Context: an optimization exercise on an open-source flow, tuned for small area and a short achievable clock period. The choices shown serve that exercise and are no tape-out recipe.
At most, simulation tests tie the RTL to the original design; equivalence was not proved.
Not every run is shown, and edits may drop behaviour that the tests do not exercise.
Only the layout flow was run in runs 2 and 3; the RTL was not checked for function there.

### Placed cells, one color a class, run 1

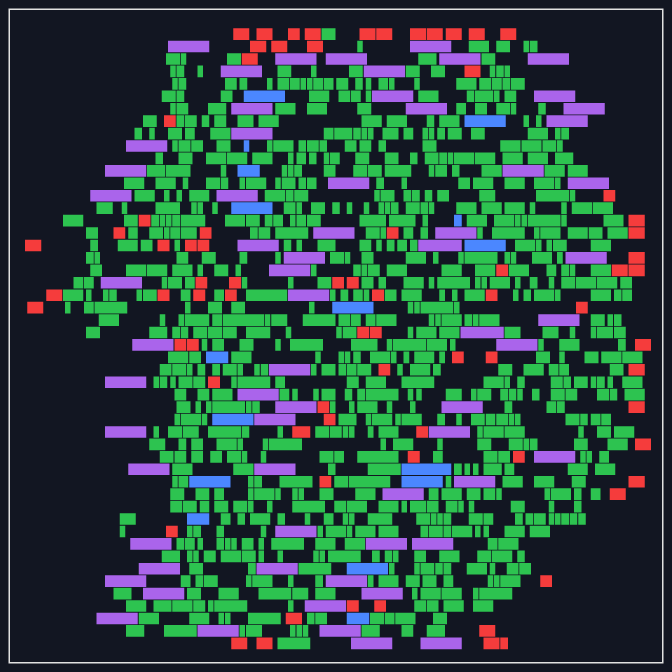
### Nets reached from selected ports, run 1

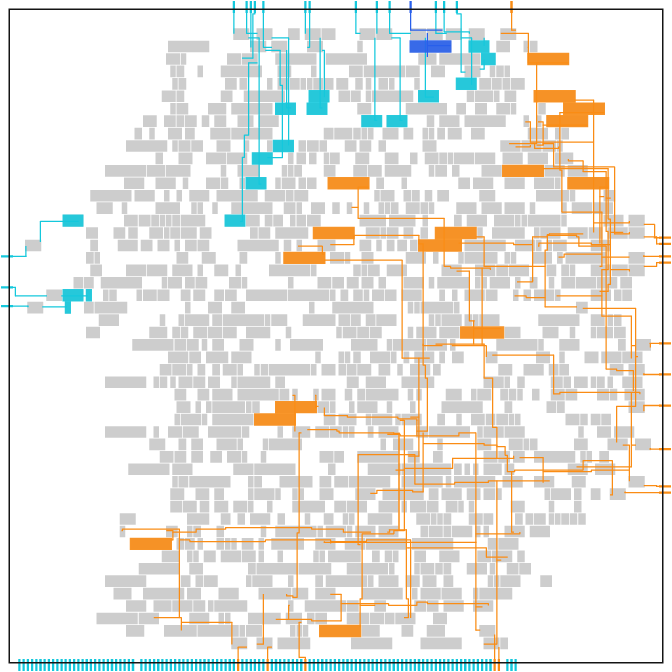
### Clock nets, run 1

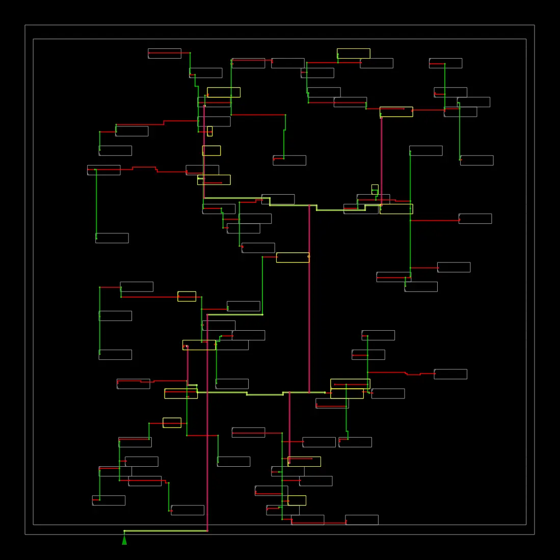
[design/flow/run.sh]
#!/bin/bash
# synth_recipe.tcl (not shown) runs the flow's synth.tcl, then flattens the netlist and writes it again
# the make line also repeats each setting of config.mk as NAME=value (left out here)
make -C /OpenROAD-flow-scripts/flow DESIGN_CONFIG=/design/flow/config.mk WORK_HOME=/design/flow/orfs CLKGATE_MAP_FILE= SYNTH_SCRIPT=/design/flow/synth_recipe.tcl finish
[design/flow/config.mk]
export PLATFORM = sky130hd
export DESIGN_NAME = aipp_coherent_phase_recovery
export DESIGN_NICKNAME = aipp_coherent_phase_recovery
export VERILOG_FILES = /design/flow/design.v
export SDC_FILE = /design/flow/constraint.sdc
export NUM_CORES = 4
export LEC_CHECK = 0
export CAP_MARGIN = 20
export CORE_MARGIN = 2
export CORE_UTILIZATION = 40
export PLACE_DENSITY = 0.6
export SLEW_MARGIN = 20
[design/flow/constraint.sdc]
create_clock -name core_clock -period 5.5 [get_ports {clk_local_ref}]
set_input_delay 1.1000 -clock core_clock [delete_from_list [all_inputs] [get_ports {clk_local_ref}]]
set_output_delay 1.1000 -clock core_clock [all_outputs]
set_load 0.01 [all_outputs]
[design/flow/design.v]
module aipp_coherent_phase_recovery (
    input wire clk_local_ref,        
    input wire rst_n,
    input wire [127:0] optical_in,   
    input wire lock_enable,
    output reg clk_omega_out,        
    output reg phase_locked,         
    output reg [15:0] phase_error    
);
    reg [31:0] phase_accumulator;
    reg [15:0] loop_filter_acc;
    localparam KP = 16'd100;
    localparam KI = 16'd10;
    always @(posedge clk_local_ref or negedge rst_n) begin
        if (!rst_n) begin
            phase_accumulator <= 32'b0;
            loop_filter_acc <= 16'b0;
            clk_omega_out <= 1'b0;
            phase_locked <= 1'b0;
            phase_error <= 16'b0;
        end else if (lock_enable) begin
            phase_error <= optical_in[15:0] - phase_accumulator[31:16];
            loop_filter_acc <= loop_filter_acc + (phase_error * KI);
            phase_accumulator <= phase_accumulator + loop_filter_acc + (phase_error * KP);
            clk_omega_out <= phase_accumulator[31];
            if (phase_error < 16'd50) begin
                phase_locked <= 1'b1;
            end else begin
                phase_locked <= 1'b0;
            end
        end
    end
endmodule
==> metrics.yaml, run 1 <==
final_layout:
  signal_buffers: 75
  fill_cells: 1823
  bufAreaShareNonClock: 0.0718
  multi_input_gates: 650
  antenna_cells: 0
  final_area_mm2: 0.00904
  multiInputGateArea_mm2: 0.00562
  clkbuf_count: 14
  final_cell_mix: "146 x inv_1, 136 x ha_1, 62 x dfrtp_1"
  nNonClkInverters: 147
  top_regs: "phase_accumulator x31, phase_error x16, loop_filter_acc x15"
  multi_input_area_share: 0.622
drt:
  dr.pass1.iters: 5
  drt_iter0_drc: 281
  routedWlPerCell_um: 15.2
  topRoutingLayerUsed: "met4"
  route.vias.total: 6155
  viasPerCell: 5.19
  wl_met3_um: 575
timing:
  fin_skew_ns: 0.00779
  fin_crit_sh: 0.946
  finalSetupViolations: 0
  hold_viol_final: 0
  worst_slew_pin_slew_ns: 0.724
  setup_tns_ns: 0
global_route:
  grt_use_met3: 0.0208
  antenna_found_initial: 0
  grt_first_pass_wirelength_um: 30300
status:
  status: "no timing/DRC/antenna violations"
worst_setup_path:
  path_class: "reg2reg"
  crit_arrival_ns: 5.42
  cpLargestDelayFamily: "adder cells"
  required_ns: 5.71
  crit_chain: "inv_2 -> ha_1 -> ha_1 -> fa_1 -> ha_4 -> nor2b_1 -> o21ai_2 -> a21boi_2 -> o41ai_2 -> nor2b_1 -> nor2_1 -> xor2_1 -> fa_1 -> inv_1 -> ha_2 -> a21oi_2 -> o221ai_2 -> a21oi_2 -> o221ai_2 -> a41o_1 -> a21oi_2 -> xor2_1 -> mux2i_1"
  ff2ff_setup_slack_ns: 0.30
  end_kind: "register"
  worst_path_largest_cell_delay_ns: 0.54
  r2r_cells: 23
job:
  cap_violations: 0
synthesis:
  ys_seq_elements: 64
  synth_top_area_frac: 0.233
  synth_edf_count: 0
  synthSimpleGateAreaFrac: 0.116
cts:
  holdBufCountCts: 0
die:
  core_area_mm2: 0.0188
  n_tap_cell: 234
placement:
  place_area_mm2: 0.00856
  dp_cells: 1169
min_path:
  worstHoldStart: "phase_accumulator[29]"
## Picture notes: 'Placed cells, one color a class'
other buffers and delay cells -> red  # cells 75, share of their area 7.4%
clock drivers and dummy loads -> blue  # cells 16, share of their area 3.6%
flip-flops -> purple  # cells 64, share of their area 18%
all other logic -> green  # cells 797, share of their area 71%

## Picture notes: 'Nets reached from selected ports'
`clk_omega_out` -> blue  # bits 1, direction output, edge top, end cells 1, buffers 1, wire 21.3 um
`phase_error` -> orange  # bits 16, direction output, edge 10 right, 5 bottom, 1 top, end cells 16, buffers 26, wire 1880 um
`optical_in` -> cyan  # bits 128, direction input, edge 112 bottom, 13 top, 3 left, end cells 17, buffers 16, wire 393 um

## Picture notes: 'Clock nets'
Seq Cell Count: 64

--- run 2 (changed files replaced; the others as in run 1) ---
==> design/flow/design.v <==
module aipp_coherent_phase_recovery (
    input wire clk_local_ref,
    input wire rst_n,
    input wire [127:0] optical_in,
    input wire lock_enable,
    output reg clk_omega_out,
    output reg phase_locked,
    output reg [15:0] phase_error
);
    reg [31:1] pa_r;
    reg [15:1] lf_r;
    reg pc16;
    wire [31:0] pa = {pa_r, 1'b0};
    wire [15:0] lf = {lf_r, 1'b0};
    wire [15:0] pe = phase_error;
    wire [15:0] opt = optical_in[15:0];
    wire [15:0] pa_hi_n = ~pa[31:16];
    wire pc16_n = ~pc16;
    wire [15:0] peg = pe & {16{lock_enable}};
    wire [15:0] lfg = lf & {16{lock_enable}};
    wire pc16g = pc16;
    wire t1 = pa[6] ^ lfg[6];
    wire t2 = pa[6] & lfg[6];
    wire t3 = pa[7] ^ lfg[7] ^ peg[5];
    wire t4 = (pa[7] & lfg[7]) | (pa[7] & peg[5]) | (lfg[7] & peg[5]);
    wire t5 = pa[8] ^ lfg[8] ^ peg[6];
    wire t6 = (pa[8] & lfg[8]) | (pa[8] & peg[6]) | (lfg[8] & peg[6]);
    wire t7 = pa[9] ^ lfg[9] ^ peg[7];
    wire t8 = (pa[9] & lfg[9]) | (pa[9] & peg[7]) | (lfg[9] & peg[7]);
    wire t9 = pa[10] ^ lfg[10] ^ peg[8];
    wire t10 = (pa[10] & lfg[10]) | (pa[10] & peg[8]) | (lfg[10] & peg[8]);
    wire t11 = pa[11] ^ lfg[11] ^ peg[9];
    wire t12 = (pa[11] & lfg[11]) | (pa[11] & peg[9]) | (lfg[11] & peg[9]);
    wire t13 = pa[12] ^ lfg[12] ^ peg[10];
    wire t14 = (pa[12] & lfg[12]) | (pa[12] & peg[10]) | (lfg[12] & peg[10]);
    wire t15 = pa[13] ^ lfg[13] ^ peg[11];
    wire t16 = (pa[13] & lfg[13]) | (pa[13] & peg[11]) | (lfg[13] & peg[11]);
    wire t17 = pa[14] ^ lfg[14] ^ peg[12];
    wire t18 = (pa[14] & lfg[14]) | (pa[14] & peg[12]) | (lfg[14] & peg[12]);
    wire t19 = pa[15] ^ lfg[15] ^ peg[13];
    wire t20 = (pa[15] & lfg[15]) | (pa[15] & peg[13]) | (lfg[15] & peg[13]);
    wire t21 = pa[16] ^ peg[14];
    wire t22 = pa[16] & peg[14];
    wire t23 = pa[17] ^ peg[15];
    wire t24 = pa[17] & peg[15];
    wire t25 = pa[5] ^ lfg[5];
    wire t26 = pa[5] & lfg[5];
    wire t27 = peg[4] ^ peg[1] ^ peg[0];
    wire t28 = (peg[4] & peg[1]) | (peg[4] & peg[0]) | (peg[1] & peg[0]);
    wire t29 = peg[2] ^ peg[1] ^ t3;
    wire t30 = (peg[2] & peg[1]) | (peg[2] & t3) | (peg[1] & t3);
    wire t31 = peg[3] ^ peg[2] ^ t5;
    wire t32 = (peg[3] & peg[2]) | (peg[3] & t5) | (peg[2] & t5);
    wire t33 = peg[4] ^ peg[3] ^ t7;
    wire t34 = (peg[4] & peg[3]) | (peg[4] & t7) | (peg[3] & t7);
    wire t35 = peg[5] ^ peg[4] ^ t9;
    wire t36 = (peg[5] & peg[4]) | (peg[5] & t9) | (peg[4] & t9);
    wire t37 = peg[6] ^ peg[5] ^ t11;
    wire t38 = (peg[6] & peg[5]) | (peg[6] & t11) | (peg[5] & t11);
    wire t39 = peg[7] ^ peg[6] ^ t13;
    wire t40 = (peg[7] & peg[6]) | (peg[7] & t13) | (peg[6] & t13);
    wire t41 = peg[8] ^ peg[7] ^ t15;
    wire t42 = (peg[8] & peg[7]) | (peg[8] & t15) | (peg[7] & t15);
    wire t43 = peg[9] ^ peg[8] ^ t17;
    wire t44 = (peg[9] & peg[8]) | (peg[9] & t17) | (peg[8] & t17);
    wire t45 = peg[10] ^ peg[9] ^ t19;
    wire t46 = (peg[10] & peg[9]) | (peg[10] & t19) | (peg[9] & t19);
    wire t47 = peg[11] ^ peg[10] ^ t21;
    wire t48 = (peg[11] & peg[10]) | (peg[11] & t21) | (peg[10] & t21);
    wire t49 = peg[12] ^ peg[11] ^ t23;
    wire t50 = (peg[12] & peg[11]) | (peg[12] & t23) | (peg[11] & t23);
    wire t51 = pa[18] ^ peg[13] ^ peg[12];
    wire t52 = (pa[18] & peg[13]) | (pa[18] & peg[12]) | (peg[13] & peg[12]);
    wire t53 = pa[19] ^ peg[14];
    wire t54 = pa[19] & peg[14];
    wire t55 = pa[20] ^ peg[15];
    wire t56 = pa[20] & peg[15];
    wire t57 = pa[2] ^ lfg[2];
    wire t58 = pa[2] & lfg[2];
    wire t59 = pa[3] ^ lfg[3] ^ peg[1];
    wire t60 = (pa[3] & lfg[3]) | (pa[3] & peg[1]) | (lfg[3] & peg[1]);
    wire t61 = pa[4] ^ lfg[4] ^ peg[2];
    wire t62 = (pa[4] & lfg[4]) | (pa[4] & peg[2]) | (lfg[4] & peg[2]);
    wire t63 = peg[3] ^ peg[0] ^ t25;
    wire t64 = (peg[3] & peg[0]) | (peg[3] & t25) | (peg[0] & t25);
    wire t65 = t1 ^ t27 ^ t26;
    wire t66 = (t1 & t27) | (t1 & t26) | (t27 & t26);
    wire t67 = t2 ^ t29 ^ t28;
    wire t68 = (t2 & t29) | (t2 & t28) | (t29 & t28);
    wire t69 = t4 ^ t31 ^ t30;
    wire t70 = (t4 & t31) | (t4 & t30) | (t31 & t30);
    wire t71 = t6 ^ t33 ^ t32;
    wire t72 = (t6 & t33) | (t6 & t32) | (t33 & t32);
    wire t73 = t8 ^ t35 ^ t34;
    wire t74 = (t8 & t35) | (t8 & t34) | (t35 & t34);
    wire t75 = t10 ^ t37 ^ t36;
    wire t76 = (t10 & t37) | (t10 & t36) | (t37 & t36);
    wire t77 = t12 ^ t39 ^ t38;
    wire t78 = (t12 & t39) | (t12 & t38) | (t39 & t38);
    wire t79 = t14 ^ t41 ^ t40;
    wire t80 = (t14 & t41) | (t14 & t40) | (t41 & t40);
    wire t81 = t16 ^ t43 ^ t42;
    wire t82 = (t16 & t43) | (t16 & t42) | (t43 & t42);
    wire t83 = t18 ^ t45 ^ t44;
    wire t84 = (t18 & t45) | (t18 & t44) | (t45 & t44);
    wire t85 = t20 ^ t47 ^ t46;
    wire t86 = (t20 & t47) | (t20 & t46) | (t47 & t46);
    wire t87 = t22 ^ t49 ^ t48;
    wire t88 = (t22 & t49) | (t22 & t48) | (t49 & t48);
    wire t89 = t24 ^ t51 ^ t50;
    wire t90 = (t24 & t51) | (t24 & t50) | (t51 & t50);
    wire t91 = peg[13] ^ t53 ^ t52;
    wire t92 = (peg[13] & t53) | (peg[13] & t52) | (t53 & t52);
    wire t93 = peg[14] ^ t55 ^ t54;
    wire t94 = (peg[14] & t55) | (peg[14] & t54) | (t55 & t54);
    wire t95 = pa[21] ^ peg[15] ^ t56;
    wire t96 = (pa[21] & peg[15]) | (pa[21] & t56) | (peg[15] & t56);
    wire t97 = pa[1] ^ lfg[1];
    wire t98 = pa[1] & lfg[1];
    wire t99 = peg[0] ^ t57;
    wire t100 = peg[0] & t57;
    wire t101 = t59 ^ t58;
    wire t102 = t59 & t58;
    wire t103 = t61 ^ t60;
    wire t104 = t61 & t60;
    wire t105 = t63 ^ t62;
    wire t106 = t63 & t62;
    wire t107 = t65 ^ t64;
    wire t108 = t65 & t64;
    wire t109 = t67 ^ t66;
    wire t110 = t67 & t66;
    wire t111 = t69 ^ t68;
    wire t112 = t69 & t68;
    wire t113 = t71 ^ t70;
    wire t114 = t71 & t70;
    wire t115 = t73 ^ t72;
    wire t116 = t73 & t72;
    wire t117 = t75 ^ t74;
    wire t118 = t75 & t74;
    wire t119 = t77 ^ t76;
    wire t120 = t77 & t76;
    wire t121 = t79 ^ t78;
    wire t122 = t79 & t78;
    wire t123 = t81 ^ t80;
    wire t124 = t81 & t80;
    wire t125 = t83 ^ t82;
    wire t126 = t83 & t82;
    wire t127 = t100 | (t99 & t98);
    wire t128 = t99 & t97;
    wire t129 = t104 | (t103 & t102);
    wire t130 = t103 & t101;
    wire t131 = t108 | (t107 & t106);
    wire t132 = t107 & t105;
    wire t133 = t112 | (t111 & t110);
    wire t134 = t111 & t109;
    wire t135 = t116 | (t115 & t114);
    wire t136 = t115 & t113;
    wire t137 = t120 | (t119 & t118);
    wire t138 = t119 & t117;
    wire t139 = t124 | (t123 & t122);
    wire t140 = t123 & t121;
    wire t141 = t102 | (t101 & t127);
    wire t142 = t101 & t128;
    wire t143 = t129 | (t130 & t127);
    wire t144 = t130 & t128;
    wire t145 = t110 | (t109 & t131);
    wire t146 = t109 & t132;
    wire t147 = t133 | (t134 & t131);
    wire t148 = t134 & t132;
    wire t149 = t118 | (t117 & t135);
    wire t150 = t117 & t136;
    wire t151 = t137 | (t138 & t135);
    wire t152 = t138 & t136;
    wire t153 = t126 | (t125 & t139);
    wire t154 = t125 & t140;
    wire t155 = t106 | (t105 & t143);
    wire t156 = t105 & t144;
    wire t157 = t131 | (t132 & t143);
    wire t158 = t132 & t144;
    wire t159 = t145 | (t146 & t143);
    wire t160 = t146 & t144;
    wire t161 = t147 | (t148 & t143);
    wire t162 = t148 & t144;
    wire t163 = t122 | (t121 & t151);
    wire t164 = t121 & t152;
    wire t165 = t139 | (t140 & t151);
    wire t166 = t140 & t152;
    wire t167 = t153 | (t154 & t151);
    wire t168 = t154 & t152;
    wire t169 = t114 | (t113 & t161);
    wire t170 = t113 & t162;
    wire t171 = t135 | (t136 & t161);
    wire t172 = t136 & t162;
    wire t173 = t149 | (t150 & t161);
    wire t174 = t150 & t162;
    wire t175 = t151 | (t152 & t161);
    wire t176 = t152 & t162;
    wire t177 = t163 | (t164 & t161);
    wire t178 = t164 & t162;
    wire t179 = t165 | (t166 & t161);
    wire t180 = t166 & t162;
    wire t181 = t167 | (t168 & t161);
    wire t182 = t168 & t162;
    wire t183 = t99 ^ t98;
    wire t184 = t101 ^ t127;
    wire t185 = t103 ^ t141;
    wire t186 = t105 ^ t143;
    wire t187 = t107 ^ t155;
    wire t188 = t109 ^ t157;
    wire t189 = t111 ^ t159;
    wire t190 = t113 ^ t161;
    wire t191 = t115 ^ t169;
    wire t192 = t117 ^ t171;
    wire t193 = t119 ^ t173;
    wire t194 = t121 ^ t175;
    wire t195 = t123 ^ t177;
    wire t196 = t125 ^ t179;
    wire t197 = t85 ^ t84;
    wire t198 = t85 & t84;
    wire t199 = t87 ^ t86;
    wire t200 = t87 & t86;
    wire t201 = t89 ^ t88;
    wire t202 = t89 & t88;
    wire t203 = t91 ^ t90;
    wire t204 = t91 & t90;
    wire t205 = t93 ^ t92;
    wire t206 = t93 & t92;
    wire t207 = t95 ^ t94;
    wire t208 = t95 & t94;
    wire t209 = pa[22] ^ t96;
    wire t210 = pa[22] & t96;
    wire t211 = pa[23] ^ 1'b0;
    wire t212 = pa[23] & 1'b0;
    wire t213 = pa[24] ^ 1'b0;
    wire t214 = pa[24] & 1'b0;
    wire t215 = pa[25] ^ 1'b0;
    wire t216 = pa[25] & 1'b0;
    wire t217 = pa[26] ^ 1'b0;
    wire t218 = pa[26] & 1'b0;
    wire t219 = pa[27] ^ 1'b0;
    wire t220 = pa[27] & 1'b0;
    wire t221 = pa[28] ^ 1'b0;
    wire t222 = pa[28] & 1'b0;
    wire t223 = pa[29] ^ 1'b0;
    wire t224 = pa[29] & 1'b0;
    wire t225 = pa[30] ^ 1'b0;
    wire t226 = pa[30] & 1'b0;
    wire t227 = pa[31] ^ 1'b0;
    wire t228 = pa[31] & 1'b0;
    wire t229 = t198 | (t197 & pc16);
    wire t230 = t200 | (t199 & t229);
    wire t231 = t199 & t197;
    wire t232 = t204 | (t203 & t202);
    wire t233 = t203 & t201;
    wire t234 = t208 | (t207 & t206);
    wire t235 = t207 & t205;
    wire t236 = t212 | (t211 & t210);
    wire t237 = t211 & t209;
    wire t238 = t216 | (t215 & t214);
    wire t239 = t215 & t213;
    wire t240 = t220 | (t219 & t218);
    wire t241 = t219 & t217;
    wire t242 = t224 | (t223 & t222);
    wire t243 = t223 & t221;
    wire t244 = t228 | (t227 & t226);
    wire t245 = t227 & t225;
    wire t246 = t202 | (t201 & t230);
    wire t247 = t201 & t231;
    wire t248 = t232 | (t233 & t230);
    wire t249 = t233 & t231;
    wire t250 = t210 | (t209 & t234);
    wire t251 = t209 & t235;
    wire t252 = t236 | (t237 & t234);
    wire t253 = t237 & t235;
    wire t254 = t218 | (t217 & t238);
    wire t255 = t217 & t239;
    wire t256 = t240 | (t241 & t238);
    wire t257 = t241 & t239;
    wire t258 = t226 | (t225 & t242);
    wire t259 = t225 & t243;
    wire t260 = t244 | (t245 & t242);
    wire t261 = t245 & t243;
    wire t262 = t206 | (t205 & t248);
    wire t263 = t205 & t249;
    wire t264 = t234 | (t235 & t248);
    wire t265 = t235 & t249;
    wire t266 = t250 | (t251 & t248);
    wire t267 = t251 & t249;
    wire t268 = t252 | (t253 & t248);
    wire t269 = t253 & t249;
    wire t270 = t222 | (t221 & t256);
    wire t271 = t221 & t257;
    wire t272 = t242 | (t243 & t256);
    wire t273 = t243 & t257;
    wire t274 = t258 | (t259 & t256);
    wire t275 = t259 & t257;
    wire t276 = t260 | (t261 & t256);
    wire t277 = t261 & t257;
    wire t278 = t214 | (t213 & t268);
    wire t279 = t213 & t269;
    wire t280 = t238 | (t239 & t268);
    wire t281 = t239 & t269;
    wire t282 = t254 | (t255 & t268);
    wire t283 = t255 & t269;
    wire t284 = t256 | (t257 & t268);
    wire t285 = t257 & t269;
    wire t286 = t270 | (t271 & t268);
    wire t287 = t271 & t269;
    wire t288 = t272 | (t273 & t268);
    wire t289 = t273 & t269;
    wire t290 = t274 | (t275 & t268);
    wire t291 = t275 & t269;
    wire t292 = t276 | (t277 & t268);
    wire t293 = t277 & t269;
    wire t294 = t197 ^ pc16;
    wire t295 = t199 ^ t229;
    wire t296 = t201 ^ t230;
    wire t297 = t203 ^ t246;
    wire t298 = t205 ^ t248;
    wire t299 = t207 ^ t262;
    wire t300 = t209 ^ t264;
    wire t301 = t211 ^ t266;
    wire t302 = t213 ^ t268;
    wire t303 = t215 ^ t278;
    wire t304 = t217 ^ t280;
    wire t305 = t219 ^ t282;
    wire t306 = t221 ^ t284;
    wire t307 = t223 ^ t286;
    wire t308 = t225 ^ t288;
    wire t309 = t227 ^ t290;
    wire t310 = lf[3] ^ peg[2];
    wire t311 = lf[3] & peg[2];
    wire t312 = lf[4] ^ peg[3] ^ peg[1];
    wire t313 = (lf[4] & peg[3]) | (lf[4] & peg[1]) | (peg[3] & peg[1]);
    wire t314 = lf[5] ^ peg[4] ^ peg[2];
    wire t315 = (lf[5] & peg[4]) | (lf[5] & peg[2]) | (peg[4] & peg[2]);
    wire t316 = lf[6] ^ peg[5] ^ peg[3];
    wire t317 = (lf[6] & peg[5]) | (lf[6] & peg[3]) | (peg[5] & peg[3]);
    wire t318 = lf[7] ^ peg[6] ^ peg[4];
    wire t319 = (lf[7] & peg[6]) | (lf[7] & peg[4]) | (peg[6] & peg[4]);
    wire t320 = lf[8] ^ peg[7] ^ peg[5];
    wire t321 = (lf[8] & peg[7]) | (lf[8] & peg[5]) | (peg[7] & peg[5]);
    wire t322 = lf[9] ^ peg[8] ^ peg[6];
    wire t323 = (lf[9] & peg[8]) | (lf[9] & peg[6]) | (peg[8] & peg[6]);
    wire t324 = lf[10] ^ peg[9] ^ peg[7];
    wire t325 = (lf[10] & peg[9]) | (lf[10] & peg[7]) | (peg[9] & peg[7]);
    wire t326 = lf[11] ^ peg[10] ^ peg[8];
    wire t327 = (lf[11] & peg[10]) | (lf[11] & peg[8]) | (peg[10] & peg[8]);
    wire t328 = lf[12] ^ peg[11] ^ peg[9];
    wire t329 = (lf[12] & peg[11]) | (lf[12] & peg[9]) | (peg[11] & peg[9]);
    wire t330 = lf[13] ^ peg[12] ^ peg[10];
    wire t331 = (lf[13] & peg[12]) | (lf[13] & peg[10]) | (peg[12] & peg[10]);
    wire t332 = lf[14] ^ peg[13] ^ peg[11];
    wire t333 = (lf[14] & peg[13]) | (lf[14] & peg[11]) | (peg[13] & peg[11]);
    wire t334 = lf[15] ^ peg[14] ^ peg[12];
    wire t335 = (lf[15] & peg[14]) | (lf[15] & peg[12]) | (peg[14] & peg[12]);
    wire t336 = lf[1] ^ peg[0];
    wire t337 = lf[1] & peg[0];
    wire t338 = lf[2] ^ peg[1];
    wire t339 = lf[2] & peg[1];
    wire t340 = peg[0] ^ t310;
    wire t341 = peg[0] & t310;
    wire t342 = t312 ^ t311;
    wire t343 = t312 & t311;
    wire t344 = t314 ^ t313;
    wire t345 = t314 & t313;
    wire t346 = t316 ^ t315;
    wire t347 = t316 & t315;
    wire t348 = t318 ^ t317;
    wire t349 = t318 & t317;
    wire t350 = t320 ^ t319;
    wire t351 = t320 & t319;
    wire t352 = t322 ^ t321;
    wire t353 = t322 & t321;
    wire t354 = t324 ^ t323;
    wire t355 = t324 & t323;
    wire t356 = t326 ^ t325;
    wire t357 = t326 & t325;
    wire t358 = t328 ^ t327;
    wire t359 = t328 & t327;
    wire t360 = t330 ^ t329;
    wire t361 = t330 & t329;
    wire t362 = t332 ^ t331;
    wire t363 = t332 & t331;
    wire t364 = t334 ^ t333;
    wire t365 = t334 & t333;
    wire t366 = t339 | (t338 & t337);
    wire t367 = t338 & t336;
    wire t368 = t343 | (t342 & t341);
    wire t369 = t342 & t340;
    wire t370 = t347 | (t346 & t345);
    wire t371 = t346 & t344;
    wire t372 = t351 | (t350 & t349);
    wire t373 = t350 & t348;
    wire t374 = t355 | (t354 & t353);
    wire t375 = t354 & t352;
    wire t376 = t359 | (t358 & t357);
    wire t377 = t358 & t356;
    wire t378 = t363 | (t362 & t361);
    wire t379 = t362 & t360;
    wire t380 = t341 | (t340 & t366);
    wire t381 = t340 & t367;
    wire t382 = t368 | (t369 & t366);
    wire t383 = t369 & t367;
    wire t384 = t349 | (t348 & t370);
    wire t385 = t348 & t371;
    wire t386 = t372 | (t373 & t370);
    wire t387 = t373 & t371;
    wire t388 = t357 | (t356 & t374);
    wire t389 = t356 & t375;
    wire t390 = t376 | (t377 & t374);
    wire t391 = t377 & t375;
    wire t392 = t365 | (t364 & t378);
    wire t393 = t364 & t379;
    wire t394 = t345 | (t344 & t382);
    wire t395 = t344 & t383;
    wire t396 = t370 | (t371 & t382);
    wire t397 = t371 & t383;
    wire t398 = t384 | (t385 & t382);
    wire t399 = t385 & t383;
    wire t400 = t386 | (t387 & t382);
    wire t401 = t387 & t383;
    wire t402 = t361 | (t360 & t390);
    wire t403 = t360 & t391;
    wire t404 = t378 | (t379 & t390);
    wire t405 = t379 & t391;
    wire t406 = t392 | (t393 & t390);
    wire t407 = t393 & t391;
    wire t408 = t353 | (t352 & t400);
    wire t409 = t352 & t401;
    wire t410 = t374 | (t375 & t400);
    wire t411 = t375 & t401;
    wire t412 = t388 | (t389 & t400);
    wire t413 = t389 & t401;
    wire t414 = t390 | (t391 & t400);
    wire t415 = t391 & t401;
    wire t416 = t402 | (t403 & t400);
    wire t417 = t403 & t401;
    wire t418 = t404 | (t405 & t400);
    wire t419 = t405 & t401;
    wire t420 = t406 | (t407 & t400);
    wire t421 = t407 & t401;
    wire t422 = t338 ^ t337;
    wire t423 = t340 ^ t366;
    wire t424 = t342 ^ t380;
    wire t425 = t344 ^ t382;
    wire t426 = t346 ^ t394;
    wire t427 = t348 ^ t396;
    wire t428 = t350 ^ t398;
    wire t429 = t352 ^ t400;
    wire t430 = t354 ^ t408;
    wire t431 = t356 ^ t410;
    wire t432 = t358 ^ t412;
    wire t433 = t360 ^ t414;
    wire t434 = t362 ^ t416;
    wire t435 = t364 ^ t418;
    wire t436 = opt[0] ^ pa_hi_n[0];
    wire t437 = opt[0] & pa_hi_n[0];
    wire t438 = opt[1] ^ pa_hi_n[1];
    wire t439 = opt[1] & pa_hi_n[1];
    wire t440 = opt[2] ^ pa_hi_n[2];
    wire t441 = opt[2] & pa_hi_n[2];
    wire t442 = opt[3] ^ pa_hi_n[3];
    wire t443 = opt[3] & pa_hi_n[3];
    wire t444 = opt[4] ^ pa_hi_n[4];
    wire t445 = opt[4] & pa_hi_n[4];
    wire t446 = opt[5] ^ pa_hi_n[5];
    wire t447 = opt[5] & pa_hi_n[5];
    wire t448 = opt[6] ^ pa_hi_n[6];
    wire t449 = opt[6] & pa_hi_n[6];
    wire t450 = opt[7] ^ pa_hi_n[7];
    wire t451 = opt[7] & pa_hi_n[7];
    wire t452 = opt[8] ^ pa_hi_n[8];
    wire t453 = opt[8] & pa_hi_n[8];
    wire t454 = opt[9] ^ pa_hi_n[9];
    wire t455 = opt[9] & pa_hi_n[9];
    wire t456 = opt[10] ^ pa_hi_n[10];
    wire t457 = opt[10] & pa_hi_n[10];
    wire t458 = opt[11] ^ pa_hi_n[11];
    wire t459 = opt[11] & pa_hi_n[11];
    wire t460 = opt[12] ^ pa_hi_n[12];
    wire t461 = opt[12] & pa_hi_n[12];
    wire t462 = opt[13] ^ pa_hi_n[13];
    wire t463 = opt[13] & pa_hi_n[13];
    wire t464 = opt[14] ^ pa_hi_n[14];
    wire t465 = opt[14] & pa_hi_n[14];
    wire t466 = opt[15] ^ pa_hi_n[15];
    wire t467 = opt[15] & pa_hi_n[15];
    wire t468 = t437 | (t436 & pc16_n);
    wire t469 = t439 | (t438 & t468);
    wire t470 = t438 & t436;
    wire t471 = t443 | (t442 & t441);
    wire t472 = t442 & t440;
    wire t473 = t447 | (t446 & t445);
    wire t474 = t446 & t444;
    wire t475 = t451 | (t450 & t449);
    wire t476 = t450 & t448;
    wire t477 = t455 | (t454 & t453);
    wire t478 = t454 & t452;
    wire t479 = t459 | (t458 & t457);
    wire t480 = t458 & t456;
    wire t481 = t463 | (t462 & t461);
    wire t482 = t462 & t460;
    wire t483 = t467 | (t466 & t465);
    wire t484 = t466 & t464;
    wire t485 = t441 | (t440 & t469);
    wire t486 = t440 & t470;
    wire t487 = t471 | (t472 & t469);
    wire t488 = t472 & t470;
    wire t489 = t449 | (t448 & t473);
    wire t490 = t448 & t474;
    wire t491 = t475 | (t476 & t473);
    wire t492 = t476 & t474;
    wire t493 = t457 | (t456 & t477);
    wire t494 = t456 & t478;
    wire t495 = t479 | (t480 & t477);
    wire t496 = t480 & t478;
    wire t497 = t465 | (t464 & t481);
    wire t498 = t464 & t482;
    wire t499 = t483 | (t484 & t481);
    wire t500 = t484 & t482;
    wire t501 = t445 | (t444 & t487);
    wire t502 = t444 & t488;
    wire t503 = t473 | (t474 & t487);
    wire t504 = t474 & t488;
    wire t505 = t489 | (t490 & t487);
    wire t506 = t490 & t488;
    wire t507 = t491 | (t492 & t487);
    wire t508 = t492 & t488;
    wire t509 = t461 | (t460 & t495);
    wire t510 = t460 & t496;
    wire t511 = t481 | (t482 & t495);
    wire t512 = t482 & t496;
    wire t513 = t497 | (t498 & t495);
    wire t514 = t498 & t496;
    wire t515 = t499 | (t500 & t495);
    wire t516 = t500 & t496;
    wire t517 = t453 | (t452 & t507);
    wire t518 = t452 & t508;
    wire t519 = t477 | (t478 & t507);
    wire t520 = t478 & t508;
    wire t521 = t493 | (t494 & t507);
    wire t522 = t494 & t508;
    wire t523 = t495 | (t496 & t507);
    wire t524 = t496 & t508;
    wire t525 = t509 | (t510 & t507);
    wire t526 = t510 & t508;
    wire t527 = t511 | (t512 & t507);
    wire t528 = t512 & t508;
    wire t529 = t513 | (t514 & t507);
    wire t530 = t514 & t508;
    wire t531 = t515 | (t516 & t507);
    wire t532 = t516 & t508;
    wire t533 = t436 ^ pc16_n;
    wire t534 = t438 ^ t468;
    wire t535 = t440 ^ t469;
    wire t536 = t442 ^ t485;
    wire t537 = t444 ^ t487;
    wire t538 = t446 ^ t501;
    wire t539 = t448 ^ t503;
    wire t540 = t450 ^ t505;
    wire t541 = t452 ^ t507;
    wire t542 = t454 ^ t517;
    wire t543 = t456 ^ t519;
    wire t544 = t458 ^ t521;
    wire t545 = t460 ^ t523;
    wire t546 = t462 ^ t525;
    wire t547 = t464 ^ t527;
    wire t548 = t466 ^ t529;
    wire [31:1] pa_d = {t309, t308, t307, t306, t305, t304, t303, t302, t301, t300, t299, t298, t297, t296, t295, t294, t196, t195, t194, t193, t192, t191, t190, t189, t188, t187, t186, t185, t184, t183, t97};
    wire [15:1] lf_d = {t435, t434, t433, t432, t431, t430, t429, t428, t427, t426, t425, t424, t423, t422, t336};
    wire pc16_d = t181;
    wire [15:0] pe_d = {t548, t547, t546, t545, t544, t543, t542, t541, t540, t539, t538, t537, t536, t535, t534, t533};
    wire pa31 = pa[31] ^ (pc16 & (&pa[30:16]));
    always @(posedge clk_local_ref or negedge rst_n) begin
        if (!rst_n) begin
            pa_r <= 31'b0; lf_r <= 15'b0; pc16 <= 1'b0;
        end else begin
            pa_r <= pa_d; lf_r <= lf_d; pc16 <= pc16_d;
        end
    end
    always @(posedge clk_local_ref or negedge rst_n) begin
        if (!rst_n) begin
            clk_omega_out <= 1'b0; phase_locked <= 1'b0; phase_error <= 16'b0;
        end else if (lock_enable) begin
            phase_error <= pe_d;
            clk_omega_out <= pa31;
            phase_locked <= (pe < 16'd50);
        end
    end
endmodule
### Placed cells, one color a class, run 2

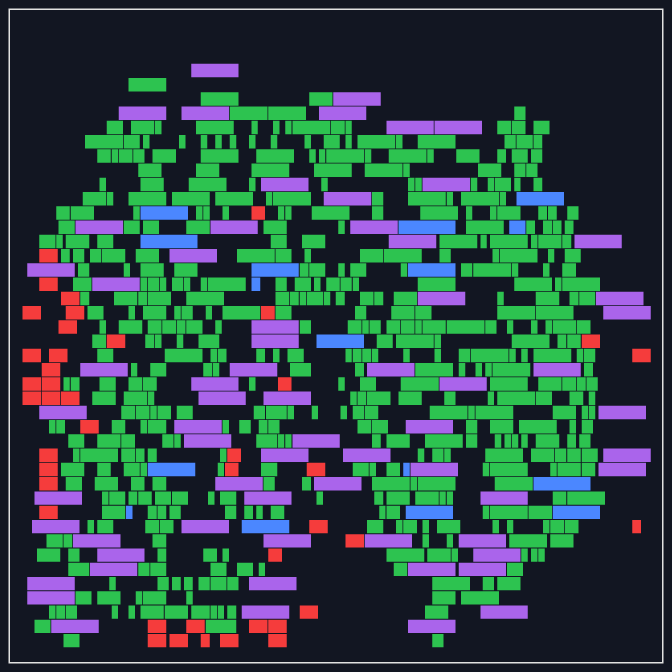
clock drivers and dummy loads -> blue  # cells 16, share of their area 5.2%
all other logic -> green  # cells 490, share of their area 64%
other buffers and delay cells -> red  # cells 42, share of their area 6.1%
flip-flops -> purple  # cells 65, share of their area 25%
Core Util, Final: 0.469
post-route cell area: 0.00674 mm^2
# rows: 44

### Logic cells by family, run 2

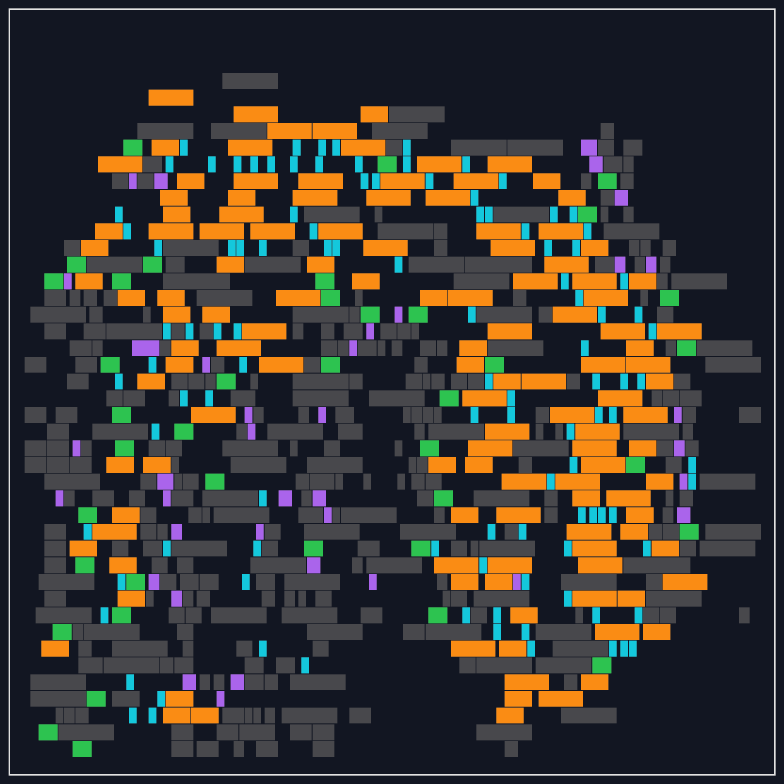
adder and majority cells -> orange  # cells 124, most used fa_1
inverters -> cyan  # cells 106, most used inv_1, where widely spread
XOR/XNOR gates -> green  # cells 39, most used xnor2_1
NOR gates -> purple  # cells 37, most used nor2_1

==> run 2 against run 1 <==
  * Synthesized cell count decreased by 36%
  * Sequential share of layout area increased by 6.4 points
  * Flip-flop and latch count increased by 1
  * Via count decreased by 35%
  * First-iteration DRC count decreased by 40%
  * Fmax increased by 8.8%
  * Critical path depth decreased by 9
  * Final cell count decreased by 33%
==> metrics.yaml, run 2 <==
final_layout:
  top_regs: "pa_r x31, phase_error x16, lf_r x15"  # was phase_accumulator x31, phase_error x16, loop_filter_acc x15
  nNetsFinal: 863  # was 1250
  multi_input_gates: 384  # was 650
  signal_buffers: 42  # was 75
  fill_cells: 1371  # was 1823
  clkbuf_count: 11  # was 14
  multiInputGateArea_mm2: 0.00375  # was 0.00562 mm^2
  antenna_cells: 0  # unchanged
  regArea_mm2: 0.00163  # was 0.00160 mm^2
  nNonClkInverters: 106  # was 147
  seq_cells: 65  # was 64
  largest_class: "multi-input combinational cells"  # unchanged
  bufAreaShareNonClock: 0.0587  # was 0.0718
  multi_input_area_share: 0.557  # was 0.622
  final_cell_mix: "106 x inv_1, 67 x fa_1, 65 x dfrtp_1"  # was 146 x inv_1, 136 x ha_1, 62 x dfrtp_1
worst_setup_path:
  crit_chain: "buf_2 -> inv_1 -> nor2_1 -> ha_1 -> inv_1 -> fa_1 -> fa_1 -> fa_1 -> fa_1 -> nor2b_1 -> o31a_1 -> o21ai_0 -> or3_2 -> xnor2_1"  # was inv_2 -> ha_1 -> ha_1 -> fa_1 -> ha_4 -> nor2b_1 -> o21ai_2 -> a21boi_2 -> o41ai_2 -> nor2b_1 -> nor2_1 -> xor2_1 -> fa_1 -> inv_1 -> ha_2 -> a21oi_2 -> o221ai_2 -> a21oi_2 -> o221ai_2 -> a41o_1 -> a21oi_2 -> xor2_1 -> mux2i_1
  worst_path_largest_cell_delay_ns: 0.49  # was 0.54 ns
  required_ns: 5.72  # was 5.71 ns
  ff2ff_setup_slack_ns: 1.23  # was 0.30 ns
  cpLargestDelayFamily: "adder cells"  # unchanged
  end_kind: "register"  # unchanged
  r2r_cells: 13  # was 23
  crit_arrival_ns: 5.00  # was 5.42 ns
synthesis:
  synth_xor_area_frac: 0.0589  # was 0.0832
  ys_seq_elements: 65  # was 64
  synth_edf_count: 0  # unchanged
  synthSimpleGateAreaFrac: 0.107  # was 0.116
timing:
  finalSetupViolations: 0  # unchanged
  fin_crit_sh: 0.869  # was 0.946
  rsz0062_at_grt: "false"
  worst_slew_pin_slew_ns: 0.653  # was 0.724 ns
  fin_skew_ns: 0.00709  # was 0.00779 ns
  setup_tns_ns: 0  # unchanged
  hold_viol_final: 0  # unchanged
placement:
  dp_cells: 781  # was 1169
  place_area_mm2: 0.00640  # was 0.00856 mm^2
global_route:
  grt_first_pass_wirelength_um: 21500  # was 30300 um
  met1_usage: 0.228  # was 0.273
  grt_use_met3: 0.0447  # was 0.0208
  antenna_found_initial: 0  # unchanged
min_path:
  hp-class: "reg2reg"  # unchanged
  worstHoldStart: "phase_locked"  # was phase_accumulator[29]
cts:
  holdBufCountCts: 0  # unchanged
  clkSinkCount: 65  # was 64
drt:
  viasPerCell: 5.05  # was 5.19
  topRoutingLayerUsed: "met4"  # unchanged
  routedWlPerCell_um: 15.9  # was 15.2 um
  dr.pass1.iters: 4  # was 5
  wl_met3_um: 384  # was 575 um
  route.vias.total: 4026  # was 6155
die:
  core_area_mm2: 0.0144  # was 0.0188 mm^2
  n_tap_cell: 184  # was 234
status:
  status: "no timing/DRC/antenna violations"  # unchanged
job:
  cap_violations: 0  # unchanged
--- run 3 (changed files replaced; the others as in run 2) ---
==> design/flow/design.v <==
module aipp_coherent_phase_recovery (
    input wire clk_local_ref,
    input wire rst_n,
    input wire [127:0] optical_in,
    input wire lock_enable,
    output reg clk_omega_out,
    output reg phase_locked,
    output reg [15:0] phase_error
);
    reg [31:1] pa_r;
    reg [15:1] lf_r;
    reg pc16;
    wire [31:0] pa = {pa_r, 1'b0};
    wire [15:0] lf = {lf_r, 1'b0};
    wire [15:0] pe = phase_error;
    wire [15:0] opt = optical_in[15:0];
    wire [15:0] pa_hi_n = ~pa[31:16];
    wire pc16_n = ~pc16;
    wire [15:0] peg = pe & {16{lock_enable}};
    wire [15:0] lfg = lf & {16{lock_enable}};
    wire pc16g = pc16;
    wire t1 = pa[6] ^ lfg[6];
    wire t2 = pa[6] & lfg[6];
    wire t3 = pa[7] ^ lfg[7] ^ peg[5];
    wire t4 = (pa[7] & lfg[7]) | (pa[7] & peg[5]) | (lfg[7] & peg[5]);
    wire t5 = pa[8] ^ lfg[8] ^ peg[6];
    wire t6 = (pa[8] & lfg[8]) | (pa[8] & peg[6]) | (lfg[8] & peg[6]);
    wire t7 = pa[9] ^ lfg[9] ^ peg[7];
    wire t8 = (pa[9] & lfg[9]) | (pa[9] & peg[7]) | (lfg[9] & peg[7]);
    wire t9 = pa[10] ^ lfg[10] ^ peg[8];
    wire t10 = (pa[10] & lfg[10]) | (pa[10] & peg[8]) | (lfg[10] & peg[8]);
    wire t11 = pa[11] ^ lfg[11] ^ peg[9];
    wire t12 = (pa[11] & lfg[11]) | (pa[11] & peg[9]) | (lfg[11] & peg[9]);
    wire t13 = pa[12] ^ lfg[12] ^ peg[10];
    wire t14 = (pa[12] & lfg[12]) | (pa[12] & peg[10]) | (lfg[12] & peg[10]);
    wire t15 = pa[13] ^ lfg[13] ^ peg[11];
    wire t16 = (pa[13] & lfg[13]) | (pa[13] & peg[11]) | (lfg[13] & peg[11]);
    wire t17 = pa[14] ^ lfg[14] ^ peg[12];
    wire t18 = (pa[14] & lfg[14]) | (pa[14] & peg[12]) | (lfg[14] & peg[12]);
    wire t19 = pa[15] ^ lfg[15] ^ peg[13];
    wire t20 = (pa[15] & lfg[15]) | (pa[15] & peg[13]) | (lfg[15] & peg[13]);
    wire t21 = pa[16] ^ peg[14];
    wire t22 = pa[16] & peg[14];
    wire t23 = pa[17] ^ peg[15];
    wire t24 = pa[17] & peg[15];
    wire t25 = pa[5] ^ lfg[5];
    wire t26 = pa[5] & lfg[5];
    wire t27 = peg[4] ^ peg[1] ^ peg[0];
    wire t28 = (peg[4] & peg[1]) | (peg[4] & peg[0]) | (peg[1] & peg[0]);
    wire t29 = peg[2] ^ peg[1] ^ t3;
    wire t30 = (peg[2] & peg[1]) | (peg[2] & t3) | (peg[1] & t3);
    wire t31 = peg[3] ^ peg[2] ^ t5;
    wire t32 = (peg[3] & peg[2]) | (peg[3] & t5) | (peg[2] & t5);
    wire t33 = peg[4] ^ peg[3] ^ t7;
    wire t34 = (peg[4] & peg[3]) | (peg[4] & t7) | (peg[3] & t7);
    wire t35 = peg[5] ^ peg[4] ^ t9;
    wire t36 = (peg[5] & peg[4]) | (peg[5] & t9) | (peg[4] & t9);
    wire t37 = peg[6] ^ peg[5] ^ t11;
    wire t38 = (peg[6] & peg[5]) | (peg[6] & t11) | (peg[5] & t11);
    wire t39 = peg[7] ^ peg[6] ^ t13;
    wire t40 = (peg[7] & peg[6]) | (peg[7] & t13) | (peg[6] & t13);
    wire t41 = peg[8] ^ peg[7] ^ t15;
    wire t42 = (peg[8] & peg[7]) | (peg[8] & t15) | (peg[7] & t15);
    wire t43 = peg[9] ^ peg[8] ^ t17;
    wire t44 = (peg[9] & peg[8]) | (peg[9] & t17) | (peg[8] & t17);
    wire t45 = peg[10] ^ peg[9] ^ t19;
    wire t46 = (peg[10] & peg[9]) | (peg[10] & t19) | (peg[9] & t19);
    wire t47 = peg[11] ^ peg[10] ^ t21;
    wire t48 = (peg[11] & peg[10]) | (peg[11] & t21) | (peg[10] & t21);
    wire t49 = peg[12] ^ peg[11] ^ t23;
    wire t50 = (peg[12] & peg[11]) | (peg[12] & t23) | (peg[11] & t23);
    wire t51 = pa[18] ^ peg[13] ^ peg[12];
    wire t52 = (pa[18] & peg[13]) | (pa[18] & peg[12]) | (peg[13] & peg[12]);
    wire t53 = pa[19] ^ peg[14];
    wire t54 = pa[19] & peg[14];
    wire t55 = pa[20] ^ peg[15];
    wire t56 = pa[20] & peg[15];
    wire t57 = pa[2] ^ lfg[2];
    wire t58 = pa[2] & lfg[2];
    wire t59 = pa[3] ^ lfg[3] ^ peg[1];
    wire t60 = (pa[3] & lfg[3]) | (pa[3] & peg[1]) | (lfg[3] & peg[1]);
    wire t61 = pa[4] ^ lfg[4] ^ peg[2];
    wire t62 = (pa[4] & lfg[4]) | (pa[4] & peg[2]) | (lfg[4] & peg[2]);
    wire t63 = peg[3] ^ peg[0] ^ t25;
    wire t64 = (peg[3] & peg[0]) | (peg[3] & t25) | (peg[0] & t25);
    wire t65 = t1 ^ t27 ^ t26;
    wire t66 = (t1 & t27) | (t1 & t26) | (t27 & t26);
    wire t67 = t2 ^ t29 ^ t28;
    wire t68 = (t2 & t29) | (t2 & t28) | (t29 & t28);
    wire t69 = t4 ^ t31 ^ t30;
    wire t70 = (t4 & t31) | (t4 & t30) | (t31 & t30);
    wire t71 = t6 ^ t33 ^ t32;
    wire t72 = (t6 & t33) | (t6 & t32) | (t33 & t32);
    wire t73 = t8 ^ t35 ^ t34;
    wire t74 = (t8 & t35) | (t8 & t34) | (t35 & t34);
    wire t75 = t10 ^ t37 ^ t36;
    wire t76 = (t10 & t37) | (t10 & t36) | (t37 & t36);
    wire t77 = t12 ^ t39 ^ t38;
    wire t78 = (t12 & t39) | (t12 & t38) | (t39 & t38);
    wire t79 = t14 ^ t41 ^ t40;
    wire t80 = (t14 & t41) | (t14 & t40) | (t41 & t40);
    wire t81 = t16 ^ t43 ^ t42;
    wire t82 = (t16 & t43) | (t16 & t42) | (t43 & t42);
    wire t83 = t18 ^ t45 ^ t44;
    wire t84 = (t18 & t45) | (t18 & t44) | (t45 & t44);
    wire t85 = t20 ^ t47 ^ t46;
    wire t86 = (t20 & t47) | (t20 & t46) | (t47 & t46);
    wire t87 = t22 ^ t49 ^ t48;
    wire t88 = (t22 & t49) | (t22 & t48) | (t49 & t48);
    wire t89 = t24 ^ t51 ^ t50;
    wire t90 = (t24 & t51) | (t24 & t50) | (t51 & t50);
    wire t91 = peg[13] ^ t53 ^ t52;
    wire t92 = (peg[13] & t53) | (peg[13] & t52) | (t53 & t52);
    wire t93 = peg[14] ^ t55 ^ t54;
    wire t94 = (peg[14] & t55) | (peg[14] & t54) | (t55 & t54);
    wire t95 = pa[21] ^ peg[15] ^ t56;
    wire t96 = (pa[21] & peg[15]) | (pa[21] & t56) | (peg[15] & t56);
    wire t97 = pa[1] ^ lfg[1];
    wire t98 = pa[1] & lfg[1];
    wire t99 = peg[0] ^ t57;
    wire t100 = peg[0] & t57;
    wire t101 = t59 ^ t58;
    wire t102 = t59 & t58;
    wire t103 = t61 ^ t60;
    wire t104 = t61 & t60;
    wire t105 = t63 ^ t62;
    wire t106 = t63 & t62;
    wire t107 = t65 ^ t64;
    wire t108 = t65 & t64;
    wire t109 = t67 ^ t66;
    wire t110 = t67 & t66;
    wire t111 = t69 ^ t68;
    wire t112 = t69 & t68;
    wire t113 = t71 ^ t70;
    wire t114 = t71 & t70;
    wire t115 = t73 ^ t72;
    wire t116 = t73 & t72;
    wire t117 = t75 ^ t74;
    wire t118 = t75 & t74;
    wire t119 = t77 ^ t76;
    wire t120 = t77 & t76;
    wire t121 = t79 ^ t78;
    wire t122 = t79 & t78;
    wire t123 = t81 ^ t80;
    wire t124 = t81 & t80;
    wire t125 = t83 ^ t82;
    wire t126 = t83 & t82;
    wire t127 = t100 | (t99 & t98);
    wire t128 = t99 & t97;
    wire t129 = t104 | (t103 & t102);
    wire t130 = t103 & t101;
    wire t131 = t108 | (t107 & t106);
    wire t132 = t107 & t105;
    wire t133 = t112 | (t111 & t110);
    wire t134 = t111 & t109;
    wire t135 = t116 | (t115 & t114);
    wire t136 = t115 & t113;
    wire t137 = t120 | (t119 & t118);
    wire t138 = t119 & t117;
    wire t139 = t124 | (t123 & t122);
    wire t140 = t123 & t121;
    wire t141 = t129 | (t130 & t127);
    wire t142 = t130 & t128;
    wire t143 = t133 | (t134 & t131);
    wire t144 = t134 & t132;
    wire t145 = t137 | (t138 & t135);
    wire t146 = t138 & t136;
    wire t147 = t143 | (t144 & t141);
    wire t148 = t144 & t142;
    wire t149 = t145 | (t146 & t147);
    wire t150 = t146 & t148;
    wire t151 = t131 | (t132 & t141);
    wire t152 = t132 & t142;
    wire t153 = t135 | (t136 & t147);
    wire t154 = t136 & t148;
    wire t155 = t139 | (t140 & t149);
    wire t156 = t140 & t150;
    wire t157 = t102 | (t101 & t127);
    wire t158 = t101 & t128;
    wire t159 = t106 | (t105 & t141);
    wire t160 = t105 & t142;
    wire t161 = t110 | (t109 & t151);
    wire t162 = t109 & t152;
    wire t163 = t114 | (t113 & t147);
    wire t164 = t113 & t148;
    wire t165 = t118 | (t117 & t153);
    wire t166 = t117 & t154;
    wire t167 = t122 | (t121 & t149);
    wire t168 = t121 & t150;
    wire t169 = t126 | (t125 & t155);
    wire t170 = t125 & t156;
    wire t171 = t99 ^ t98;
    wire t172 = t101 ^ t127;
    wire t173 = t103 ^ t157;
    wire t174 = t105 ^ t141;
    wire t175 = t107 ^ t159;
    wire t176 = t109 ^ t151;
    wire t177 = t111 ^ t161;
    wire t178 = t113 ^ t147;
    wire t179 = t115 ^ t163;
    wire t180 = t117 ^ t153;
    wire t181 = t119 ^ t165;
    wire t182 = t121 ^ t149;
    wire t183 = t123 ^ t167;
    wire t184 = t125 ^ t155;
    wire t185 = t85 ^ t84;
    wire t186 = t85 & t84;
    wire t187 = t87 ^ t86;
    wire t188 = t87 & t86;
    wire t189 = t89 ^ t88;
    wire t190 = t89 & t88;
    wire t191 = t91 ^ t90;
    wire t192 = t91 & t90;
    wire t193 = t93 ^ t92;
    wire t194 = t93 & t92;
    wire t195 = t95 ^ t94;
    wire t196 = t95 & t94;
    wire t197 = pa[22] ^ t96;
    wire t198 = pa[22] & t96;
    wire t199 = pa[23] ^ 1'b0;
    wire t200 = pa[23] & 1'b0;
    wire t201 = pa[24] ^ 1'b0;
    wire t202 = pa[24] & 1'b0;
    wire t203 = pa[25] ^ 1'b0;
    wire t204 = pa[25] & 1'b0;
    wire t205 = pa[26] ^ 1'b0;
    wire t206 = pa[26] & 1'b0;
    wire t207 = pa[27] ^ 1'b0;
    wire t208 = pa[27] & 1'b0;
    wire t209 = pa[28] ^ 1'b0;
    wire t210 = pa[28] & 1'b0;
    wire t211 = pa[29] ^ 1'b0;
    wire t212 = pa[29] & 1'b0;
    wire t213 = pa[30] ^ 1'b0;
    wire t214 = pa[30] & 1'b0;
    wire t215 = pa[31] ^ 1'b0;
    wire t216 = pa[31] & 1'b0;
    wire t217 = t186 | (t185 & pc16);
    wire t218 = t188 | (t187 & t217);
    wire t219 = t187 & t185;
    wire t220 = t192 | (t191 & t190);
    wire t221 = t191 & t189;
    wire t222 = t196 | (t195 & t194);
    wire t223 = t195 & t193;
    wire t224 = t200 | (t199 & t198);
    wire t225 = t199 & t197;
    wire t226 = t204 | (t203 & t202);
    wire t227 = t203 & t201;
    wire t228 = t208 | (t207 & t206);
    wire t229 = t207 & t205;
    wire t230 = t212 | (t211 & t210);
    wire t231 = t211 & t209;
    wire t232 = t216 | (t215 & t214);
    wire t233 = t215 & t213;
    wire t234 = t220 | (t221 & t218);
    wire t235 = t221 & t219;
    wire t236 = t224 | (t225 & t222);
    wire t237 = t225 & t223;
    wire t238 = t228 | (t229 & t226);
    wire t239 = t229 & t227;
    wire t240 = t232 | (t233 & t230);
    wire t241 = t233 & t231;
    wire t242 = t236 | (t237 & t234);
    wire t243 = t237 & t235;
    wire t244 = t240 | (t241 & t238);
    wire t245 = t241 & t239;
    wire t246 = t244 | (t245 & t242);
    wire t247 = t245 & t243;
    wire t248 = t238 | (t239 & t242);
    wire t249 = t239 & t243;
    wire t250 = t222 | (t223 & t234);
    wire t251 = t223 & t235;
    wire t252 = t226 | (t227 & t242);
    wire t253 = t227 & t243;
    wire t254 = t230 | (t231 & t248);
    wire t255 = t231 & t249;
    wire t256 = t190 | (t189 & t218);
    wire t257 = t189 & t219;
    wire t258 = t194 | (t193 & t234);
    wire t259 = t193 & t235;
    wire t260 = t198 | (t197 & t250);
    wire t261 = t197 & t251;
    wire t262 = t202 | (t201 & t242);
    wire t263 = t201 & t243;
    wire t264 = t206 | (t205 & t252);
    wire t265 = t205 & t253;
    wire t266 = t210 | (t209 & t248);
    wire t267 = t209 & t249;
    wire t268 = t214 | (t213 & t254);
    wire t269 = t213 & t255;
    wire t270 = t185 ^ pc16;
    wire t271 = t187 ^ t217;
    wire t272 = t189 ^ t218;
    wire t273 = t191 ^ t256;
    wire t274 = t193 ^ t234;
    wire t275 = t195 ^ t258;
    wire t276 = t197 ^ t250;
    wire t277 = t199 ^ t260;
    wire t278 = t201 ^ t242;
    wire t279 = t203 ^ t262;
    wire t280 = t205 ^ t252;
    wire t281 = t207 ^ t264;
    wire t282 = t209 ^ t248;
    wire t283 = t211 ^ t266;
    wire t284 = t213 ^ t254;
    wire t285 = t215 ^ t268;
    wire t286 = lf[3] ^ peg[2];
    wire t287 = lf[3] & peg[2];
    wire t288 = lf[4] ^ peg[3] ^ peg[1];
    wire t289 = (lf[4] & peg[3]) | (lf[4] & peg[1]) | (peg[3] & peg[1]);
    wire t290 = lf[5] ^ peg[4] ^ peg[2];
    wire t291 = (lf[5] & peg[4]) | (lf[5] & peg[2]) | (peg[4] & peg[2]);
    wire t292 = lf[6] ^ peg[5] ^ peg[3];
    wire t293 = (lf[6] & peg[5]) | (lf[6] & peg[3]) | (peg[5] & peg[3]);
    wire t294 = lf[7] ^ peg[6] ^ peg[4];
    wire t295 = (lf[7] & peg[6]) | (lf[7] & peg[4]) | (peg[6] & peg[4]);
    wire t296 = lf[8] ^ peg[7] ^ peg[5];
    wire t297 = (lf[8] & peg[7]) | (lf[8] & peg[5]) | (peg[7] & peg[5]);
    wire t298 = lf[9] ^ peg[8] ^ peg[6];
    wire t299 = (lf[9] & peg[8]) | (lf[9] & peg[6]) | (peg[8] & peg[6]);
    wire t300 = lf[10] ^ peg[9] ^ peg[7];
    wire t301 = (lf[10] & peg[9]) | (lf[10] & peg[7]) | (peg[9] & peg[7]);
    wire t302 = lf[11] ^ peg[10] ^ peg[8];
    wire t303 = (lf[11] & peg[10]) | (lf[11] & peg[8]) | (peg[10] & peg[8]);
    wire t304 = lf[12] ^ peg[11] ^ peg[9];
    wire t305 = (lf[12] & peg[11]) | (lf[12] & peg[9]) | (peg[11] & peg[9]);
    wire t306 = lf[13] ^ peg[12] ^ peg[10];
    wire t307 = (lf[13] & peg[12]) | (lf[13] & peg[10]) | (peg[12] & peg[10]);
    wire t308 = lf[14] ^ peg[13] ^ peg[11];
    wire t309 = (lf[14] & peg[13]) | (lf[14] & peg[11]) | (peg[13] & peg[11]);
    wire t310 = lf[15] ^ peg[14] ^ peg[12];
    wire t311 = (lf[15] & peg[14]) | (lf[15] & peg[12]) | (peg[14] & peg[12]);
    wire t312 = lf[1] ^ peg[0];
    wire t313 = lf[1] & peg[0];
    wire t314 = lf[2] ^ peg[1];
    wire t315 = lf[2] & peg[1];
    wire t316 = peg[0] ^ t286;
    wire t317 = peg[0] & t286;
    wire t318 = t288 ^ t287;
    wire t319 = t288 & t287;
    wire t320 = t290 ^ t289;
    wire t321 = t290 & t289;
    wire t322 = t292 ^ t291;
    wire t323 = t292 & t291;
    wire t324 = t294 ^ t293;
    wire t325 = t294 & t293;
    wire t326 = t296 ^ t295;
    wire t327 = t296 & t295;
    wire t328 = t298 ^ t297;
    wire t329 = t298 & t297;
    wire t330 = t300 ^ t299;
    wire t331 = t300 & t299;
    wire t332 = t302 ^ t301;
    wire t333 = t302 & t301;
    wire t334 = t304 ^ t303;
    wire t335 = t304 & t303;
    wire t336 = t306 ^ t305;
    wire t337 = t306 & t305;
    wire t338 = t308 ^ t307;
    wire t339 = t308 & t307;
    wire t340 = t310 ^ t309;
    wire t341 = t310 & t309;
    wire t342 = t315 | (t314 & t313);
    wire t343 = t314 & t312;
    wire t344 = t319 | (t318 & t317);
    wire t345 = t318 & t316;
    wire t346 = t323 | (t322 & t321);
    wire t347 = t322 & t320;
    wire t348 = t327 | (t326 & t325);
    wire t349 = t326 & t324;
    wire t350 = t331 | (t330 & t329);
    wire t351 = t330 & t328;
    wire t352 = t335 | (t334 & t333);
    wire t353 = t334 & t332;
    wire t354 = t339 | (t338 & t337);
    wire t355 = t338 & t336;
    wire t356 = t344 | (t345 & t342);
    wire t357 = t345 & t343;
    wire t358 = t348 | (t349 & t346);
    wire t359 = t349 & t347;
    wire t360 = t352 | (t353 & t350);
    wire t361 = t353 & t351;
    wire t362 = t358 | (t359 & t356);
    wire t363 = t359 & t357;
    wire t364 = t360 | (t361 & t362);
    wire t365 = t361 & t363;
    wire t366 = t346 | (t347 & t356);
    wire t367 = t347 & t357;
    wire t368 = t350 | (t351 & t362);
    wire t369 = t351 & t363;
    wire t370 = t354 | (t355 & t364);
    wire t371 = t355 & t365;
    wire t372 = t317 | (t316 & t342);
    wire t373 = t316 & t343;
    wire t374 = t321 | (t320 & t356);
    wire t375 = t320 & t357;
    wire t376 = t325 | (t324 & t366);
    wire t377 = t324 & t367;
    wire t378 = t329 | (t328 & t362);
    wire t379 = t328 & t363;
    wire t380 = t333 | (t332 & t368);
    wire t381 = t332 & t369;
    wire t382 = t337 | (t336 & t364);
    wire t383 = t336 & t365;
    wire t384 = t341 | (t340 & t370);
    wire t385 = t340 & t371;
    wire t386 = t314 ^ t313;
    wire t387 = t316 ^ t342;
    wire t388 = t318 ^ t372;
    wire t389 = t320 ^ t356;
    wire t390 = t322 ^ t374;
    wire t391 = t324 ^ t366;
    wire t392 = t326 ^ t376;
    wire t393 = t328 ^ t362;
    wire t394 = t330 ^ t378;
    wire t395 = t332 ^ t368;
    wire t396 = t334 ^ t380;
    wire t397 = t336 ^ t364;
    wire t398 = t338 ^ t382;
    wire t399 = t340 ^ t370;
    wire t400 = opt[0] ^ pa_hi_n[0];
    wire t401 = opt[0] & pa_hi_n[0];
    wire t402 = opt[1] ^ pa_hi_n[1];
    wire t403 = opt[1] & pa_hi_n[1];
    wire t404 = opt[2] ^ pa_hi_n[2];
    wire t405 = opt[2] & pa_hi_n[2];
    wire t406 = opt[3] ^ pa_hi_n[3];
    wire t407 = opt[3] & pa_hi_n[3];
    wire t408 = opt[4] ^ pa_hi_n[4];
    wire t409 = opt[4] & pa_hi_n[4];
    wire t410 = opt[5] ^ pa_hi_n[5];
    wire t411 = opt[5] & pa_hi_n[5];
    wire t412 = opt[6] ^ pa_hi_n[6];
    wire t413 = opt[6] & pa_hi_n[6];
    wire t414 = opt[7] ^ pa_hi_n[7];
    wire t415 = opt[7] & pa_hi_n[7];
    wire t416 = opt[8] ^ pa_hi_n[8];
    wire t417 = opt[8] & pa_hi_n[8];
    wire t418 = opt[9] ^ pa_hi_n[9];
    wire t419 = opt[9] & pa_hi_n[9];
    wire t420 = opt[10] ^ pa_hi_n[10];
    wire t421 = opt[10] & pa_hi_n[10];
    wire t422 = opt[11] ^ pa_hi_n[11];
    wire t423 = opt[11] & pa_hi_n[11];
    wire t424 = opt[12] ^ pa_hi_n[12];
    wire t425 = opt[12] & pa_hi_n[12];
    wire t426 = opt[13] ^ pa_hi_n[13];
    wire t427 = opt[13] & pa_hi_n[13];
    wire t428 = opt[14] ^ pa_hi_n[14];
    wire t429 = opt[14] & pa_hi_n[14];
    wire t430 = opt[15] ^ pa_hi_n[15];
    wire t431 = opt[15] & pa_hi_n[15];
    wire t432 = t401 | (t400 & pc16_n);
    wire t433 = t403 | (t402 & t432);
    wire t434 = t402 & t400;
    wire t435 = t407 | (t406 & t405);
    wire t436 = t406 & t404;
    wire t437 = t411 | (t410 & t409);
    wire t438 = t410 & t408;
    wire t439 = t415 | (t414 & t413);
    wire t440 = t414 & t412;
    wire t441 = t419 | (t418 & t417);
    wire t442 = t418 & t416;
    wire t443 = t423 | (t422 & t421);
    wire t444 = t422 & t420;
    wire t445 = t427 | (t426 & t425);
    wire t446 = t426 & t424;
    wire t447 = t431 | (t430 & t429);
    wire t448 = t430 & t428;
    wire t449 = t435 | (t436 & t433);
    wire t450 = t436 & t434;
    wire t451 = t439 | (t440 & t437);
    wire t452 = t440 & t438;
    wire t453 = t443 | (t444 & t441);
    wire t454 = t444 & t442;
    wire t455 = t447 | (t448 & t445);
    wire t456 = t448 & t446;
    wire t457 = t451 | (t452 & t449);
    wire t458 = t452 & t450;
    wire t459 = t455 | (t456 & t453);
    wire t460 = t456 & t454;
    wire t461 = t459 | (t460 & t457);
    wire t462 = t460 & t458;
    wire t463 = t453 | (t454 & t457);
    wire t464 = t454 & t458;
    wire t465 = t437 | (t438 & t449);
    wire t466 = t438 & t450;
    wire t467 = t441 | (t442 & t457);
    wire t468 = t442 & t458;
    wire t469 = t445 | (t446 & t463);
    wire t470 = t446 & t464;
    wire t471 = t405 | (t404 & t433);
    wire t472 = t404 & t434;
    wire t473 = t409 | (t408 & t449);
    wire t474 = t408 & t450;
    wire t475 = t413 | (t412 & t465);
    wire t476 = t412 & t466;
    wire t477 = t417 | (t416 & t457);
    wire t478 = t416 & t458;
    wire t479 = t421 | (t420 & t467);
    wire t480 = t420 & t468;
    wire t481 = t425 | (t424 & t463);
    wire t482 = t424 & t464;
    wire t483 = t429 | (t428 & t469);
    wire t484 = t428 & t470;
    wire t485 = t400 ^ pc16_n;
    wire t486 = t402 ^ t432;
    wire t487 = t404 ^ t433;
    wire t488 = t406 ^ t471;
    wire t489 = t408 ^ t449;
    wire t490 = t410 ^ t473;
    wire t491 = t412 ^ t465;
    wire t492 = t414 ^ t475;
    wire t493 = t416 ^ t457;
    wire t494 = t418 ^ t477;
    wire t495 = t420 ^ t467;
    wire t496 = t422 ^ t479;
    wire t497 = t424 ^ t463;
    wire t498 = t426 ^ t481;
    wire t499 = t428 ^ t469;
    wire t500 = t430 ^ t483;
    wire [31:1] pa_d = {t285, t284, t283, t282, t281, t280, t279, t278, t277, t276, t275, t274, t273, t272, t271, t270, t184, t183, t182, t181, t180, t179, t178, t177, t176, t175, t174, t173, t172, t171, t97};
    wire [15:1] lf_d = {t399, t398, t397, t396, t395, t394, t393, t392, t391, t390, t389, t388, t387, t386, t312};
    wire pc16_d = t169;
    wire [15:0] pe_d = {t500, t499, t498, t497, t496, t495, t494, t493, t492, t491, t490, t489, t488, t487, t486, t485};
    wire pa31 = pa[31] ^ (pc16 & (&pa[30:16]));
    always @(posedge clk_local_ref or negedge rst_n) begin
        if (!rst_n) begin
            pa_r <= 31'b0; lf_r <= 15'b0; pc16 <= 1'b0;
        end else begin
            pa_r <= pa_d; lf_r <= lf_d; pc16 <= pc16_d;
        end
    end
    always @(posedge clk_local_ref or negedge rst_n) begin
        if (!rst_n) begin
            clk_omega_out <= 1'b0; phase_locked <= 1'b0; phase_error <= 16'b0;
        end else if (lock_enable) begin
            phase_error <= pe_d;
            clk_omega_out <= pa31;
            phase_locked <= (pe < 16'd50);
        end
    end
endmodule
### Track usage over the die, run 3

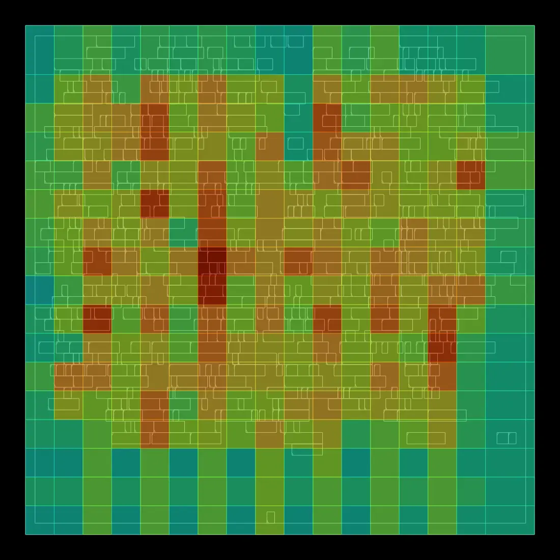
global router's overall resource usage: 0.170
Core Util, Final: 0.472
GRT busiest layer: met2
grt met2 use: 0.285
Global Route met1 Usage: 0.227

### Clock nets, run 3

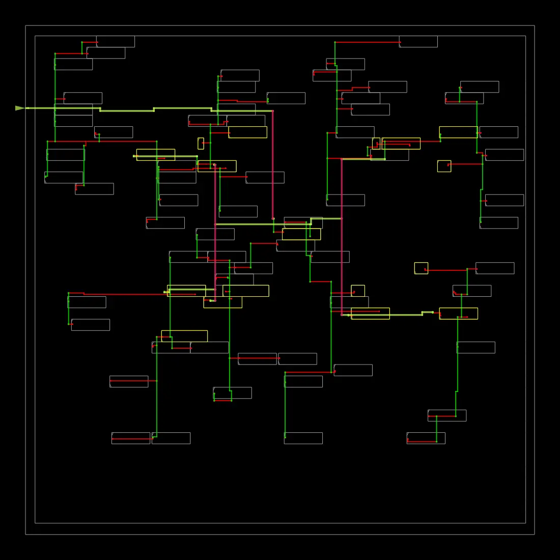
Clock Sinks: 65
Skew-Pair Late Insertion Delay: 0.33 ns
Num CTS Buffers: 9
CLK BUF: 10

==> run 3 against run 2 <==
  * Fmax fell by 1.9%
  * Synthesized area shrank 3.7%
  * Clock skew up 0.00093 ns
  * Via count down 13%
  * Critical path depth grew 1
  * Synthesized cell count is 10% lower
  * Sequential share of layout area increased by 0.88 points
  * Non-clock buffer count unchanged
  * Final cell count is 7.5% lower
  * Worst hold slack lost 0.0014 ns
==> metrics.yaml, run 3 <==
status:
  status: "no timing/DRC/antenna violations"  # unchanged
drt:
  routedWlPerCell_um: 15.0  # was 15.9 um
  drt_iter0_drc: 161  # was 168
  route.vias.total: 3496  # was 4026
  topRoutingLayerUsed: "met4"  # unchanged
  dr.pass1.iters: 5  # was 4
timing:
  setup_tns_ns: 0  # unchanged
  hold_viol_final: 0  # unchanged
  rsz0062_at_grt: "false"  # unchanged
  fin_crit_sh: 0.886  # was 0.869
final_layout:
  nNetsFinal: 820  # was 863
  multi_input_area_share: 0.542  # was 0.557
  final_cell_mix: "107 x inv_1, 79 x fa_1, 65 x dfrtp_1"  # was 106 x inv_1, 67 x fa_1, 65 x dfrtp_1
  regArea_mm2: 0.00163  # unchanged
  multiInputGateArea_mm2: 0.00352  # was 0.00375 mm^2
  nNonClkInverters: 109  # was 106
worst_setup_path:
  end_kind: "register"  # unchanged
  crit_arrival_ns: 5.13  # was 5.00 ns
synthesis:
  synth_edf_count: 0  # unchanged
  synth_top_area_frac: 0.291  # was 0.280
  synth_xor_area_frac: 0.0533  # was 0.0589
cts:
  holdBufCountCts: 0  # unchanged
placement:
  place_area_mm2: 0.00618  # was 0.00640 mm^2
die:
  rows: 43  # was 44
global_route:
  grt_first_pass_wirelength_um: 19400  # was 21500 um
  antenna_found_initial: 0  # unchanged
min_path:
  hp-class: "reg2reg"  # unchanged
==> run 4: a larger rewrite; changed files in full <==
==> design/flow/design.v <==
module aipp_coherent_phase_recovery (
    input wire clk_local_ref,
    input wire rst_n,
    input wire [127:0] optical_in,
    input wire lock_enable,
    output reg clk_omega_out,
    output reg phase_locked,
    output reg [15:0] phase_error
);
    reg [31:1] pa_r;
    reg [15:1] lf_r;
    reg pc16;
    wire [31:0] pa = {pa_r, 1'b0};
    wire [15:0] lf = {lf_r, 1'b0};
    wire [15:0] pe = phase_error;
    wire [15:0] opt = optical_in[15:0];
    wire [15:0] pa_hi_n = ~pa[31:16];
    wire pc16_n = ~pc16;
    wire [15:0] peg = pe & {16{lock_enable}};
    wire [15:0] lfg = lf & {16{lock_enable}};
    wire pc16g = pc16;
    wire t1 = lf[6] ^ pe[4];
    wire t2 = lf[6] & pe[4];
    wire t3 = lf[7] ^ pe[5] ^ pe[2];
    wire t4 = (lf[7] & pe[5]) | (lf[7] & pe[2]) | (pe[5] & pe[2]);
    wire t5 = lf[8] ^ pe[6] ^ pe[3];
    wire t6 = (lf[8] & pe[6]) | (lf[8] & pe[3]) | (pe[6] & pe[3]);
    wire t7 = lf[9] ^ pe[7] ^ pe[4];
    wire t8 = (lf[9] & pe[7]) | (lf[9] & pe[4]) | (pe[7] & pe[4]);
    wire t9 = lf[10] ^ pe[8] ^ pe[5];
    wire t10 = (lf[10] & pe[8]) | (lf[10] & pe[5]) | (pe[8] & pe[5]);
    wire t11 = lf[11] ^ pe[9] ^ pe[6];
    wire t12 = (lf[11] & pe[9]) | (lf[11] & pe[6]) | (pe[9] & pe[6]);
    wire t13 = lf[12] ^ pe[10] ^ pe[7];
    wire t14 = (lf[12] & pe[10]) | (lf[12] & pe[7]) | (pe[10] & pe[7]);
    wire t15 = lf[13] ^ pe[11] ^ pe[8];
    wire t16 = (lf[13] & pe[11]) | (lf[13] & pe[8]) | (pe[11] & pe[8]);
    wire t17 = lf[14] ^ pe[12] ^ pe[9];
    wire t18 = (lf[14] & pe[12]) | (lf[14] & pe[9]) | (pe[12] & pe[9]);
    wire t19 = lf[15] ^ pe[13] ^ pe[10];
    wire t20 = (lf[15] & pe[13]) | (lf[15] & pe[10]) | (pe[13] & pe[10]);
    wire t21 = pe[14] ^ pe[11];
    wire t22 = pe[14] & pe[11];
    wire t23 = pe[15] ^ pe[12];
    wire t24 = pe[15] & pe[12];
    wire t25 = lf[5] ^ pe[3];
    wire t26 = lf[5] & pe[3];
    wire t27 = pe[1] ^ pe[0] ^ t1;
    wire t28 = (pe[1] & pe[0]) | (pe[1] & t1) | (pe[0] & t1);
    wire t29 = pe[1] ^ t3 ^ t2;
    wire t30 = (pe[1] & t3) | (pe[1] & t2) | (t3 & t2);
    wire t31 = pe[2] ^ t5 ^ t4;
    wire t32 = (pe[2] & t5) | (pe[2] & t4) | (t5 & t4);
    wire t33 = pe[3] ^ t7 ^ t6;
    wire t34 = (pe[3] & t7) | (pe[3] & t6) | (t7 & t6);
    wire t35 = pe[4] ^ t9 ^ t8;
    wire t36 = (pe[4] & t9) | (pe[4] & t8) | (t9 & t8);
    wire t37 = pe[5] ^ t11 ^ t10;
    wire t38 = (pe[5] & t11) | (pe[5] & t10) | (t11 & t10);
    wire t39 = pe[6] ^ t13 ^ t12;
    wire t40 = (pe[6] & t13) | (pe[6] & t12) | (t13 & t12);
    wire t41 = pe[7] ^ t15 ^ t14;
    wire t42 = (pe[7] & t15) | (pe[7] & t14) | (t15 & t14);
    wire t43 = pe[8] ^ t17 ^ t16;
    wire t44 = (pe[8] & t17) | (pe[8] & t16) | (t17 & t16);
    wire t45 = pe[9] ^ t19 ^ t18;
    wire t46 = (pe[9] & t19) | (pe[9] & t18) | (t19 & t18);
    wire t47 = pe[10] ^ t21 ^ t20;
    wire t48 = (pe[10] & t21) | (pe[10] & t20) | (t21 & t20);
    wire t49 = pe[11] ^ t23 ^ t22;
    wire t50 = (pe[11] & t23) | (pe[11] & t22) | (t23 & t22);
    wire t51 = pe[13] ^ pe[12] ^ t24;
    wire t52 = (pe[13] & pe[12]) | (pe[13] & t24) | (pe[12] & t24);
    wire t53 = pe[14] ^ pe[13];
    wire t54 = pe[14] & pe[13];
    wire t55 = pe[15] ^ pe[14];
    wire t56 = pe[15] & pe[14];
    wire t57 = lf[1] & lock_enable;
    wire t58 = lf[2] & lock_enable;
    wire t59 = pe[0] & lock_enable;
    wire t60 = lf[3] & lock_enable;
    wire t61 = pe[1] & lock_enable;
    wire t62 = lf[4] & lock_enable;
    wire t63 = pe[2] & lock_enable;
    wire t64 = pe[0] & lock_enable;
    wire t65 = t25 & lock_enable;
    wire t66 = t27 & lock_enable;
    wire t67 = t26 & lock_enable;
    wire t68 = t29 & lock_enable;
    wire t69 = t28 & lock_enable;
    wire t70 = t31 & lock_enable;
    wire t71 = t30 & lock_enable;
    wire t72 = t33 & lock_enable;
    wire t73 = t32 & lock_enable;
    wire t74 = t35 & lock_enable;
    wire t75 = t34 & lock_enable;
    wire t76 = t37 & lock_enable;
    wire t77 = t36 & lock_enable;
    wire t78 = t39 & lock_enable;
    wire t79 = t38 & lock_enable;
    wire t80 = t41 & lock_enable;
    wire t81 = t40 & lock_enable;
    wire t82 = t43 & lock_enable;
    wire t83 = t42 & lock_enable;
    wire t84 = t45 & lock_enable;
    wire t85 = t44 & lock_enable;
    wire t86 = t47 & lock_enable;
    wire t87 = t46 & lock_enable;
    wire t88 = t49 & lock_enable;
    wire t89 = t48 & lock_enable;
    wire t90 = t51 & lock_enable;
    wire t91 = t50 & lock_enable;
    wire t92 = t53 & lock_enable;
    wire t93 = t52 & lock_enable;
    wire t94 = t55 & lock_enable;
    wire t95 = t54 & lock_enable;
    wire t96 = pe[15] & lock_enable;
    wire t97 = t56 & lock_enable;
    wire t98 = pa[16] ^ t86;
    wire t99 = pa[16] & t86;
    wire t100 = pa[17] ^ t88;
    wire t101 = pa[17] & t88;
    wire t102 = pa[18] ^ t90;
    wire t103 = pa[18] & t90;
    wire t104 = pa[19] ^ t92;
    wire t105 = pa[19] & t92;
    wire t106 = pa[20] ^ t94;
    wire t107 = pa[20] & t94;
    wire t108 = pa[21] ^ t96;
    wire t109 = pa[21] & t96;
    wire t110 = pa[2] ^ t58;
    wire t111 = pa[2] & t58;
    wire t112 = pa[3] ^ t60 ^ t61;
    wire t113 = (pa[3] & t60) | (pa[3] & t61) | (t60 & t61);
    wire t114 = pa[4] ^ t62 ^ t63;
    wire t115 = (pa[4] & t62) | (pa[4] & t63) | (t62 & t63);
    wire t116 = pa[5] ^ t64 ^ t65;
    wire t117 = (pa[5] & t64) | (pa[5] & t65) | (t64 & t65);
    wire t118 = pa[6] ^ t66 ^ t67;
    wire t119 = (pa[6] & t66) | (pa[6] & t67) | (t66 & t67);
    wire t120 = pa[7] ^ t68 ^ t69;
    wire t121 = (pa[7] & t68) | (pa[7] & t69) | (t68 & t69);
    wire t122 = pa[8] ^ t70 ^ t71;
    wire t123 = (pa[8] & t70) | (pa[8] & t71) | (t70 & t71);
    wire t124 = pa[9] ^ t72 ^ t73;
    wire t125 = (pa[9] & t72) | (pa[9] & t73) | (t72 & t73);
    wire t126 = pa[10] ^ t74 ^ t75;
    wire t127 = (pa[10] & t74) | (pa[10] & t75) | (t74 & t75);
    wire t128 = pa[11] ^ t76 ^ t77;
    wire t129 = (pa[11] & t76) | (pa[11] & t77) | (t76 & t77);
    wire t130 = pa[12] ^ t78 ^ t79;
    wire t131 = (pa[12] & t78) | (pa[12] & t79) | (t78 & t79);
    wire t132 = pa[13] ^ t80 ^ t81;
    wire t133 = (pa[13] & t80) | (pa[13] & t81) | (t80 & t81);
    wire t134 = pa[14] ^ t82 ^ t83;
    wire t135 = (pa[14] & t82) | (pa[14] & t83) | (t82 & t83);
    wire t136 = pa[15] ^ t84 ^ t85;
    wire t137 = (pa[15] & t84) | (pa[15] & t85) | (t84 & t85);
    wire t138 = t87 ^ pc16 ^ t98;
    wire t139 = (t87 & pc16) | (t87 & t98) | (pc16 & t98);
    wire t140 = t89 ^ t100 ^ t99;
    wire t141 = (t89 & t100) | (t89 & t99) | (t100 & t99);
    wire t142 = t91 ^ t102 ^ t101;
    wire t143 = (t91 & t102) | (t91 & t101) | (t102 & t101);
    wire t144 = t93 ^ t104 ^ t103;
    wire t145 = (t93 & t104) | (t93 & t103) | (t104 & t103);
    wire t146 = t95 ^ t106 ^ t105;
    wire t147 = (t95 & t106) | (t95 & t105) | (t106 & t105);
    wire t148 = t97 ^ t108 ^ t107;
    wire t149 = (t97 & t108) | (t97 & t107) | (t108 & t107);
    wire t150 = pa[22] ^ t109;
    wire t151 = pa[22] & t109;
    wire t152 = pa[1] ^ t57;
    wire t153 = pa[1] & t57;
    wire t154 = t59 ^ t110;
    wire t155 = t59 & t110;
    wire t156 = t112 ^ t111;
    wire t157 = t112 & t111;
    wire t158 = t114 ^ t113;
    wire t159 = t114 & t113;
    wire t160 = t116 ^ t115;
    wire t161 = t116 & t115;
    wire t162 = t118 ^ t117;
    wire t163 = t118 & t117;
    wire t164 = t120 ^ t119;
    wire t165 = t120 & t119;
    wire t166 = t122 ^ t121;
    wire t167 = t122 & t121;
    wire t168 = t124 ^ t123;
    wire t169 = t124 & t123;
    wire t170 = t126 ^ t125;
    wire t171 = t126 & t125;
    wire t172 = t128 ^ t127;
    wire t173 = t128 & t127;
    wire t174 = t130 ^ t129;
    wire t175 = t130 & t129;
    wire t176 = t132 ^ t131;
    wire t177 = t132 & t131;
    wire t178 = t134 ^ t133;
    wire t179 = t134 & t133;
    wire t180 = t136 ^ t135;
    wire t181 = t136 & t135;
    wire t182 = t155 | (t154 & t153);
    wire t183 = t154 & t152;
    wire t184 = t159 | (t158 & t157);
    wire t185 = t158 & t156;
    wire t186 = t163 | (t162 & t161);
    wire t187 = t162 & t160;
    wire t188 = t167 | (t166 & t165);
    wire t189 = t166 & t164;
    wire t190 = t171 | (t170 & t169);
    wire t191 = t170 & t168;
    wire t192 = t175 | (t174 & t173);
    wire t193 = t174 & t172;
    wire t194 = t179 | (t178 & t177);
    wire t195 = t178 & t176;
    wire t196 = t184 | (t185 & t182);
    wire t197 = t185 & t183;
    wire t198 = t188 | (t189 & t186);
    wire t199 = t189 & t187;
    wire t200 = t192 | (t193 & t190);
    wire t201 = t193 & t191;
    wire t202 = t198 | (t199 & t196);
    wire t203 = t199 & t197;
    wire t204 = t200 | (t201 & t202);
    wire t205 = t201 & t203;
    wire t206 = t186 | (t187 & t196);
    wire t207 = t187 & t197;
    wire t208 = t190 | (t191 & t202);
    wire t209 = t191 & t203;
    wire t210 = t194 | (t195 & t204);
    wire t211 = t195 & t205;
    wire t212 = t157 | (t156 & t182);
    wire t213 = t156 & t183;
    wire t214 = t161 | (t160 & t196);
    wire t215 = t160 & t197;
    wire t216 = t165 | (t164 & t206);
    wire t217 = t164 & t207;
    wire t218 = t169 | (t168 & t202);
    wire t219 = t168 & t203;
    wire t220 = t173 | (t172 & t208);
    wire t221 = t172 & t209;
    wire t222 = t177 | (t176 & t204);
    wire t223 = t176 & t205;
    wire t224 = t181 | (t180 & t210);
    wire t225 = t180 & t211;
    wire t226 = t154 ^ t153;
    wire t227 = t156 ^ t182;
    wire t228 = t158 ^ t212;
    wire t229 = t160 ^ t196;
    wire t230 = t162 ^ t214;
    wire t231 = t164 ^ t206;
    wire t232 = t166 ^ t216;
    wire t233 = t168 ^ t202;
    wire t234 = t170 ^ t218;
    wire t235 = t172 ^ t208;
    wire t236 = t174 ^ t220;
    wire t237 = t176 ^ t204;
    wire t238 = t178 ^ t222;
    wire t239 = t180 ^ t210;
    wire t240 = t138 ^ t137;
    wire t241 = t138 & t137;
    wire t242 = t140 ^ t139;
    wire t243 = t140 & t139;
    wire t244 = t142 ^ t141;
    wire t245 = t142 & t141;
    wire t246 = t144 ^ t143;
    wire t247 = t144 & t143;
    wire t248 = t146 ^ t145;
    wire t249 = t146 & t145;
    wire t250 = t148 ^ t147;
    wire t251 = t148 & t147;
    wire t252 = t150 ^ t149;
    wire t253 = t150 & t149;
    wire t254 = pa[23] ^ t151;
    wire t255 = pa[23] & t151;
    wire t256 = pa[24] ^ 1'b0;
    wire t257 = pa[24] & 1'b0;
    wire t258 = pa[25] ^ 1'b0;
    wire t259 = pa[25] & 1'b0;
    wire t260 = pa[26] ^ 1'b0;
    wire t261 = pa[26] & 1'b0;
    wire t262 = pa[27] ^ 1'b0;
    wire t263 = pa[27] & 1'b0;
    wire t264 = pa[28] ^ 1'b0;
    wire t265 = pa[28] & 1'b0;
    wire t266 = pa[29] ^ 1'b0;
    wire t267 = pa[29] & 1'b0;
    wire t268 = pa[30] ^ 1'b0;
    wire t269 = pa[30] & 1'b0;
    wire t270 = pa[31] ^ 1'b0;
    wire t271 = pa[31] & 1'b0;
    wire t272 = t243 | (t242 & t241);
    wire t273 = t242 & t240;
    wire t274 = t247 | (t246 & t245);
    wire t275 = t246 & t244;
    wire t276 = t251 | (t250 & t249);
    wire t277 = t250 & t248;
    wire t278 = t255 | (t254 & t253);
    wire t279 = t254 & t252;
    wire t280 = t259 | (t258 & t257);
    wire t281 = t258 & t256;
    wire t282 = t263 | (t262 & t261);
    wire t283 = t262 & t260;
    wire t284 = t267 | (t266 & t265);
    wire t285 = t266 & t264;
    wire t286 = t271 | (t270 & t269);
    wire t287 = t270 & t268;
    wire t288 = t274 | (t275 & t272);
    wire t289 = t275 & t273;
    wire t290 = t278 | (t279 & t276);
    wire t291 = t279 & t277;
    wire t292 = t282 | (t283 & t280);
    wire t293 = t283 & t281;
    wire t294 = t286 | (t287 & t284);
    wire t295 = t287 & t285;
    wire t296 = t290 | (t291 & t288);
    wire t297 = t291 & t289;
    wire t298 = t294 | (t295 & t292);
    wire t299 = t295 & t293;
    wire t300 = t298 | (t299 & t296);
    wire t301 = t299 & t297;
    wire t302 = t292 | (t293 & t296);
    wire t303 = t293 & t297;
    wire t304 = t276 | (t277 & t288);
    wire t305 = t277 & t289;
    wire t306 = t280 | (t281 & t296);
    wire t307 = t281 & t297;
    wire t308 = t284 | (t285 & t302);
    wire t309 = t285 & t303;
    wire t310 = t245 | (t244 & t272);
    wire t311 = t244 & t273;
    wire t312 = t249 | (t248 & t288);
    wire t313 = t248 & t289;
    wire t314 = t253 | (t252 & t304);
    wire t315 = t252 & t305;
    wire t316 = t257 | (t256 & t296);
    wire t317 = t256 & t297;
    wire t318 = t261 | (t260 & t306);
    wire t319 = t260 & t307;
    wire t320 = t265 | (t264 & t302);
    wire t321 = t264 & t303;
    wire t322 = t269 | (t268 & t308);
    wire t323 = t268 & t309;
    wire t324 = t242 ^ t241;
    wire t325 = t244 ^ t272;
    wire t326 = t246 ^ t310;
    wire t327 = t248 ^ t288;
    wire t328 = t250 ^ t312;
    wire t329 = t252 ^ t304;
    wire t330 = t254 ^ t314;
    wire t331 = t256 ^ t296;
    wire t332 = t258 ^ t316;
    wire t333 = t260 ^ t306;
    wire t334 = t262 ^ t318;
    wire t335 = t264 ^ t302;
    wire t336 = t266 ^ t320;
    wire t337 = t268 ^ t308;
    wire t338 = t270 ^ t322;
    wire t339 = lf[3] ^ peg[2];
    wire t340 = lf[3] & peg[2];
    wire t341 = lf[4] ^ peg[3] ^ peg[1];
    wire t342 = (lf[4] & peg[3]) | (lf[4] & peg[1]) | (peg[3] & peg[1]);
    wire t343 = lf[5] ^ peg[4] ^ peg[2];
    wire t344 = (lf[5] & peg[4]) | (lf[5] & peg[2]) | (peg[4] & peg[2]);
    wire t345 = lf[6] ^ peg[5] ^ peg[3];
    wire t346 = (lf[6] & peg[5]) | (lf[6] & peg[3]) | (peg[5] & peg[3]);
    wire t347 = lf[7] ^ peg[6] ^ peg[4];
    wire t348 = (lf[7] & peg[6]) | (lf[7] & peg[4]) | (peg[6] & peg[4]);
    wire t349 = lf[8] ^ peg[7] ^ peg[5];
    wire t350 = (lf[8] & peg[7]) | (lf[8] & peg[5]) | (peg[7] & peg[5]);
    wire t351 = lf[9] ^ peg[8] ^ peg[6];
    wire t352 = (lf[9] & peg[8]) | (lf[9] & peg[6]) | (peg[8] & peg[6]);
    wire t353 = lf[10] ^ peg[9] ^ peg[7];
    wire t354 = (lf[10] & peg[9]) | (lf[10] & peg[7]) | (peg[9] & peg[7]);
    wire t355 = lf[11] ^ peg[10] ^ peg[8];
    wire t356 = (lf[11] & peg[10]) | (lf[11] & peg[8]) | (peg[10] & peg[8]);
    wire t357 = lf[12] ^ peg[11] ^ peg[9];
    wire t358 = (lf[12] & peg[11]) | (lf[12] & peg[9]) | (peg[11] & peg[9]);
    wire t359 = lf[13] ^ peg[12] ^ peg[10];
    wire t360 = (lf[13] & peg[12]) | (lf[13] & peg[10]) | (peg[12] & peg[10]);
    wire t361 = lf[14] ^ peg[13] ^ peg[11];
    wire t362 = (lf[14] & peg[13]) | (lf[14] & peg[11]) | (peg[13] & peg[11]);
    wire t363 = lf[15] ^ peg[14] ^ peg[12];
    wire t364 = (lf[15] & peg[14]) | (lf[15] & peg[12]) | (peg[14] & peg[12]);
    wire t365 = lf[1] ^ peg[0];
    wire t366 = lf[1] & peg[0];
    wire t367 = lf[2] ^ peg[1];
    wire t368 = lf[2] & peg[1];
    wire t369 = peg[0] ^ t339;
    wire t370 = peg[0] & t339;
    wire t371 = t341 ^ t340;
    wire t372 = t341 & t340;
    wire t373 = t343 ^ t342;
    wire t374 = t343 & t342;
    wire t375 = t345 ^ t344;
    wire t376 = t345 & t344;
    wire t377 = t347 ^ t346;
    wire t378 = t347 & t346;
    wire t379 = t349 ^ t348;
    wire t380 = t349 & t348;
    wire t381 = t351 ^ t350;
    wire t382 = t351 & t350;
    wire t383 = t353 ^ t352;
    wire t384 = t353 & t352;
    wire t385 = t355 ^ t354;
    wire t386 = t355 & t354;
    wire t387 = t357 ^ t356;
    wire t388 = t357 & t356;
    wire t389 = t359 ^ t358;
    wire t390 = t359 & t358;
    wire t391 = t361 ^ t360;
    wire t392 = t361 & t360;
    wire t393 = t363 ^ t362;
    wire t394 = t363 & t362;
    wire t395 = t368 | (t367 & t366);
    wire t396 = t367 & t365;
    wire t397 = t372 | (t371 & t370);
    wire t398 = t371 & t369;
    wire t399 = t376 | (t375 & t374);
    wire t400 = t375 & t373;
    wire t401 = t380 | (t379 & t378);
    wire t402 = t379 & t377;
    wire t403 = t384 | (t383 & t382);
    wire t404 = t383 & t381;
    wire t405 = t388 | (t387 & t386);
    wire t406 = t387 & t385;
    wire t407 = t392 | (t391 & t390);
    wire t408 = t391 & t389;
    wire t409 = t397 | (t398 & t395);
    wire t410 = t398 & t396;
    wire t411 = t401 | (t402 & t399);
    wire t412 = t402 & t400;
    wire t413 = t405 | (t406 & t403);
    wire t414 = t406 & t404;
    wire t415 = t411 | (t412 & t409);
    wire t416 = t412 & t410;
    wire t417 = t413 | (t414 & t415);
    wire t418 = t414 & t416;
    wire t419 = t399 | (t400 & t409);
    wire t420 = t400 & t410;
    wire t421 = t403 | (t404 & t415);
    wire t422 = t404 & t416;
    wire t423 = t407 | (t408 & t417);
    wire t424 = t408 & t418;
    wire t425 = t370 | (t369 & t395);
    wire t426 = t369 & t396;
    wire t427 = t374 | (t373 & t409);
    wire t428 = t373 & t410;
    wire t429 = t378 | (t377 & t419);
    wire t430 = t377 & t420;
    wire t431 = t382 | (t381 & t415);
    wire t432 = t381 & t416;
    wire t433 = t386 | (t385 & t421);
    wire t434 = t385 & t422;
    wire t435 = t390 | (t389 & t417);
    wire t436 = t389 & t418;
    wire t437 = t394 | (t393 & t423);
    wire t438 = t393 & t424;
    wire t439 = t367 ^ t366;
    wire t440 = t369 ^ t395;
    wire t441 = t371 ^ t425;
    wire t442 = t373 ^ t409;
    wire t443 = t375 ^ t427;
    wire t444 = t377 ^ t419;
    wire t445 = t379 ^ t429;
    wire t446 = t381 ^ t415;
    wire t447 = t383 ^ t431;
    wire t448 = t385 ^ t421;
    wire t449 = t387 ^ t433;
    wire t450 = t389 ^ t417;
    wire t451 = t391 ^ t435;
    wire t452 = t393 ^ t423;
    wire t453 = opt[0] ^ pa_hi_n[0];
    wire t454 = opt[0] & pa_hi_n[0];
    wire t455 = opt[1] ^ pa_hi_n[1];
    wire t456 = opt[1] & pa_hi_n[1];
    wire t457 = opt[2] ^ pa_hi_n[2];
    wire t458 = opt[2] & pa_hi_n[2];
    wire t459 = opt[3] ^ pa_hi_n[3];
    wire t460 = opt[3] & pa_hi_n[3];
    wire t461 = opt[4] ^ pa_hi_n[4];
    wire t462 = opt[4] & pa_hi_n[4];
    wire t463 = opt[5] ^ pa_hi_n[5];
    wire t464 = opt[5] & pa_hi_n[5];
    wire t465 = opt[6] ^ pa_hi_n[6];
    wire t466 = opt[6] & pa_hi_n[6];
    wire t467 = opt[7] ^ pa_hi_n[7];
    wire t468 = opt[7] & pa_hi_n[7];
    wire t469 = opt[8] ^ pa_hi_n[8];
    wire t470 = opt[8] & pa_hi_n[8];
    wire t471 = opt[9] ^ pa_hi_n[9];
    wire t472 = opt[9] & pa_hi_n[9];
    wire t473 = opt[10] ^ pa_hi_n[10];
    wire t474 = opt[10] & pa_hi_n[10];
    wire t475 = opt[11] ^ pa_hi_n[11];
    wire t476 = opt[11] & pa_hi_n[11];
    wire t477 = opt[12] ^ pa_hi_n[12];
    wire t478 = opt[12] & pa_hi_n[12];
    wire t479 = opt[13] ^ pa_hi_n[13];
    wire t480 = opt[13] & pa_hi_n[13];
    wire t481 = opt[14] ^ pa_hi_n[14];
    wire t482 = opt[14] & pa_hi_n[14];
    wire t483 = opt[15] ^ pa_hi_n[15];
    wire t484 = opt[15] & pa_hi_n[15];
    wire t485 = t454 | (t453 & pc16_n);
    wire t486 = t456 | (t455 & t485);
    wire t487 = t455 & t453;
    wire t488 = t460 | (t459 & t458);
    wire t489 = t459 & t457;
    wire t490 = t464 | (t463 & t462);
    wire t491 = t463 & t461;
    wire t492 = t468 | (t467 & t466);
    wire t493 = t467 & t465;
    wire t494 = t472 | (t471 & t470);
    wire t495 = t471 & t469;
    wire t496 = t476 | (t475 & t474);
    wire t497 = t475 & t473;
    wire t498 = t480 | (t479 & t478);
    wire t499 = t479 & t477;
    wire t500 = t484 | (t483 & t482);
    wire t501 = t483 & t481;
    wire t502 = t488 | (t489 & t486);
    wire t503 = t489 & t487;
    wire t504 = t492 | (t493 & t490);
    wire t505 = t493 & t491;
    wire t506 = t496 | (t497 & t494);
    wire t507 = t497 & t495;
    wire t508 = t500 | (t501 & t498);
    wire t509 = t501 & t499;
    wire t510 = t504 | (t505 & t502);
    wire t511 = t505 & t503;
    wire t512 = t508 | (t509 & t506);
    wire t513 = t509 & t507;
    wire t514 = t512 | (t513 & t510);
    wire t515 = t513 & t511;
    wire t516 = t506 | (t507 & t510);
    wire t517 = t507 & t511;
    wire t518 = t490 | (t491 & t502);
    wire t519 = t491 & t503;
    wire t520 = t494 | (t495 & t510);
    wire t521 = t495 & t511;
    wire t522 = t498 | (t499 & t516);
    wire t523 = t499 & t517;
    wire t524 = t458 | (t457 & t486);
    wire t525 = t457 & t487;
    wire t526 = t462 | (t461 & t502);
    wire t527 = t461 & t503;
    wire t528 = t466 | (t465 & t518);
    wire t529 = t465 & t519;
    wire t530 = t470 | (t469 & t510);
    wire t531 = t469 & t511;
    wire t532 = t474 | (t473 & t520);
    wire t533 = t473 & t521;
    wire t534 = t478 | (t477 & t516);
    wire t535 = t477 & t517;
    wire t536 = t482 | (t481 & t522);
    wire t537 = t481 & t523;
    wire t538 = t453 ^ pc16_n;
    wire t539 = t455 ^ t485;
    wire t540 = t457 ^ t486;
    wire t541 = t459 ^ t524;
    wire t542 = t461 ^ t502;
    wire t543 = t463 ^ t526;
    wire t544 = t465 ^ t518;
    wire t545 = t467 ^ t528;
    wire t546 = t469 ^ t510;
    wire t547 = t471 ^ t530;
    wire t548 = t473 ^ t520;
    wire t549 = t475 ^ t532;
    wire t550 = t477 ^ t516;
    wire t551 = t479 ^ t534;
    wire t552 = t481 ^ t522;
    wire t553 = t483 ^ t536;
    wire [31:1] pa_d = {t338, t337, t336, t335, t334, t333, t332, t331, t330, t329, t328, t327, t326, t325, t324, t240, t239, t238, t237, t236, t235, t234, t233, t232, t231, t230, t229, t228, t227, t226, t152};
    wire [15:1] lf_d = {t452, t451, t450, t449, t448, t447, t446, t445, t444, t443, t442, t441, t440, t439, t365};
    wire pc16_d = t224;
    wire [15:0] pe_d = {t553, t552, t551, t550, t549, t548, t547, t546, t545, t544, t543, t542, t541, t540, t539, t538};
    wire pa31 = pa[31] ^ (pc16 & (&pa[30:16]));
    always @(posedge clk_local_ref or negedge rst_n) begin
        if (!rst_n) begin
            pa_r <= 31'b0; lf_r <= 15'b0; pc16 <= 1'b0;
        end else begin
            pa_r <= pa_d; lf_r <= lf_d; pc16 <= pc16_d;
        end
    end
    always @(posedge clk_local_ref or negedge rst_n) begin
        if (!rst_n) begin
            clk_omega_out <= 1'b0; phase_locked <= 1'b0; phase_error <= 16'b0;
        end else if (lock_enable) begin
            phase_error <= pe_d;
            clk_omega_out <= pa31;
            phase_locked <= (pe < 16'd50);
        end
    end
endmodule
==> design/flow/config.mk <==
export PLATFORM = sky130hd
export DESIGN_NAME = aipp_coherent_phase_recovery
export DESIGN_NICKNAME = aipp_coherent_phase_recovery
export VERILOG_FILES = /design/flow/design.v
export SDC_FILE = /design/flow/constraint.sdc
export NUM_CORES = 4
export LEC_CHECK = 0
export CAP_MARGIN = 20
export CORE_MARGIN = 2
export CORE_UTILIZATION = 40
export CTS_BUF_LIST = sky130_fd_sc_hd__clkbuf_4
export PLACE_DENSITY = 0.6
export SETUP_SLACK_MARGIN = 2.0
export SLEW_MARGIN = 20
### Nets reached from selected ports, run 4

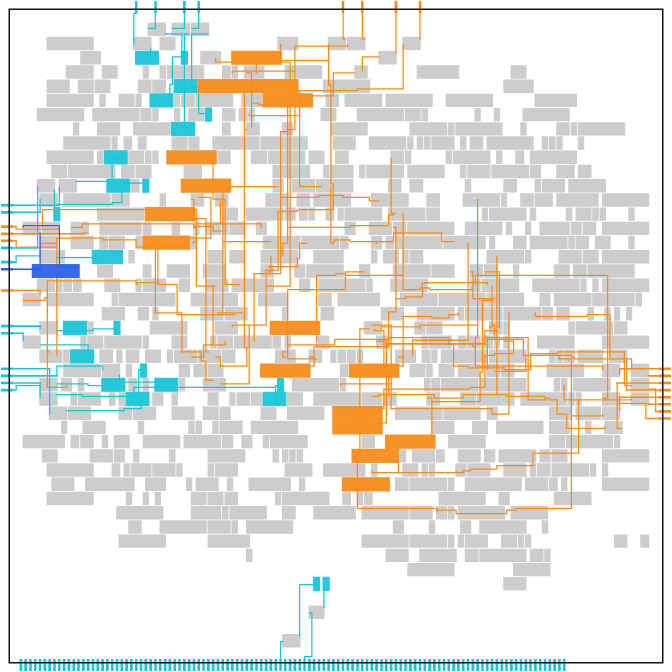
`optical_in` -> cyan  # bits 128, direction input, edge 114 bottom, 10 left, 4 top, end cells 22, buffers 16, wire 386 um
`clk_omega_out` -> blue  # bits 1, direction output, edge left, end cells 1, buffers 1, wire 31.0 um
`phase_error` -> orange  # bits 16, direction output, edge 8 right, 4 top, 4 left, end cells 16, buffers 30, wire 2170 um
PortBufs: 36
Ports: 149

### Logic cells by family, run 4

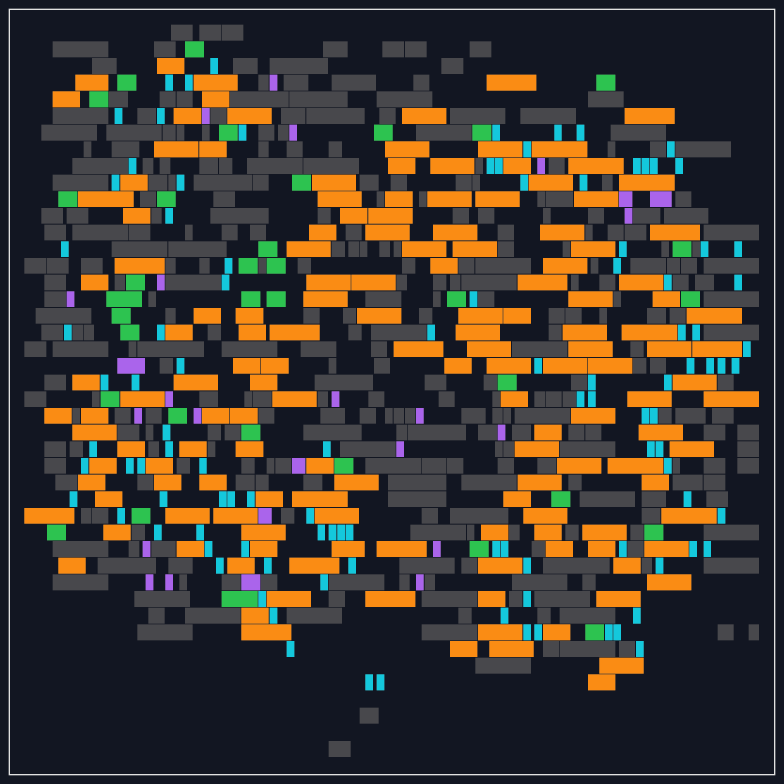
XOR/XNOR gates -> green  # cells 34, most used xnor2_1
adder and majority cells -> orange  # cells 148, most used fa_1
NOR gates -> purple  # cells 25, most used nor2_1
inverters -> cyan  # cells 105, most used inv_1

==> run 4 against run 3 <==
  * Sequential share of layout area decreased by 2.1 points
  * Worst setup slack better by 0.85 ns
  * Critical endpoint is now pa_r[27]
  * Global-route usage rose by 0.52 points
  * Synthesized cell count is 7.7% higher
  * Final cell count rose by 9.6%
  * Clock-buffer cell count shrank 1
  * Non-clock buffer count is 30 higher
  * Register-to-register slack gained 0.23 ns
  * Clock skew up 0.0036 ns
==> metrics.yaml, run 4 <==
status:
  status: "no timing/DRC/antenna violations"  # unchanged
synthesis:
  synth_edf_count: 0  # unchanged
  synth_top_area_frac: 0.279  # was 0.291
  synth_xor_area_frac: 0.0511  # was 0.0533
  ys_seq_elements: 65  # unchanged
  synthSimpleGateAreaFrac: 0.0940  # was 0.0829
final_layout:
  seq_cells: 65  # unchanged
  multi_input_gates: 366  # was 325
  bufAreaShareNonClock: 0.0904  # was 0.0608
  signal_buffers: 72  # was 42
  nNetsFinal: 898  # was 820
  clkbuf_count: 9  # was 10
  top_regs: "pa_r x31, phase_error x16, lf_r x15"  # unchanged
  largest_class: "multi-input combinational cells"  # unchanged
  nNonClkInverters: 105  # was 109
  multi_input_area_share: 0.571  # was 0.542
  fin_util: 0.500  # was 0.472
  final_cell_mix: "95 x inv_1, 64 x fa_1, 59 x ha_1"  # was 107 x inv_1, 79 x fa_1, 65 x dfrtp_1
drt:
  drt_iter0_drc: 100  # was 161
  wl_met3_um: 382  # was 333 um
  topRoutingLayerUsed: "met4"  # unchanged
  route.vias.total: 3948  # was 3496
  viasPerCell: 4.89  # was 4.74
  routedWlPerCell_um: 15.7  # was 15.0 um
cts:
  cts_inserted_buffers: 9  # unchanged
  holdBufCountCts: 0  # unchanged
  clkSinkCount: 65  # unchanged
placement:
  place_area_mm2: 0.00649  # was 0.00618 mm^2
  dp_cells: 760  # was 721
min_path:
  hp-class: "reg2reg"  # unchanged
  worstHoldStart: "pa_r[25]"  # was pa_r[1]
worst_setup_path:
  crit_arrival_ns: 4.40  # was 5.13 ns
  ff2ff_setup_slack_ns: 1.48  # was 1.25 ns
  required_ns: 5.88  # was 5.76 ns
  cpLargestDelayFamily: "adder cells"  # unchanged
  path_class: "reg2reg"  # was in2reg
  worst_path_largest_cell_delay_ns: 0.45  # was 0.51 ns
  r2r_cells: 17  # was 14
  end_kind: "register"  # unchanged
die:
  n_tap_cell: 184  # was 180
  core_area_mm2: 0.0144  # was 0.0138 mm^2
  rows: 44  # was 43
timing:
  rsz0062_at_grt: "true"  # was false
  hold_viol_final: 0  # unchanged
  fin_skew_ns: 0.0116  # was 0.00802 ns
  finalSetupViolations: 0  # unchanged
  fin_crit_sh: 0.731  # was 0.886
global_route:
  met1_usage: 0.219  # was 0.227
  grt_use_met2: 0.308  # was 0.285
  antenna_found_initial: 0  # unchanged
  track_usage: 0.175  # was 0.170
  busiest_layer: "met2"  # unchanged
### Track usage over the die, run 4

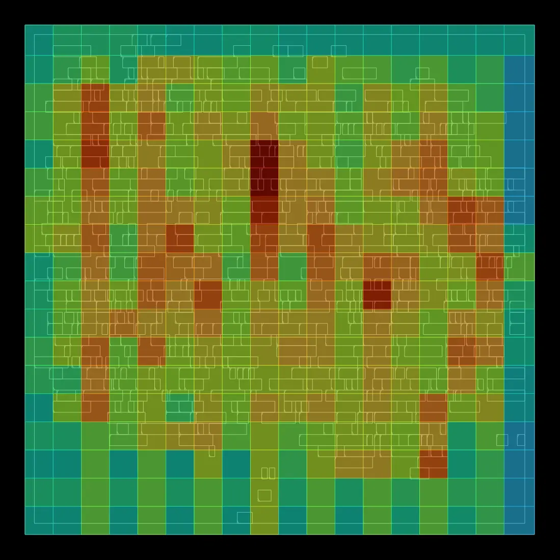

## Run 5: what changed since run 4
--- a/design/flow/config.mk
+++ b/design/flow/config.mk
@@ -10,5 +10,4 @@
 export CORE_UTILIZATION = 40
-export CTS_BUF_LIST = sky130_fd_sc_hd__clkbuf_4
 export PLACE_DENSITY = 0.6
-export SETUP_SLACK_MARGIN = 2.0
+export SETUP_SLACK_MARGIN = 1.0
 export SLEW_MARGIN = 20
### Track usage over the die, run 5

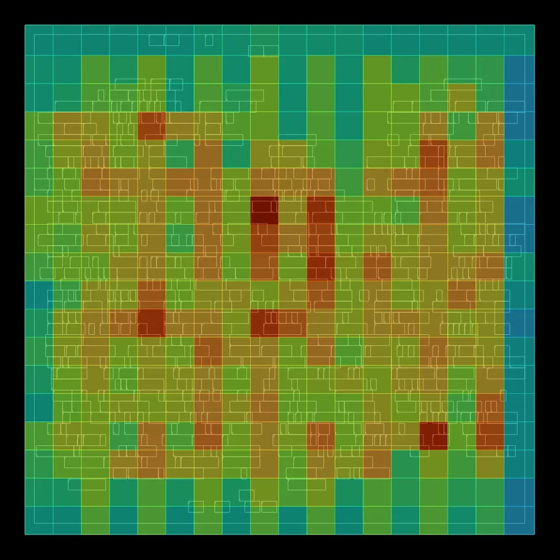
routed length per instance: 15.6 um
M3 GR Usage: 0.0447
grt met2 use: 0.296

==> run 5 against run 4 <==
  * Flip-flop and latch count stayed put
  * Core utilization is 3.2 points lower
  * Clock-buffer cell count stayed put
  * Clock skew is 0.0077 ns lower
==> metrics.yaml, run 5 <==
status:
  status: "no timing/DRC/antenna violations"  # unchanged
timing:
  hold_viol_final: 0  # unchanged
  fin_crit_sh: 0.769  # was 0.731
final_layout:
  bufAreaShareNonClock: 0.0577  # was 0.0904
  fin_util: 0.468  # was 0.500
  top_regs: "pa_r x31, phase_error x16, lf_r x15"  # unchanged
  regArea_mm2: 0.00163  # was 0.00164 mm^2
  clkbuf_count: 9  # unchanged
  multiInputGateArea_mm2: 0.00380  # was 0.00410 mm^2
  multi_input_gates: 366  # unchanged
  final_cell_mix: "105 x inv_1, 77 x fa_1, 71 x ha_1"  # was 95 x inv_1, 64 x fa_1, 59 x ha_1
  final_area_mm2: 0.00673  # was 0.00718 mm^2
  nNonClkInverters: 105  # unchanged
worst_setup_path:
  end_kind: "register"  # unchanged
  ff2ff_setup_slack_ns: 1.27  # was 1.48 ns
  crit_chain: "fa_1 -> fa_1 -> and2_1 -> ha_1 -> inv_1 -> fa_1 -> inv_1 -> ha_1 -> inv_1 -> fa_1 -> nor2b_1 -> o21ai_0 -> a21boi_2 -> o2111ai_4 -> a211oi_2 -> ha_1 -> xor2_1"  # was fa_2 -> fa_1 -> and2_4 -> ha_4 -> inv_2 -> fa_1 -> inv_1 -> ha_2 -> inv_2 -> fa_2 -> nor2b_2 -> o21ai_2 -> a21boi_2 -> o2111ai_4 -> a211oi_2 -> ha_2 -> xor2_1
job:
  cap_violations: 0  # unchanged
placement:
  port_buffers: 36  # unchanged
  dp_cells: 761  # was 760
die:
  pin_count: 149  # unchanged
global_route:
  busiest_layer: "met2"  # unchanged
drt:
  route.vias.total: 3750  # was 3948
  topRoutingLayerUsed: "met4"  # unchanged
min_path:
  hp-class: "reg2reg"  # unchanged
  worstHoldStart: "pa_r[1]"  # was pa_r[25]
synthesis:
  synth_top_area_frac: 0.279  # unchanged
### Ports around the boundary, run 5

Bar = 20 um. Pins as bars across the die edge, other pins in gray.
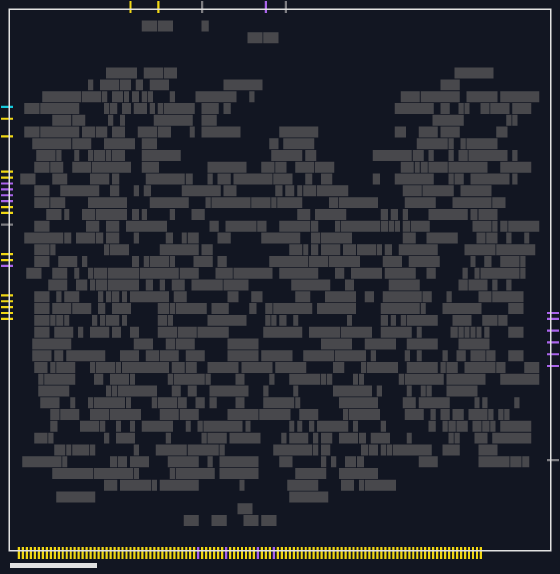
`optical_in` -> yellow  # pins 128, direction input, edge 113 bottom, 13 left, 2 top
`phase_error` -> purple  # pins 16, direction output, edge 6 right, 5 left, 4 bottom, 1 top
`clk_local_ref` -> cyan  # pins 1, direction input, edge left
all pins by edge = 117 bottom, 20 left, 7 right, 5 top

## Run 6: what changed since run 5
--- a/design/flow/config.mk
+++ b/design/flow/config.mk
@@ -11,3 +11,2 @@
 export PLACE_DENSITY = 0.6
-export SETUP_SLACK_MARGIN = 1.0
 export SLEW_MARGIN = 20
### Track usage over the die, run 6

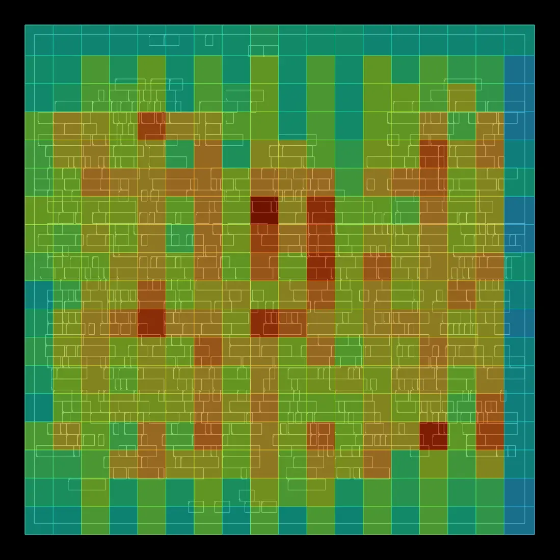
Core Util, Final: 0.466
routed length per instance: 15.5 um
global router's overall resource usage: 0.170
Global Route met1 Usage: 0.215

### Clock nets, run 6

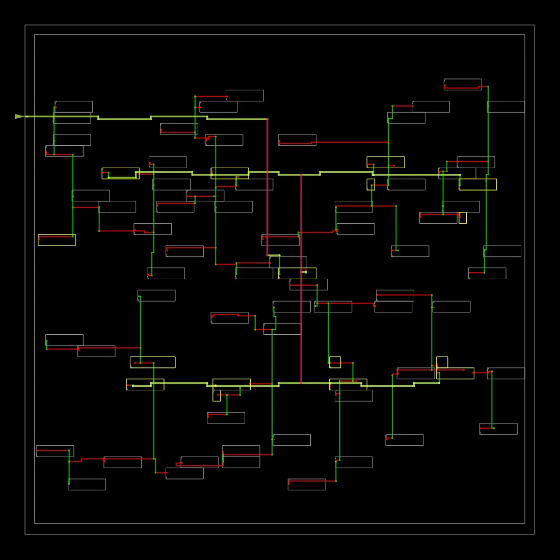
Skew-Pair Late Insertion Delay: 0.34 ns
Seq Cell Count: 65
CLK BUF: 9
Layout Skew: 0.00401 ns

==> run 6 against run 5 <==
  * Still clean on timing, DRC and antenna
  * Critical path depth did not move
  * Design area fell by 0.43%
  * Die area did not move
  * Synthesized cell count did not move
  * Flip-flop and latch count did not move
  * Via count fell by 0.37%
  * Sequential share of layout area rose by 0.067 points
  * Critical path type unchanged
  * Critical endpoint unchanged
==> metrics.yaml, run 6 <==
die:
  pin_count: 149  # unchanged
  rows: 44  # unchanged
  n_tap_cell: 184  # unchanged
  core_area_mm2: 0.0144  # unchanged
worst_setup_path:
  crit_arrival_ns: 4.86  # was 4.49 ns
  end_kind: "register"  # unchanged
  r2r_cells: 17  # unchanged
  cpLargestDelayFamily: "adder cells"  # unchanged
  crit_chain: "ha_1 -> fa_1 -> and2_1 -> ha_1 -> inv_1 -> fa_1 -> inv_1 -> ha_1 -> inv_1 -> fa_1 -> nor2b_1 -> o21ai_0 -> a21boi_0 -> o2111ai_1 -> a211oi_1 -> ha_1 -> xor2_1"  # was fa_1 -> fa_1 -> and2_1 -> ha_1 -> inv_1 -> fa_1 -> inv_1 -> ha_1 -> inv_1 -> fa_1 -> nor2b_1 -> o21ai_0 -> a21boi_2 -> o2111ai_4 -> a211oi_2 -> ha_1 -> xor2_1
  ff2ff_setup_slack_ns: 0.89  # was 1.27 ns
drt:
  viasPerCell: 4.81  # was 4.83
  drt_iter0_drc: 136  # was 126
  dr.pass1.iters: 4  # unchanged
placement:
  port_buffers: 36  # unchanged
cts:
  clkSinkCount: 65  # unchanged
  cts_inserted_buffers: 9  # unchanged
  holdBufCountCts: 0  # unchanged
final_layout:
  final_cell_mix: "105 x inv_1, 77 x fa_1, 71 x ha_1"  # unchanged
  multi_input_gates: 366  # unchanged
  multi_input_area_share: 0.563  # was 0.565
  final_area_mm2: 0.00670  # was 0.00673 mm^2
  top_regs: "pa_r x31, phase_error x16, lf_r x15"  # unchanged
  multiInputGateArea_mm2: 0.00377  # was 0.00380 mm^2
  bufAreaShareNonClock: 0.0579  # was 0.0577
  largest_class: "multi-input combinational cells"  # unchanged
  nNonClkInverters: 105  # unchanged
  signal_buffers: 41  # unchanged
job:
  cap_violations: 0  # unchanged
timing:
  hold_viol_final: 0  # unchanged
  setup_tns_ns: 0  # unchanged
  fin_crit_sh: 0.838  # was 0.769
synthesis:
  synthSimpleGateAreaFrac: 0.0940  # unchanged
  synth_edf_count: 0  # unchanged
  synth_top_area_frac: 0.279  # unchanged
global_route:
  antenna_found_initial: 0  # unchanged
  busiest_layer: "met2"  # unchanged
  grt_use_met3: 0.0447  # unchanged
min_path:
  hp-class: "reg2reg"  # unchanged
  worstHoldStart: "pa_r[1]"  # unchanged
status:
  status: "no timing/DRC/antenna violations"  # unchanged
## Run 7: what changed since run 6
==> design/flow/flow/run.sh (new file) <==
#!/bin/bash
# Own layout flow: the standard ORFS flow (standard.sh), with two changes:
#  - synthesis runs without Yosys's early "abc -fast" pass (SYNTH_ARGS=-noabc), so the full
#    adders that ORFS extracts from the RTL's explicit carry-save logic keep their polarity
#    (no inverter pairs around them); the final ABC mapping is unchanged;
#  - the port buffers that placement inserts are buf_1 cells rather than the default choice.
# Everything else (floorplan, power grid, taps, placement, CTS, routing) is standard.sh unchanged.
set -euo pipefail
export SYNTH_ARGS="-noabc"
export BUFFER_PORTS_ARGS="-buffer_cell sky130_fd_sc_hd__buf_1"
bash standard.sh > standard_make.log 2>&1
==> design/flow/standard.sh (new file) <==
#!/bin/bash
# synth_recipe.tcl (not shown) runs the flow's synth.tcl, then flattens the netlist and writes it again
# the make line also repeats each setting of config.mk as NAME=value (left out here)
make -C /OpenROAD-flow-scripts/flow DESIGN_CONFIG=/design/flow/config.mk WORK_HOME=/design/flow/orfs CLKGATE_MAP_FILE= SYNTH_SCRIPT=/design/flow/synth_recipe.tcl "${@:-finish}"
--- a/design/flow/config.mk
+++ b/design/flow/config.mk
@@ -11,2 +11,3 @@
 export PLACE_DENSITY = 0.6
+export SETUP_SLACK_MARGIN = 1.0
 export SLEW_MARGIN = 20
removed: design/flow/run.sh
### Logic cells by family, run 7

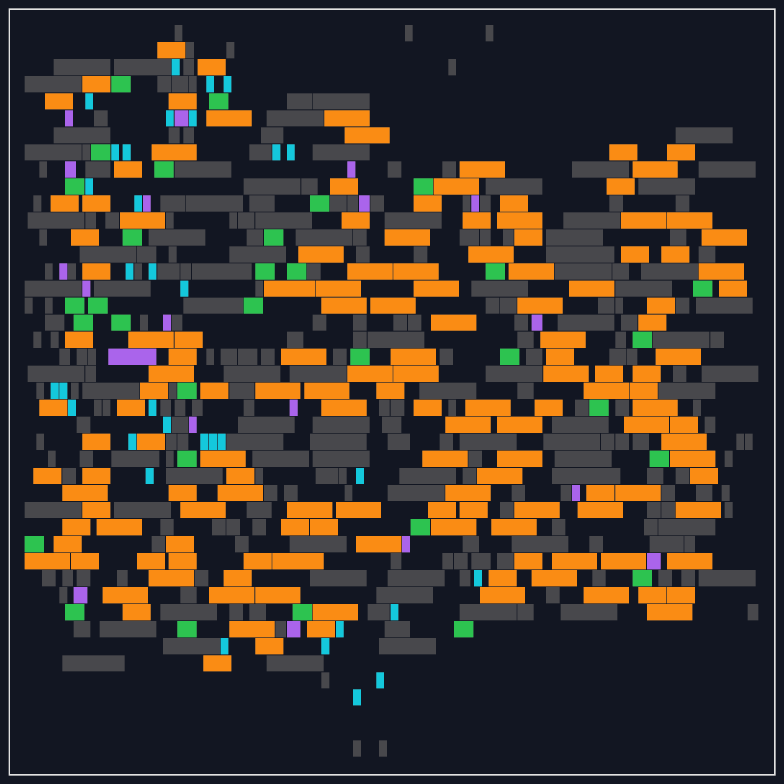
most common library cell in the layout ignoring fill and taps: fa_1
final cell count without fillers: 680
fraction of area in multi-input gates: 0.605

==> run 7 against run 6 <==
  * Still clean
  * Clock-buffer cell count grew 4
  * Final cell count is 12% lower
  * First-iteration DRC count down 29%
  * Fmax increased by 6.8%
  * Routed wire length is 8.4% lower
==> metrics.yaml, run 7 <==
timing:
  rsz0062_at_grt: "true"  # was false
  fin_crit_sh: 0.784  # was 0.838
  hold_viol_final: 0  # unchanged
worst_setup_path:
  worst_path_largest_cell_delay_ns: 0.46  # was 0.57 ns
  crit_arrival_ns: 4.53  # was 4.86 ns
  ff2ff_setup_slack_ns: 1.19  # was 0.89 ns
  end_kind: "register"  # unchanged
  cpLargestDelayFamily: "adder cells"  # unchanged
synthesis:
  synthSimpleGateAreaFrac: 0.105  # was 0.0940
  ys_seq_elements: 65  # unchanged
  synth_edf_count: 0  # unchanged
  synth_xor_area_frac: 0.0503  # was 0.0511
cts:
  cts_inserted_buffers: 9  # unchanged
  holdBufCountCts: 0  # unchanged
global_route:
  grt_first_pass_wirelength_um: 19100  # was 20800 um
  antenna_found_initial: 0  # unchanged
status:
  status: "no timing/DRC/antenna violations"  # unchanged
drt:
  viasPerCell: 4.99  # was 4.81
  routedWlPerCell_um: 16.2  # was 15.5 um
  wl_met3_um: 387  # was 469 um
  route.vias.total: 3392  # was 3736
  drt_iter0_drc: 96  # was 136
  topRoutingLayerUsed: "met4"  # unchanged
placement:
  dp_cells: 662  # was 761
  place_area_mm2: 0.00595  # was 0.00641 mm^2
final_layout:
  nNonClkInverters: 33  # was 105
  nNetsFinal: 774  # was 867
  multiInputGateArea_mm2: 0.00381  # was 0.00377 mm^2
  final_cell_mix: "78 x fa_1, 68 x ha_1, 63 x dfrtp_1"  # was 105 x inv_1, 77 x fa_1, 71 x ha_1
  fin_util: 0.459  # was 0.466
  signal_buffers: 44  # was 41
die:
  rows: 43  # was 44
  pin_count: 149  # unchanged
  core_area_mm2: 0.0137  # was 0.0144 mm^2
min_path:
  hp-class: "reg2reg"  # unchanged
  worstHoldStart: "pa_r[1]"  # unchanged
### Clock nets, run 7

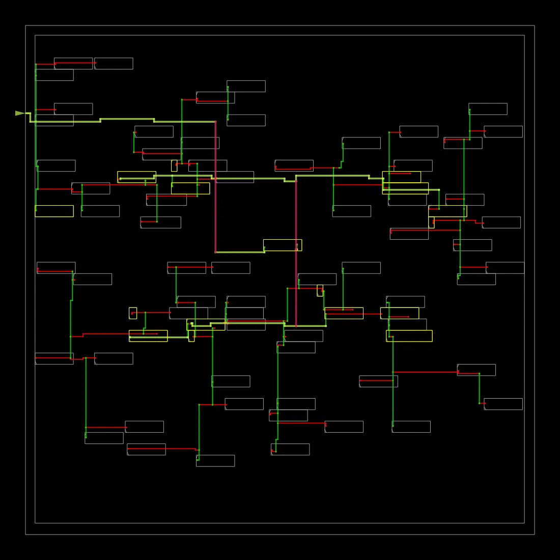
Skew-Pair Late Insertion Delay: 0.33 ns
CLK BUF: 13
Layout Skew: 0.00723 ns


==> gallery <==
Ports around the boundary.
panel A
Bar = 20 um. Pins as bars across the die edge, other pins in gray.
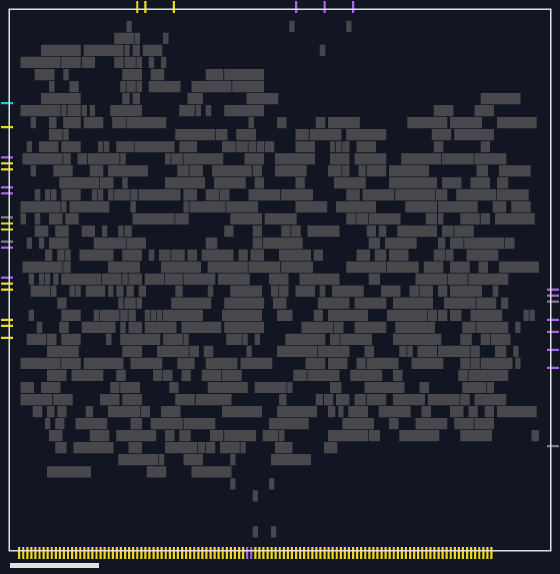
panel B
Bar = 50 um. Pins as bars across the die edge, other pins in gray.
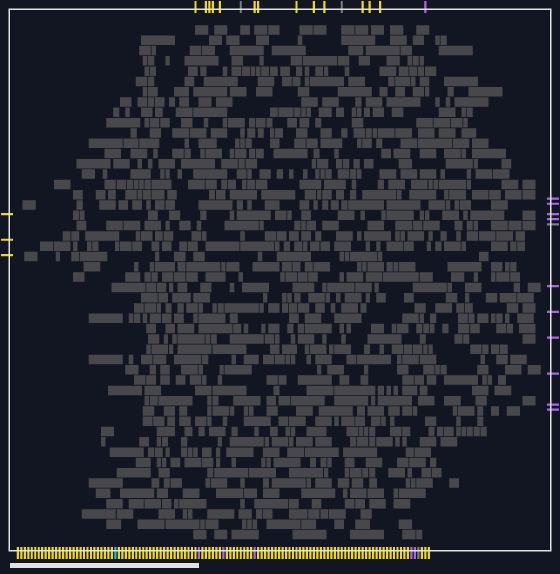
| from | picture |
|---|---|
| run 7 | panel A |
| run 1 | panel B |
Of these, largest die: panel B

Key to panel A:
`clk_local_ref` -> cyan  # pins 1, direction input, edge left
`optical_in` -> yellow  # pins 128, direction input, edge 115 bottom, 10 left, 3 top
`phase_error` -> purple  # pins 16, direction output, edge 6 right, 5 left, 3 top, 2 bottom

[re-timing with driven ports]
How much do the figures lean on ideal ports? The routed layouts below were timed once more, with nothing changed but the port constraints.
Step 1: set_driving_cell puts a clkbuf_16 on clk_local_ref and a buf_2 on each other input, an assumption about the parent block.
Step 2 times the ports against the registers' clock, not the clock port: input delays grow and output delays shrink by t, the midpoint of the rising clock arrivals with the driver on.
Three values: no drivers, after step 1, after step 2; two values: the first two.
run | t, ns | setup WS [ns] | hold WS [ns] | cell pins on the clock port's net
run 1 | 0.380 | 0.298 / 0.298 / 0.298 | 0.473 / 0.473 / 0.473 | 1
run 2 | 0.379 | 0.720 / 0.739 / 0.361 | 0.484 / 0.484 / 0.484 | 1
run 3 | 0.367 | 0.629 / 0.648 / 0.280 | 0.482 / 0.482 / 0.482 | 1
run 4 | 0.482 | 1.477 / 1.477 / 1.401 | 0.491 / 0.491 / 0.491 | 1
run 5 | 0.372 | 1.270 / 1.270 / 1.007 | 0.482 / 0.482 / 0.482 | 1
run 6 | 0.373 | 0.892 / 0.892 / 0.827 | 0.482 / 0.482 / 0.482 | 1
run 7 | 0.366 | 1.187 / 1.187 / 0.877 | 0.479 / 0.479 / 0.479 | 1
After both steps every run listed still meets setup and hold. The setup slack of run 2, which loses most, moves by +0.019 ns with the drivers and by -0.359 ns with both steps.
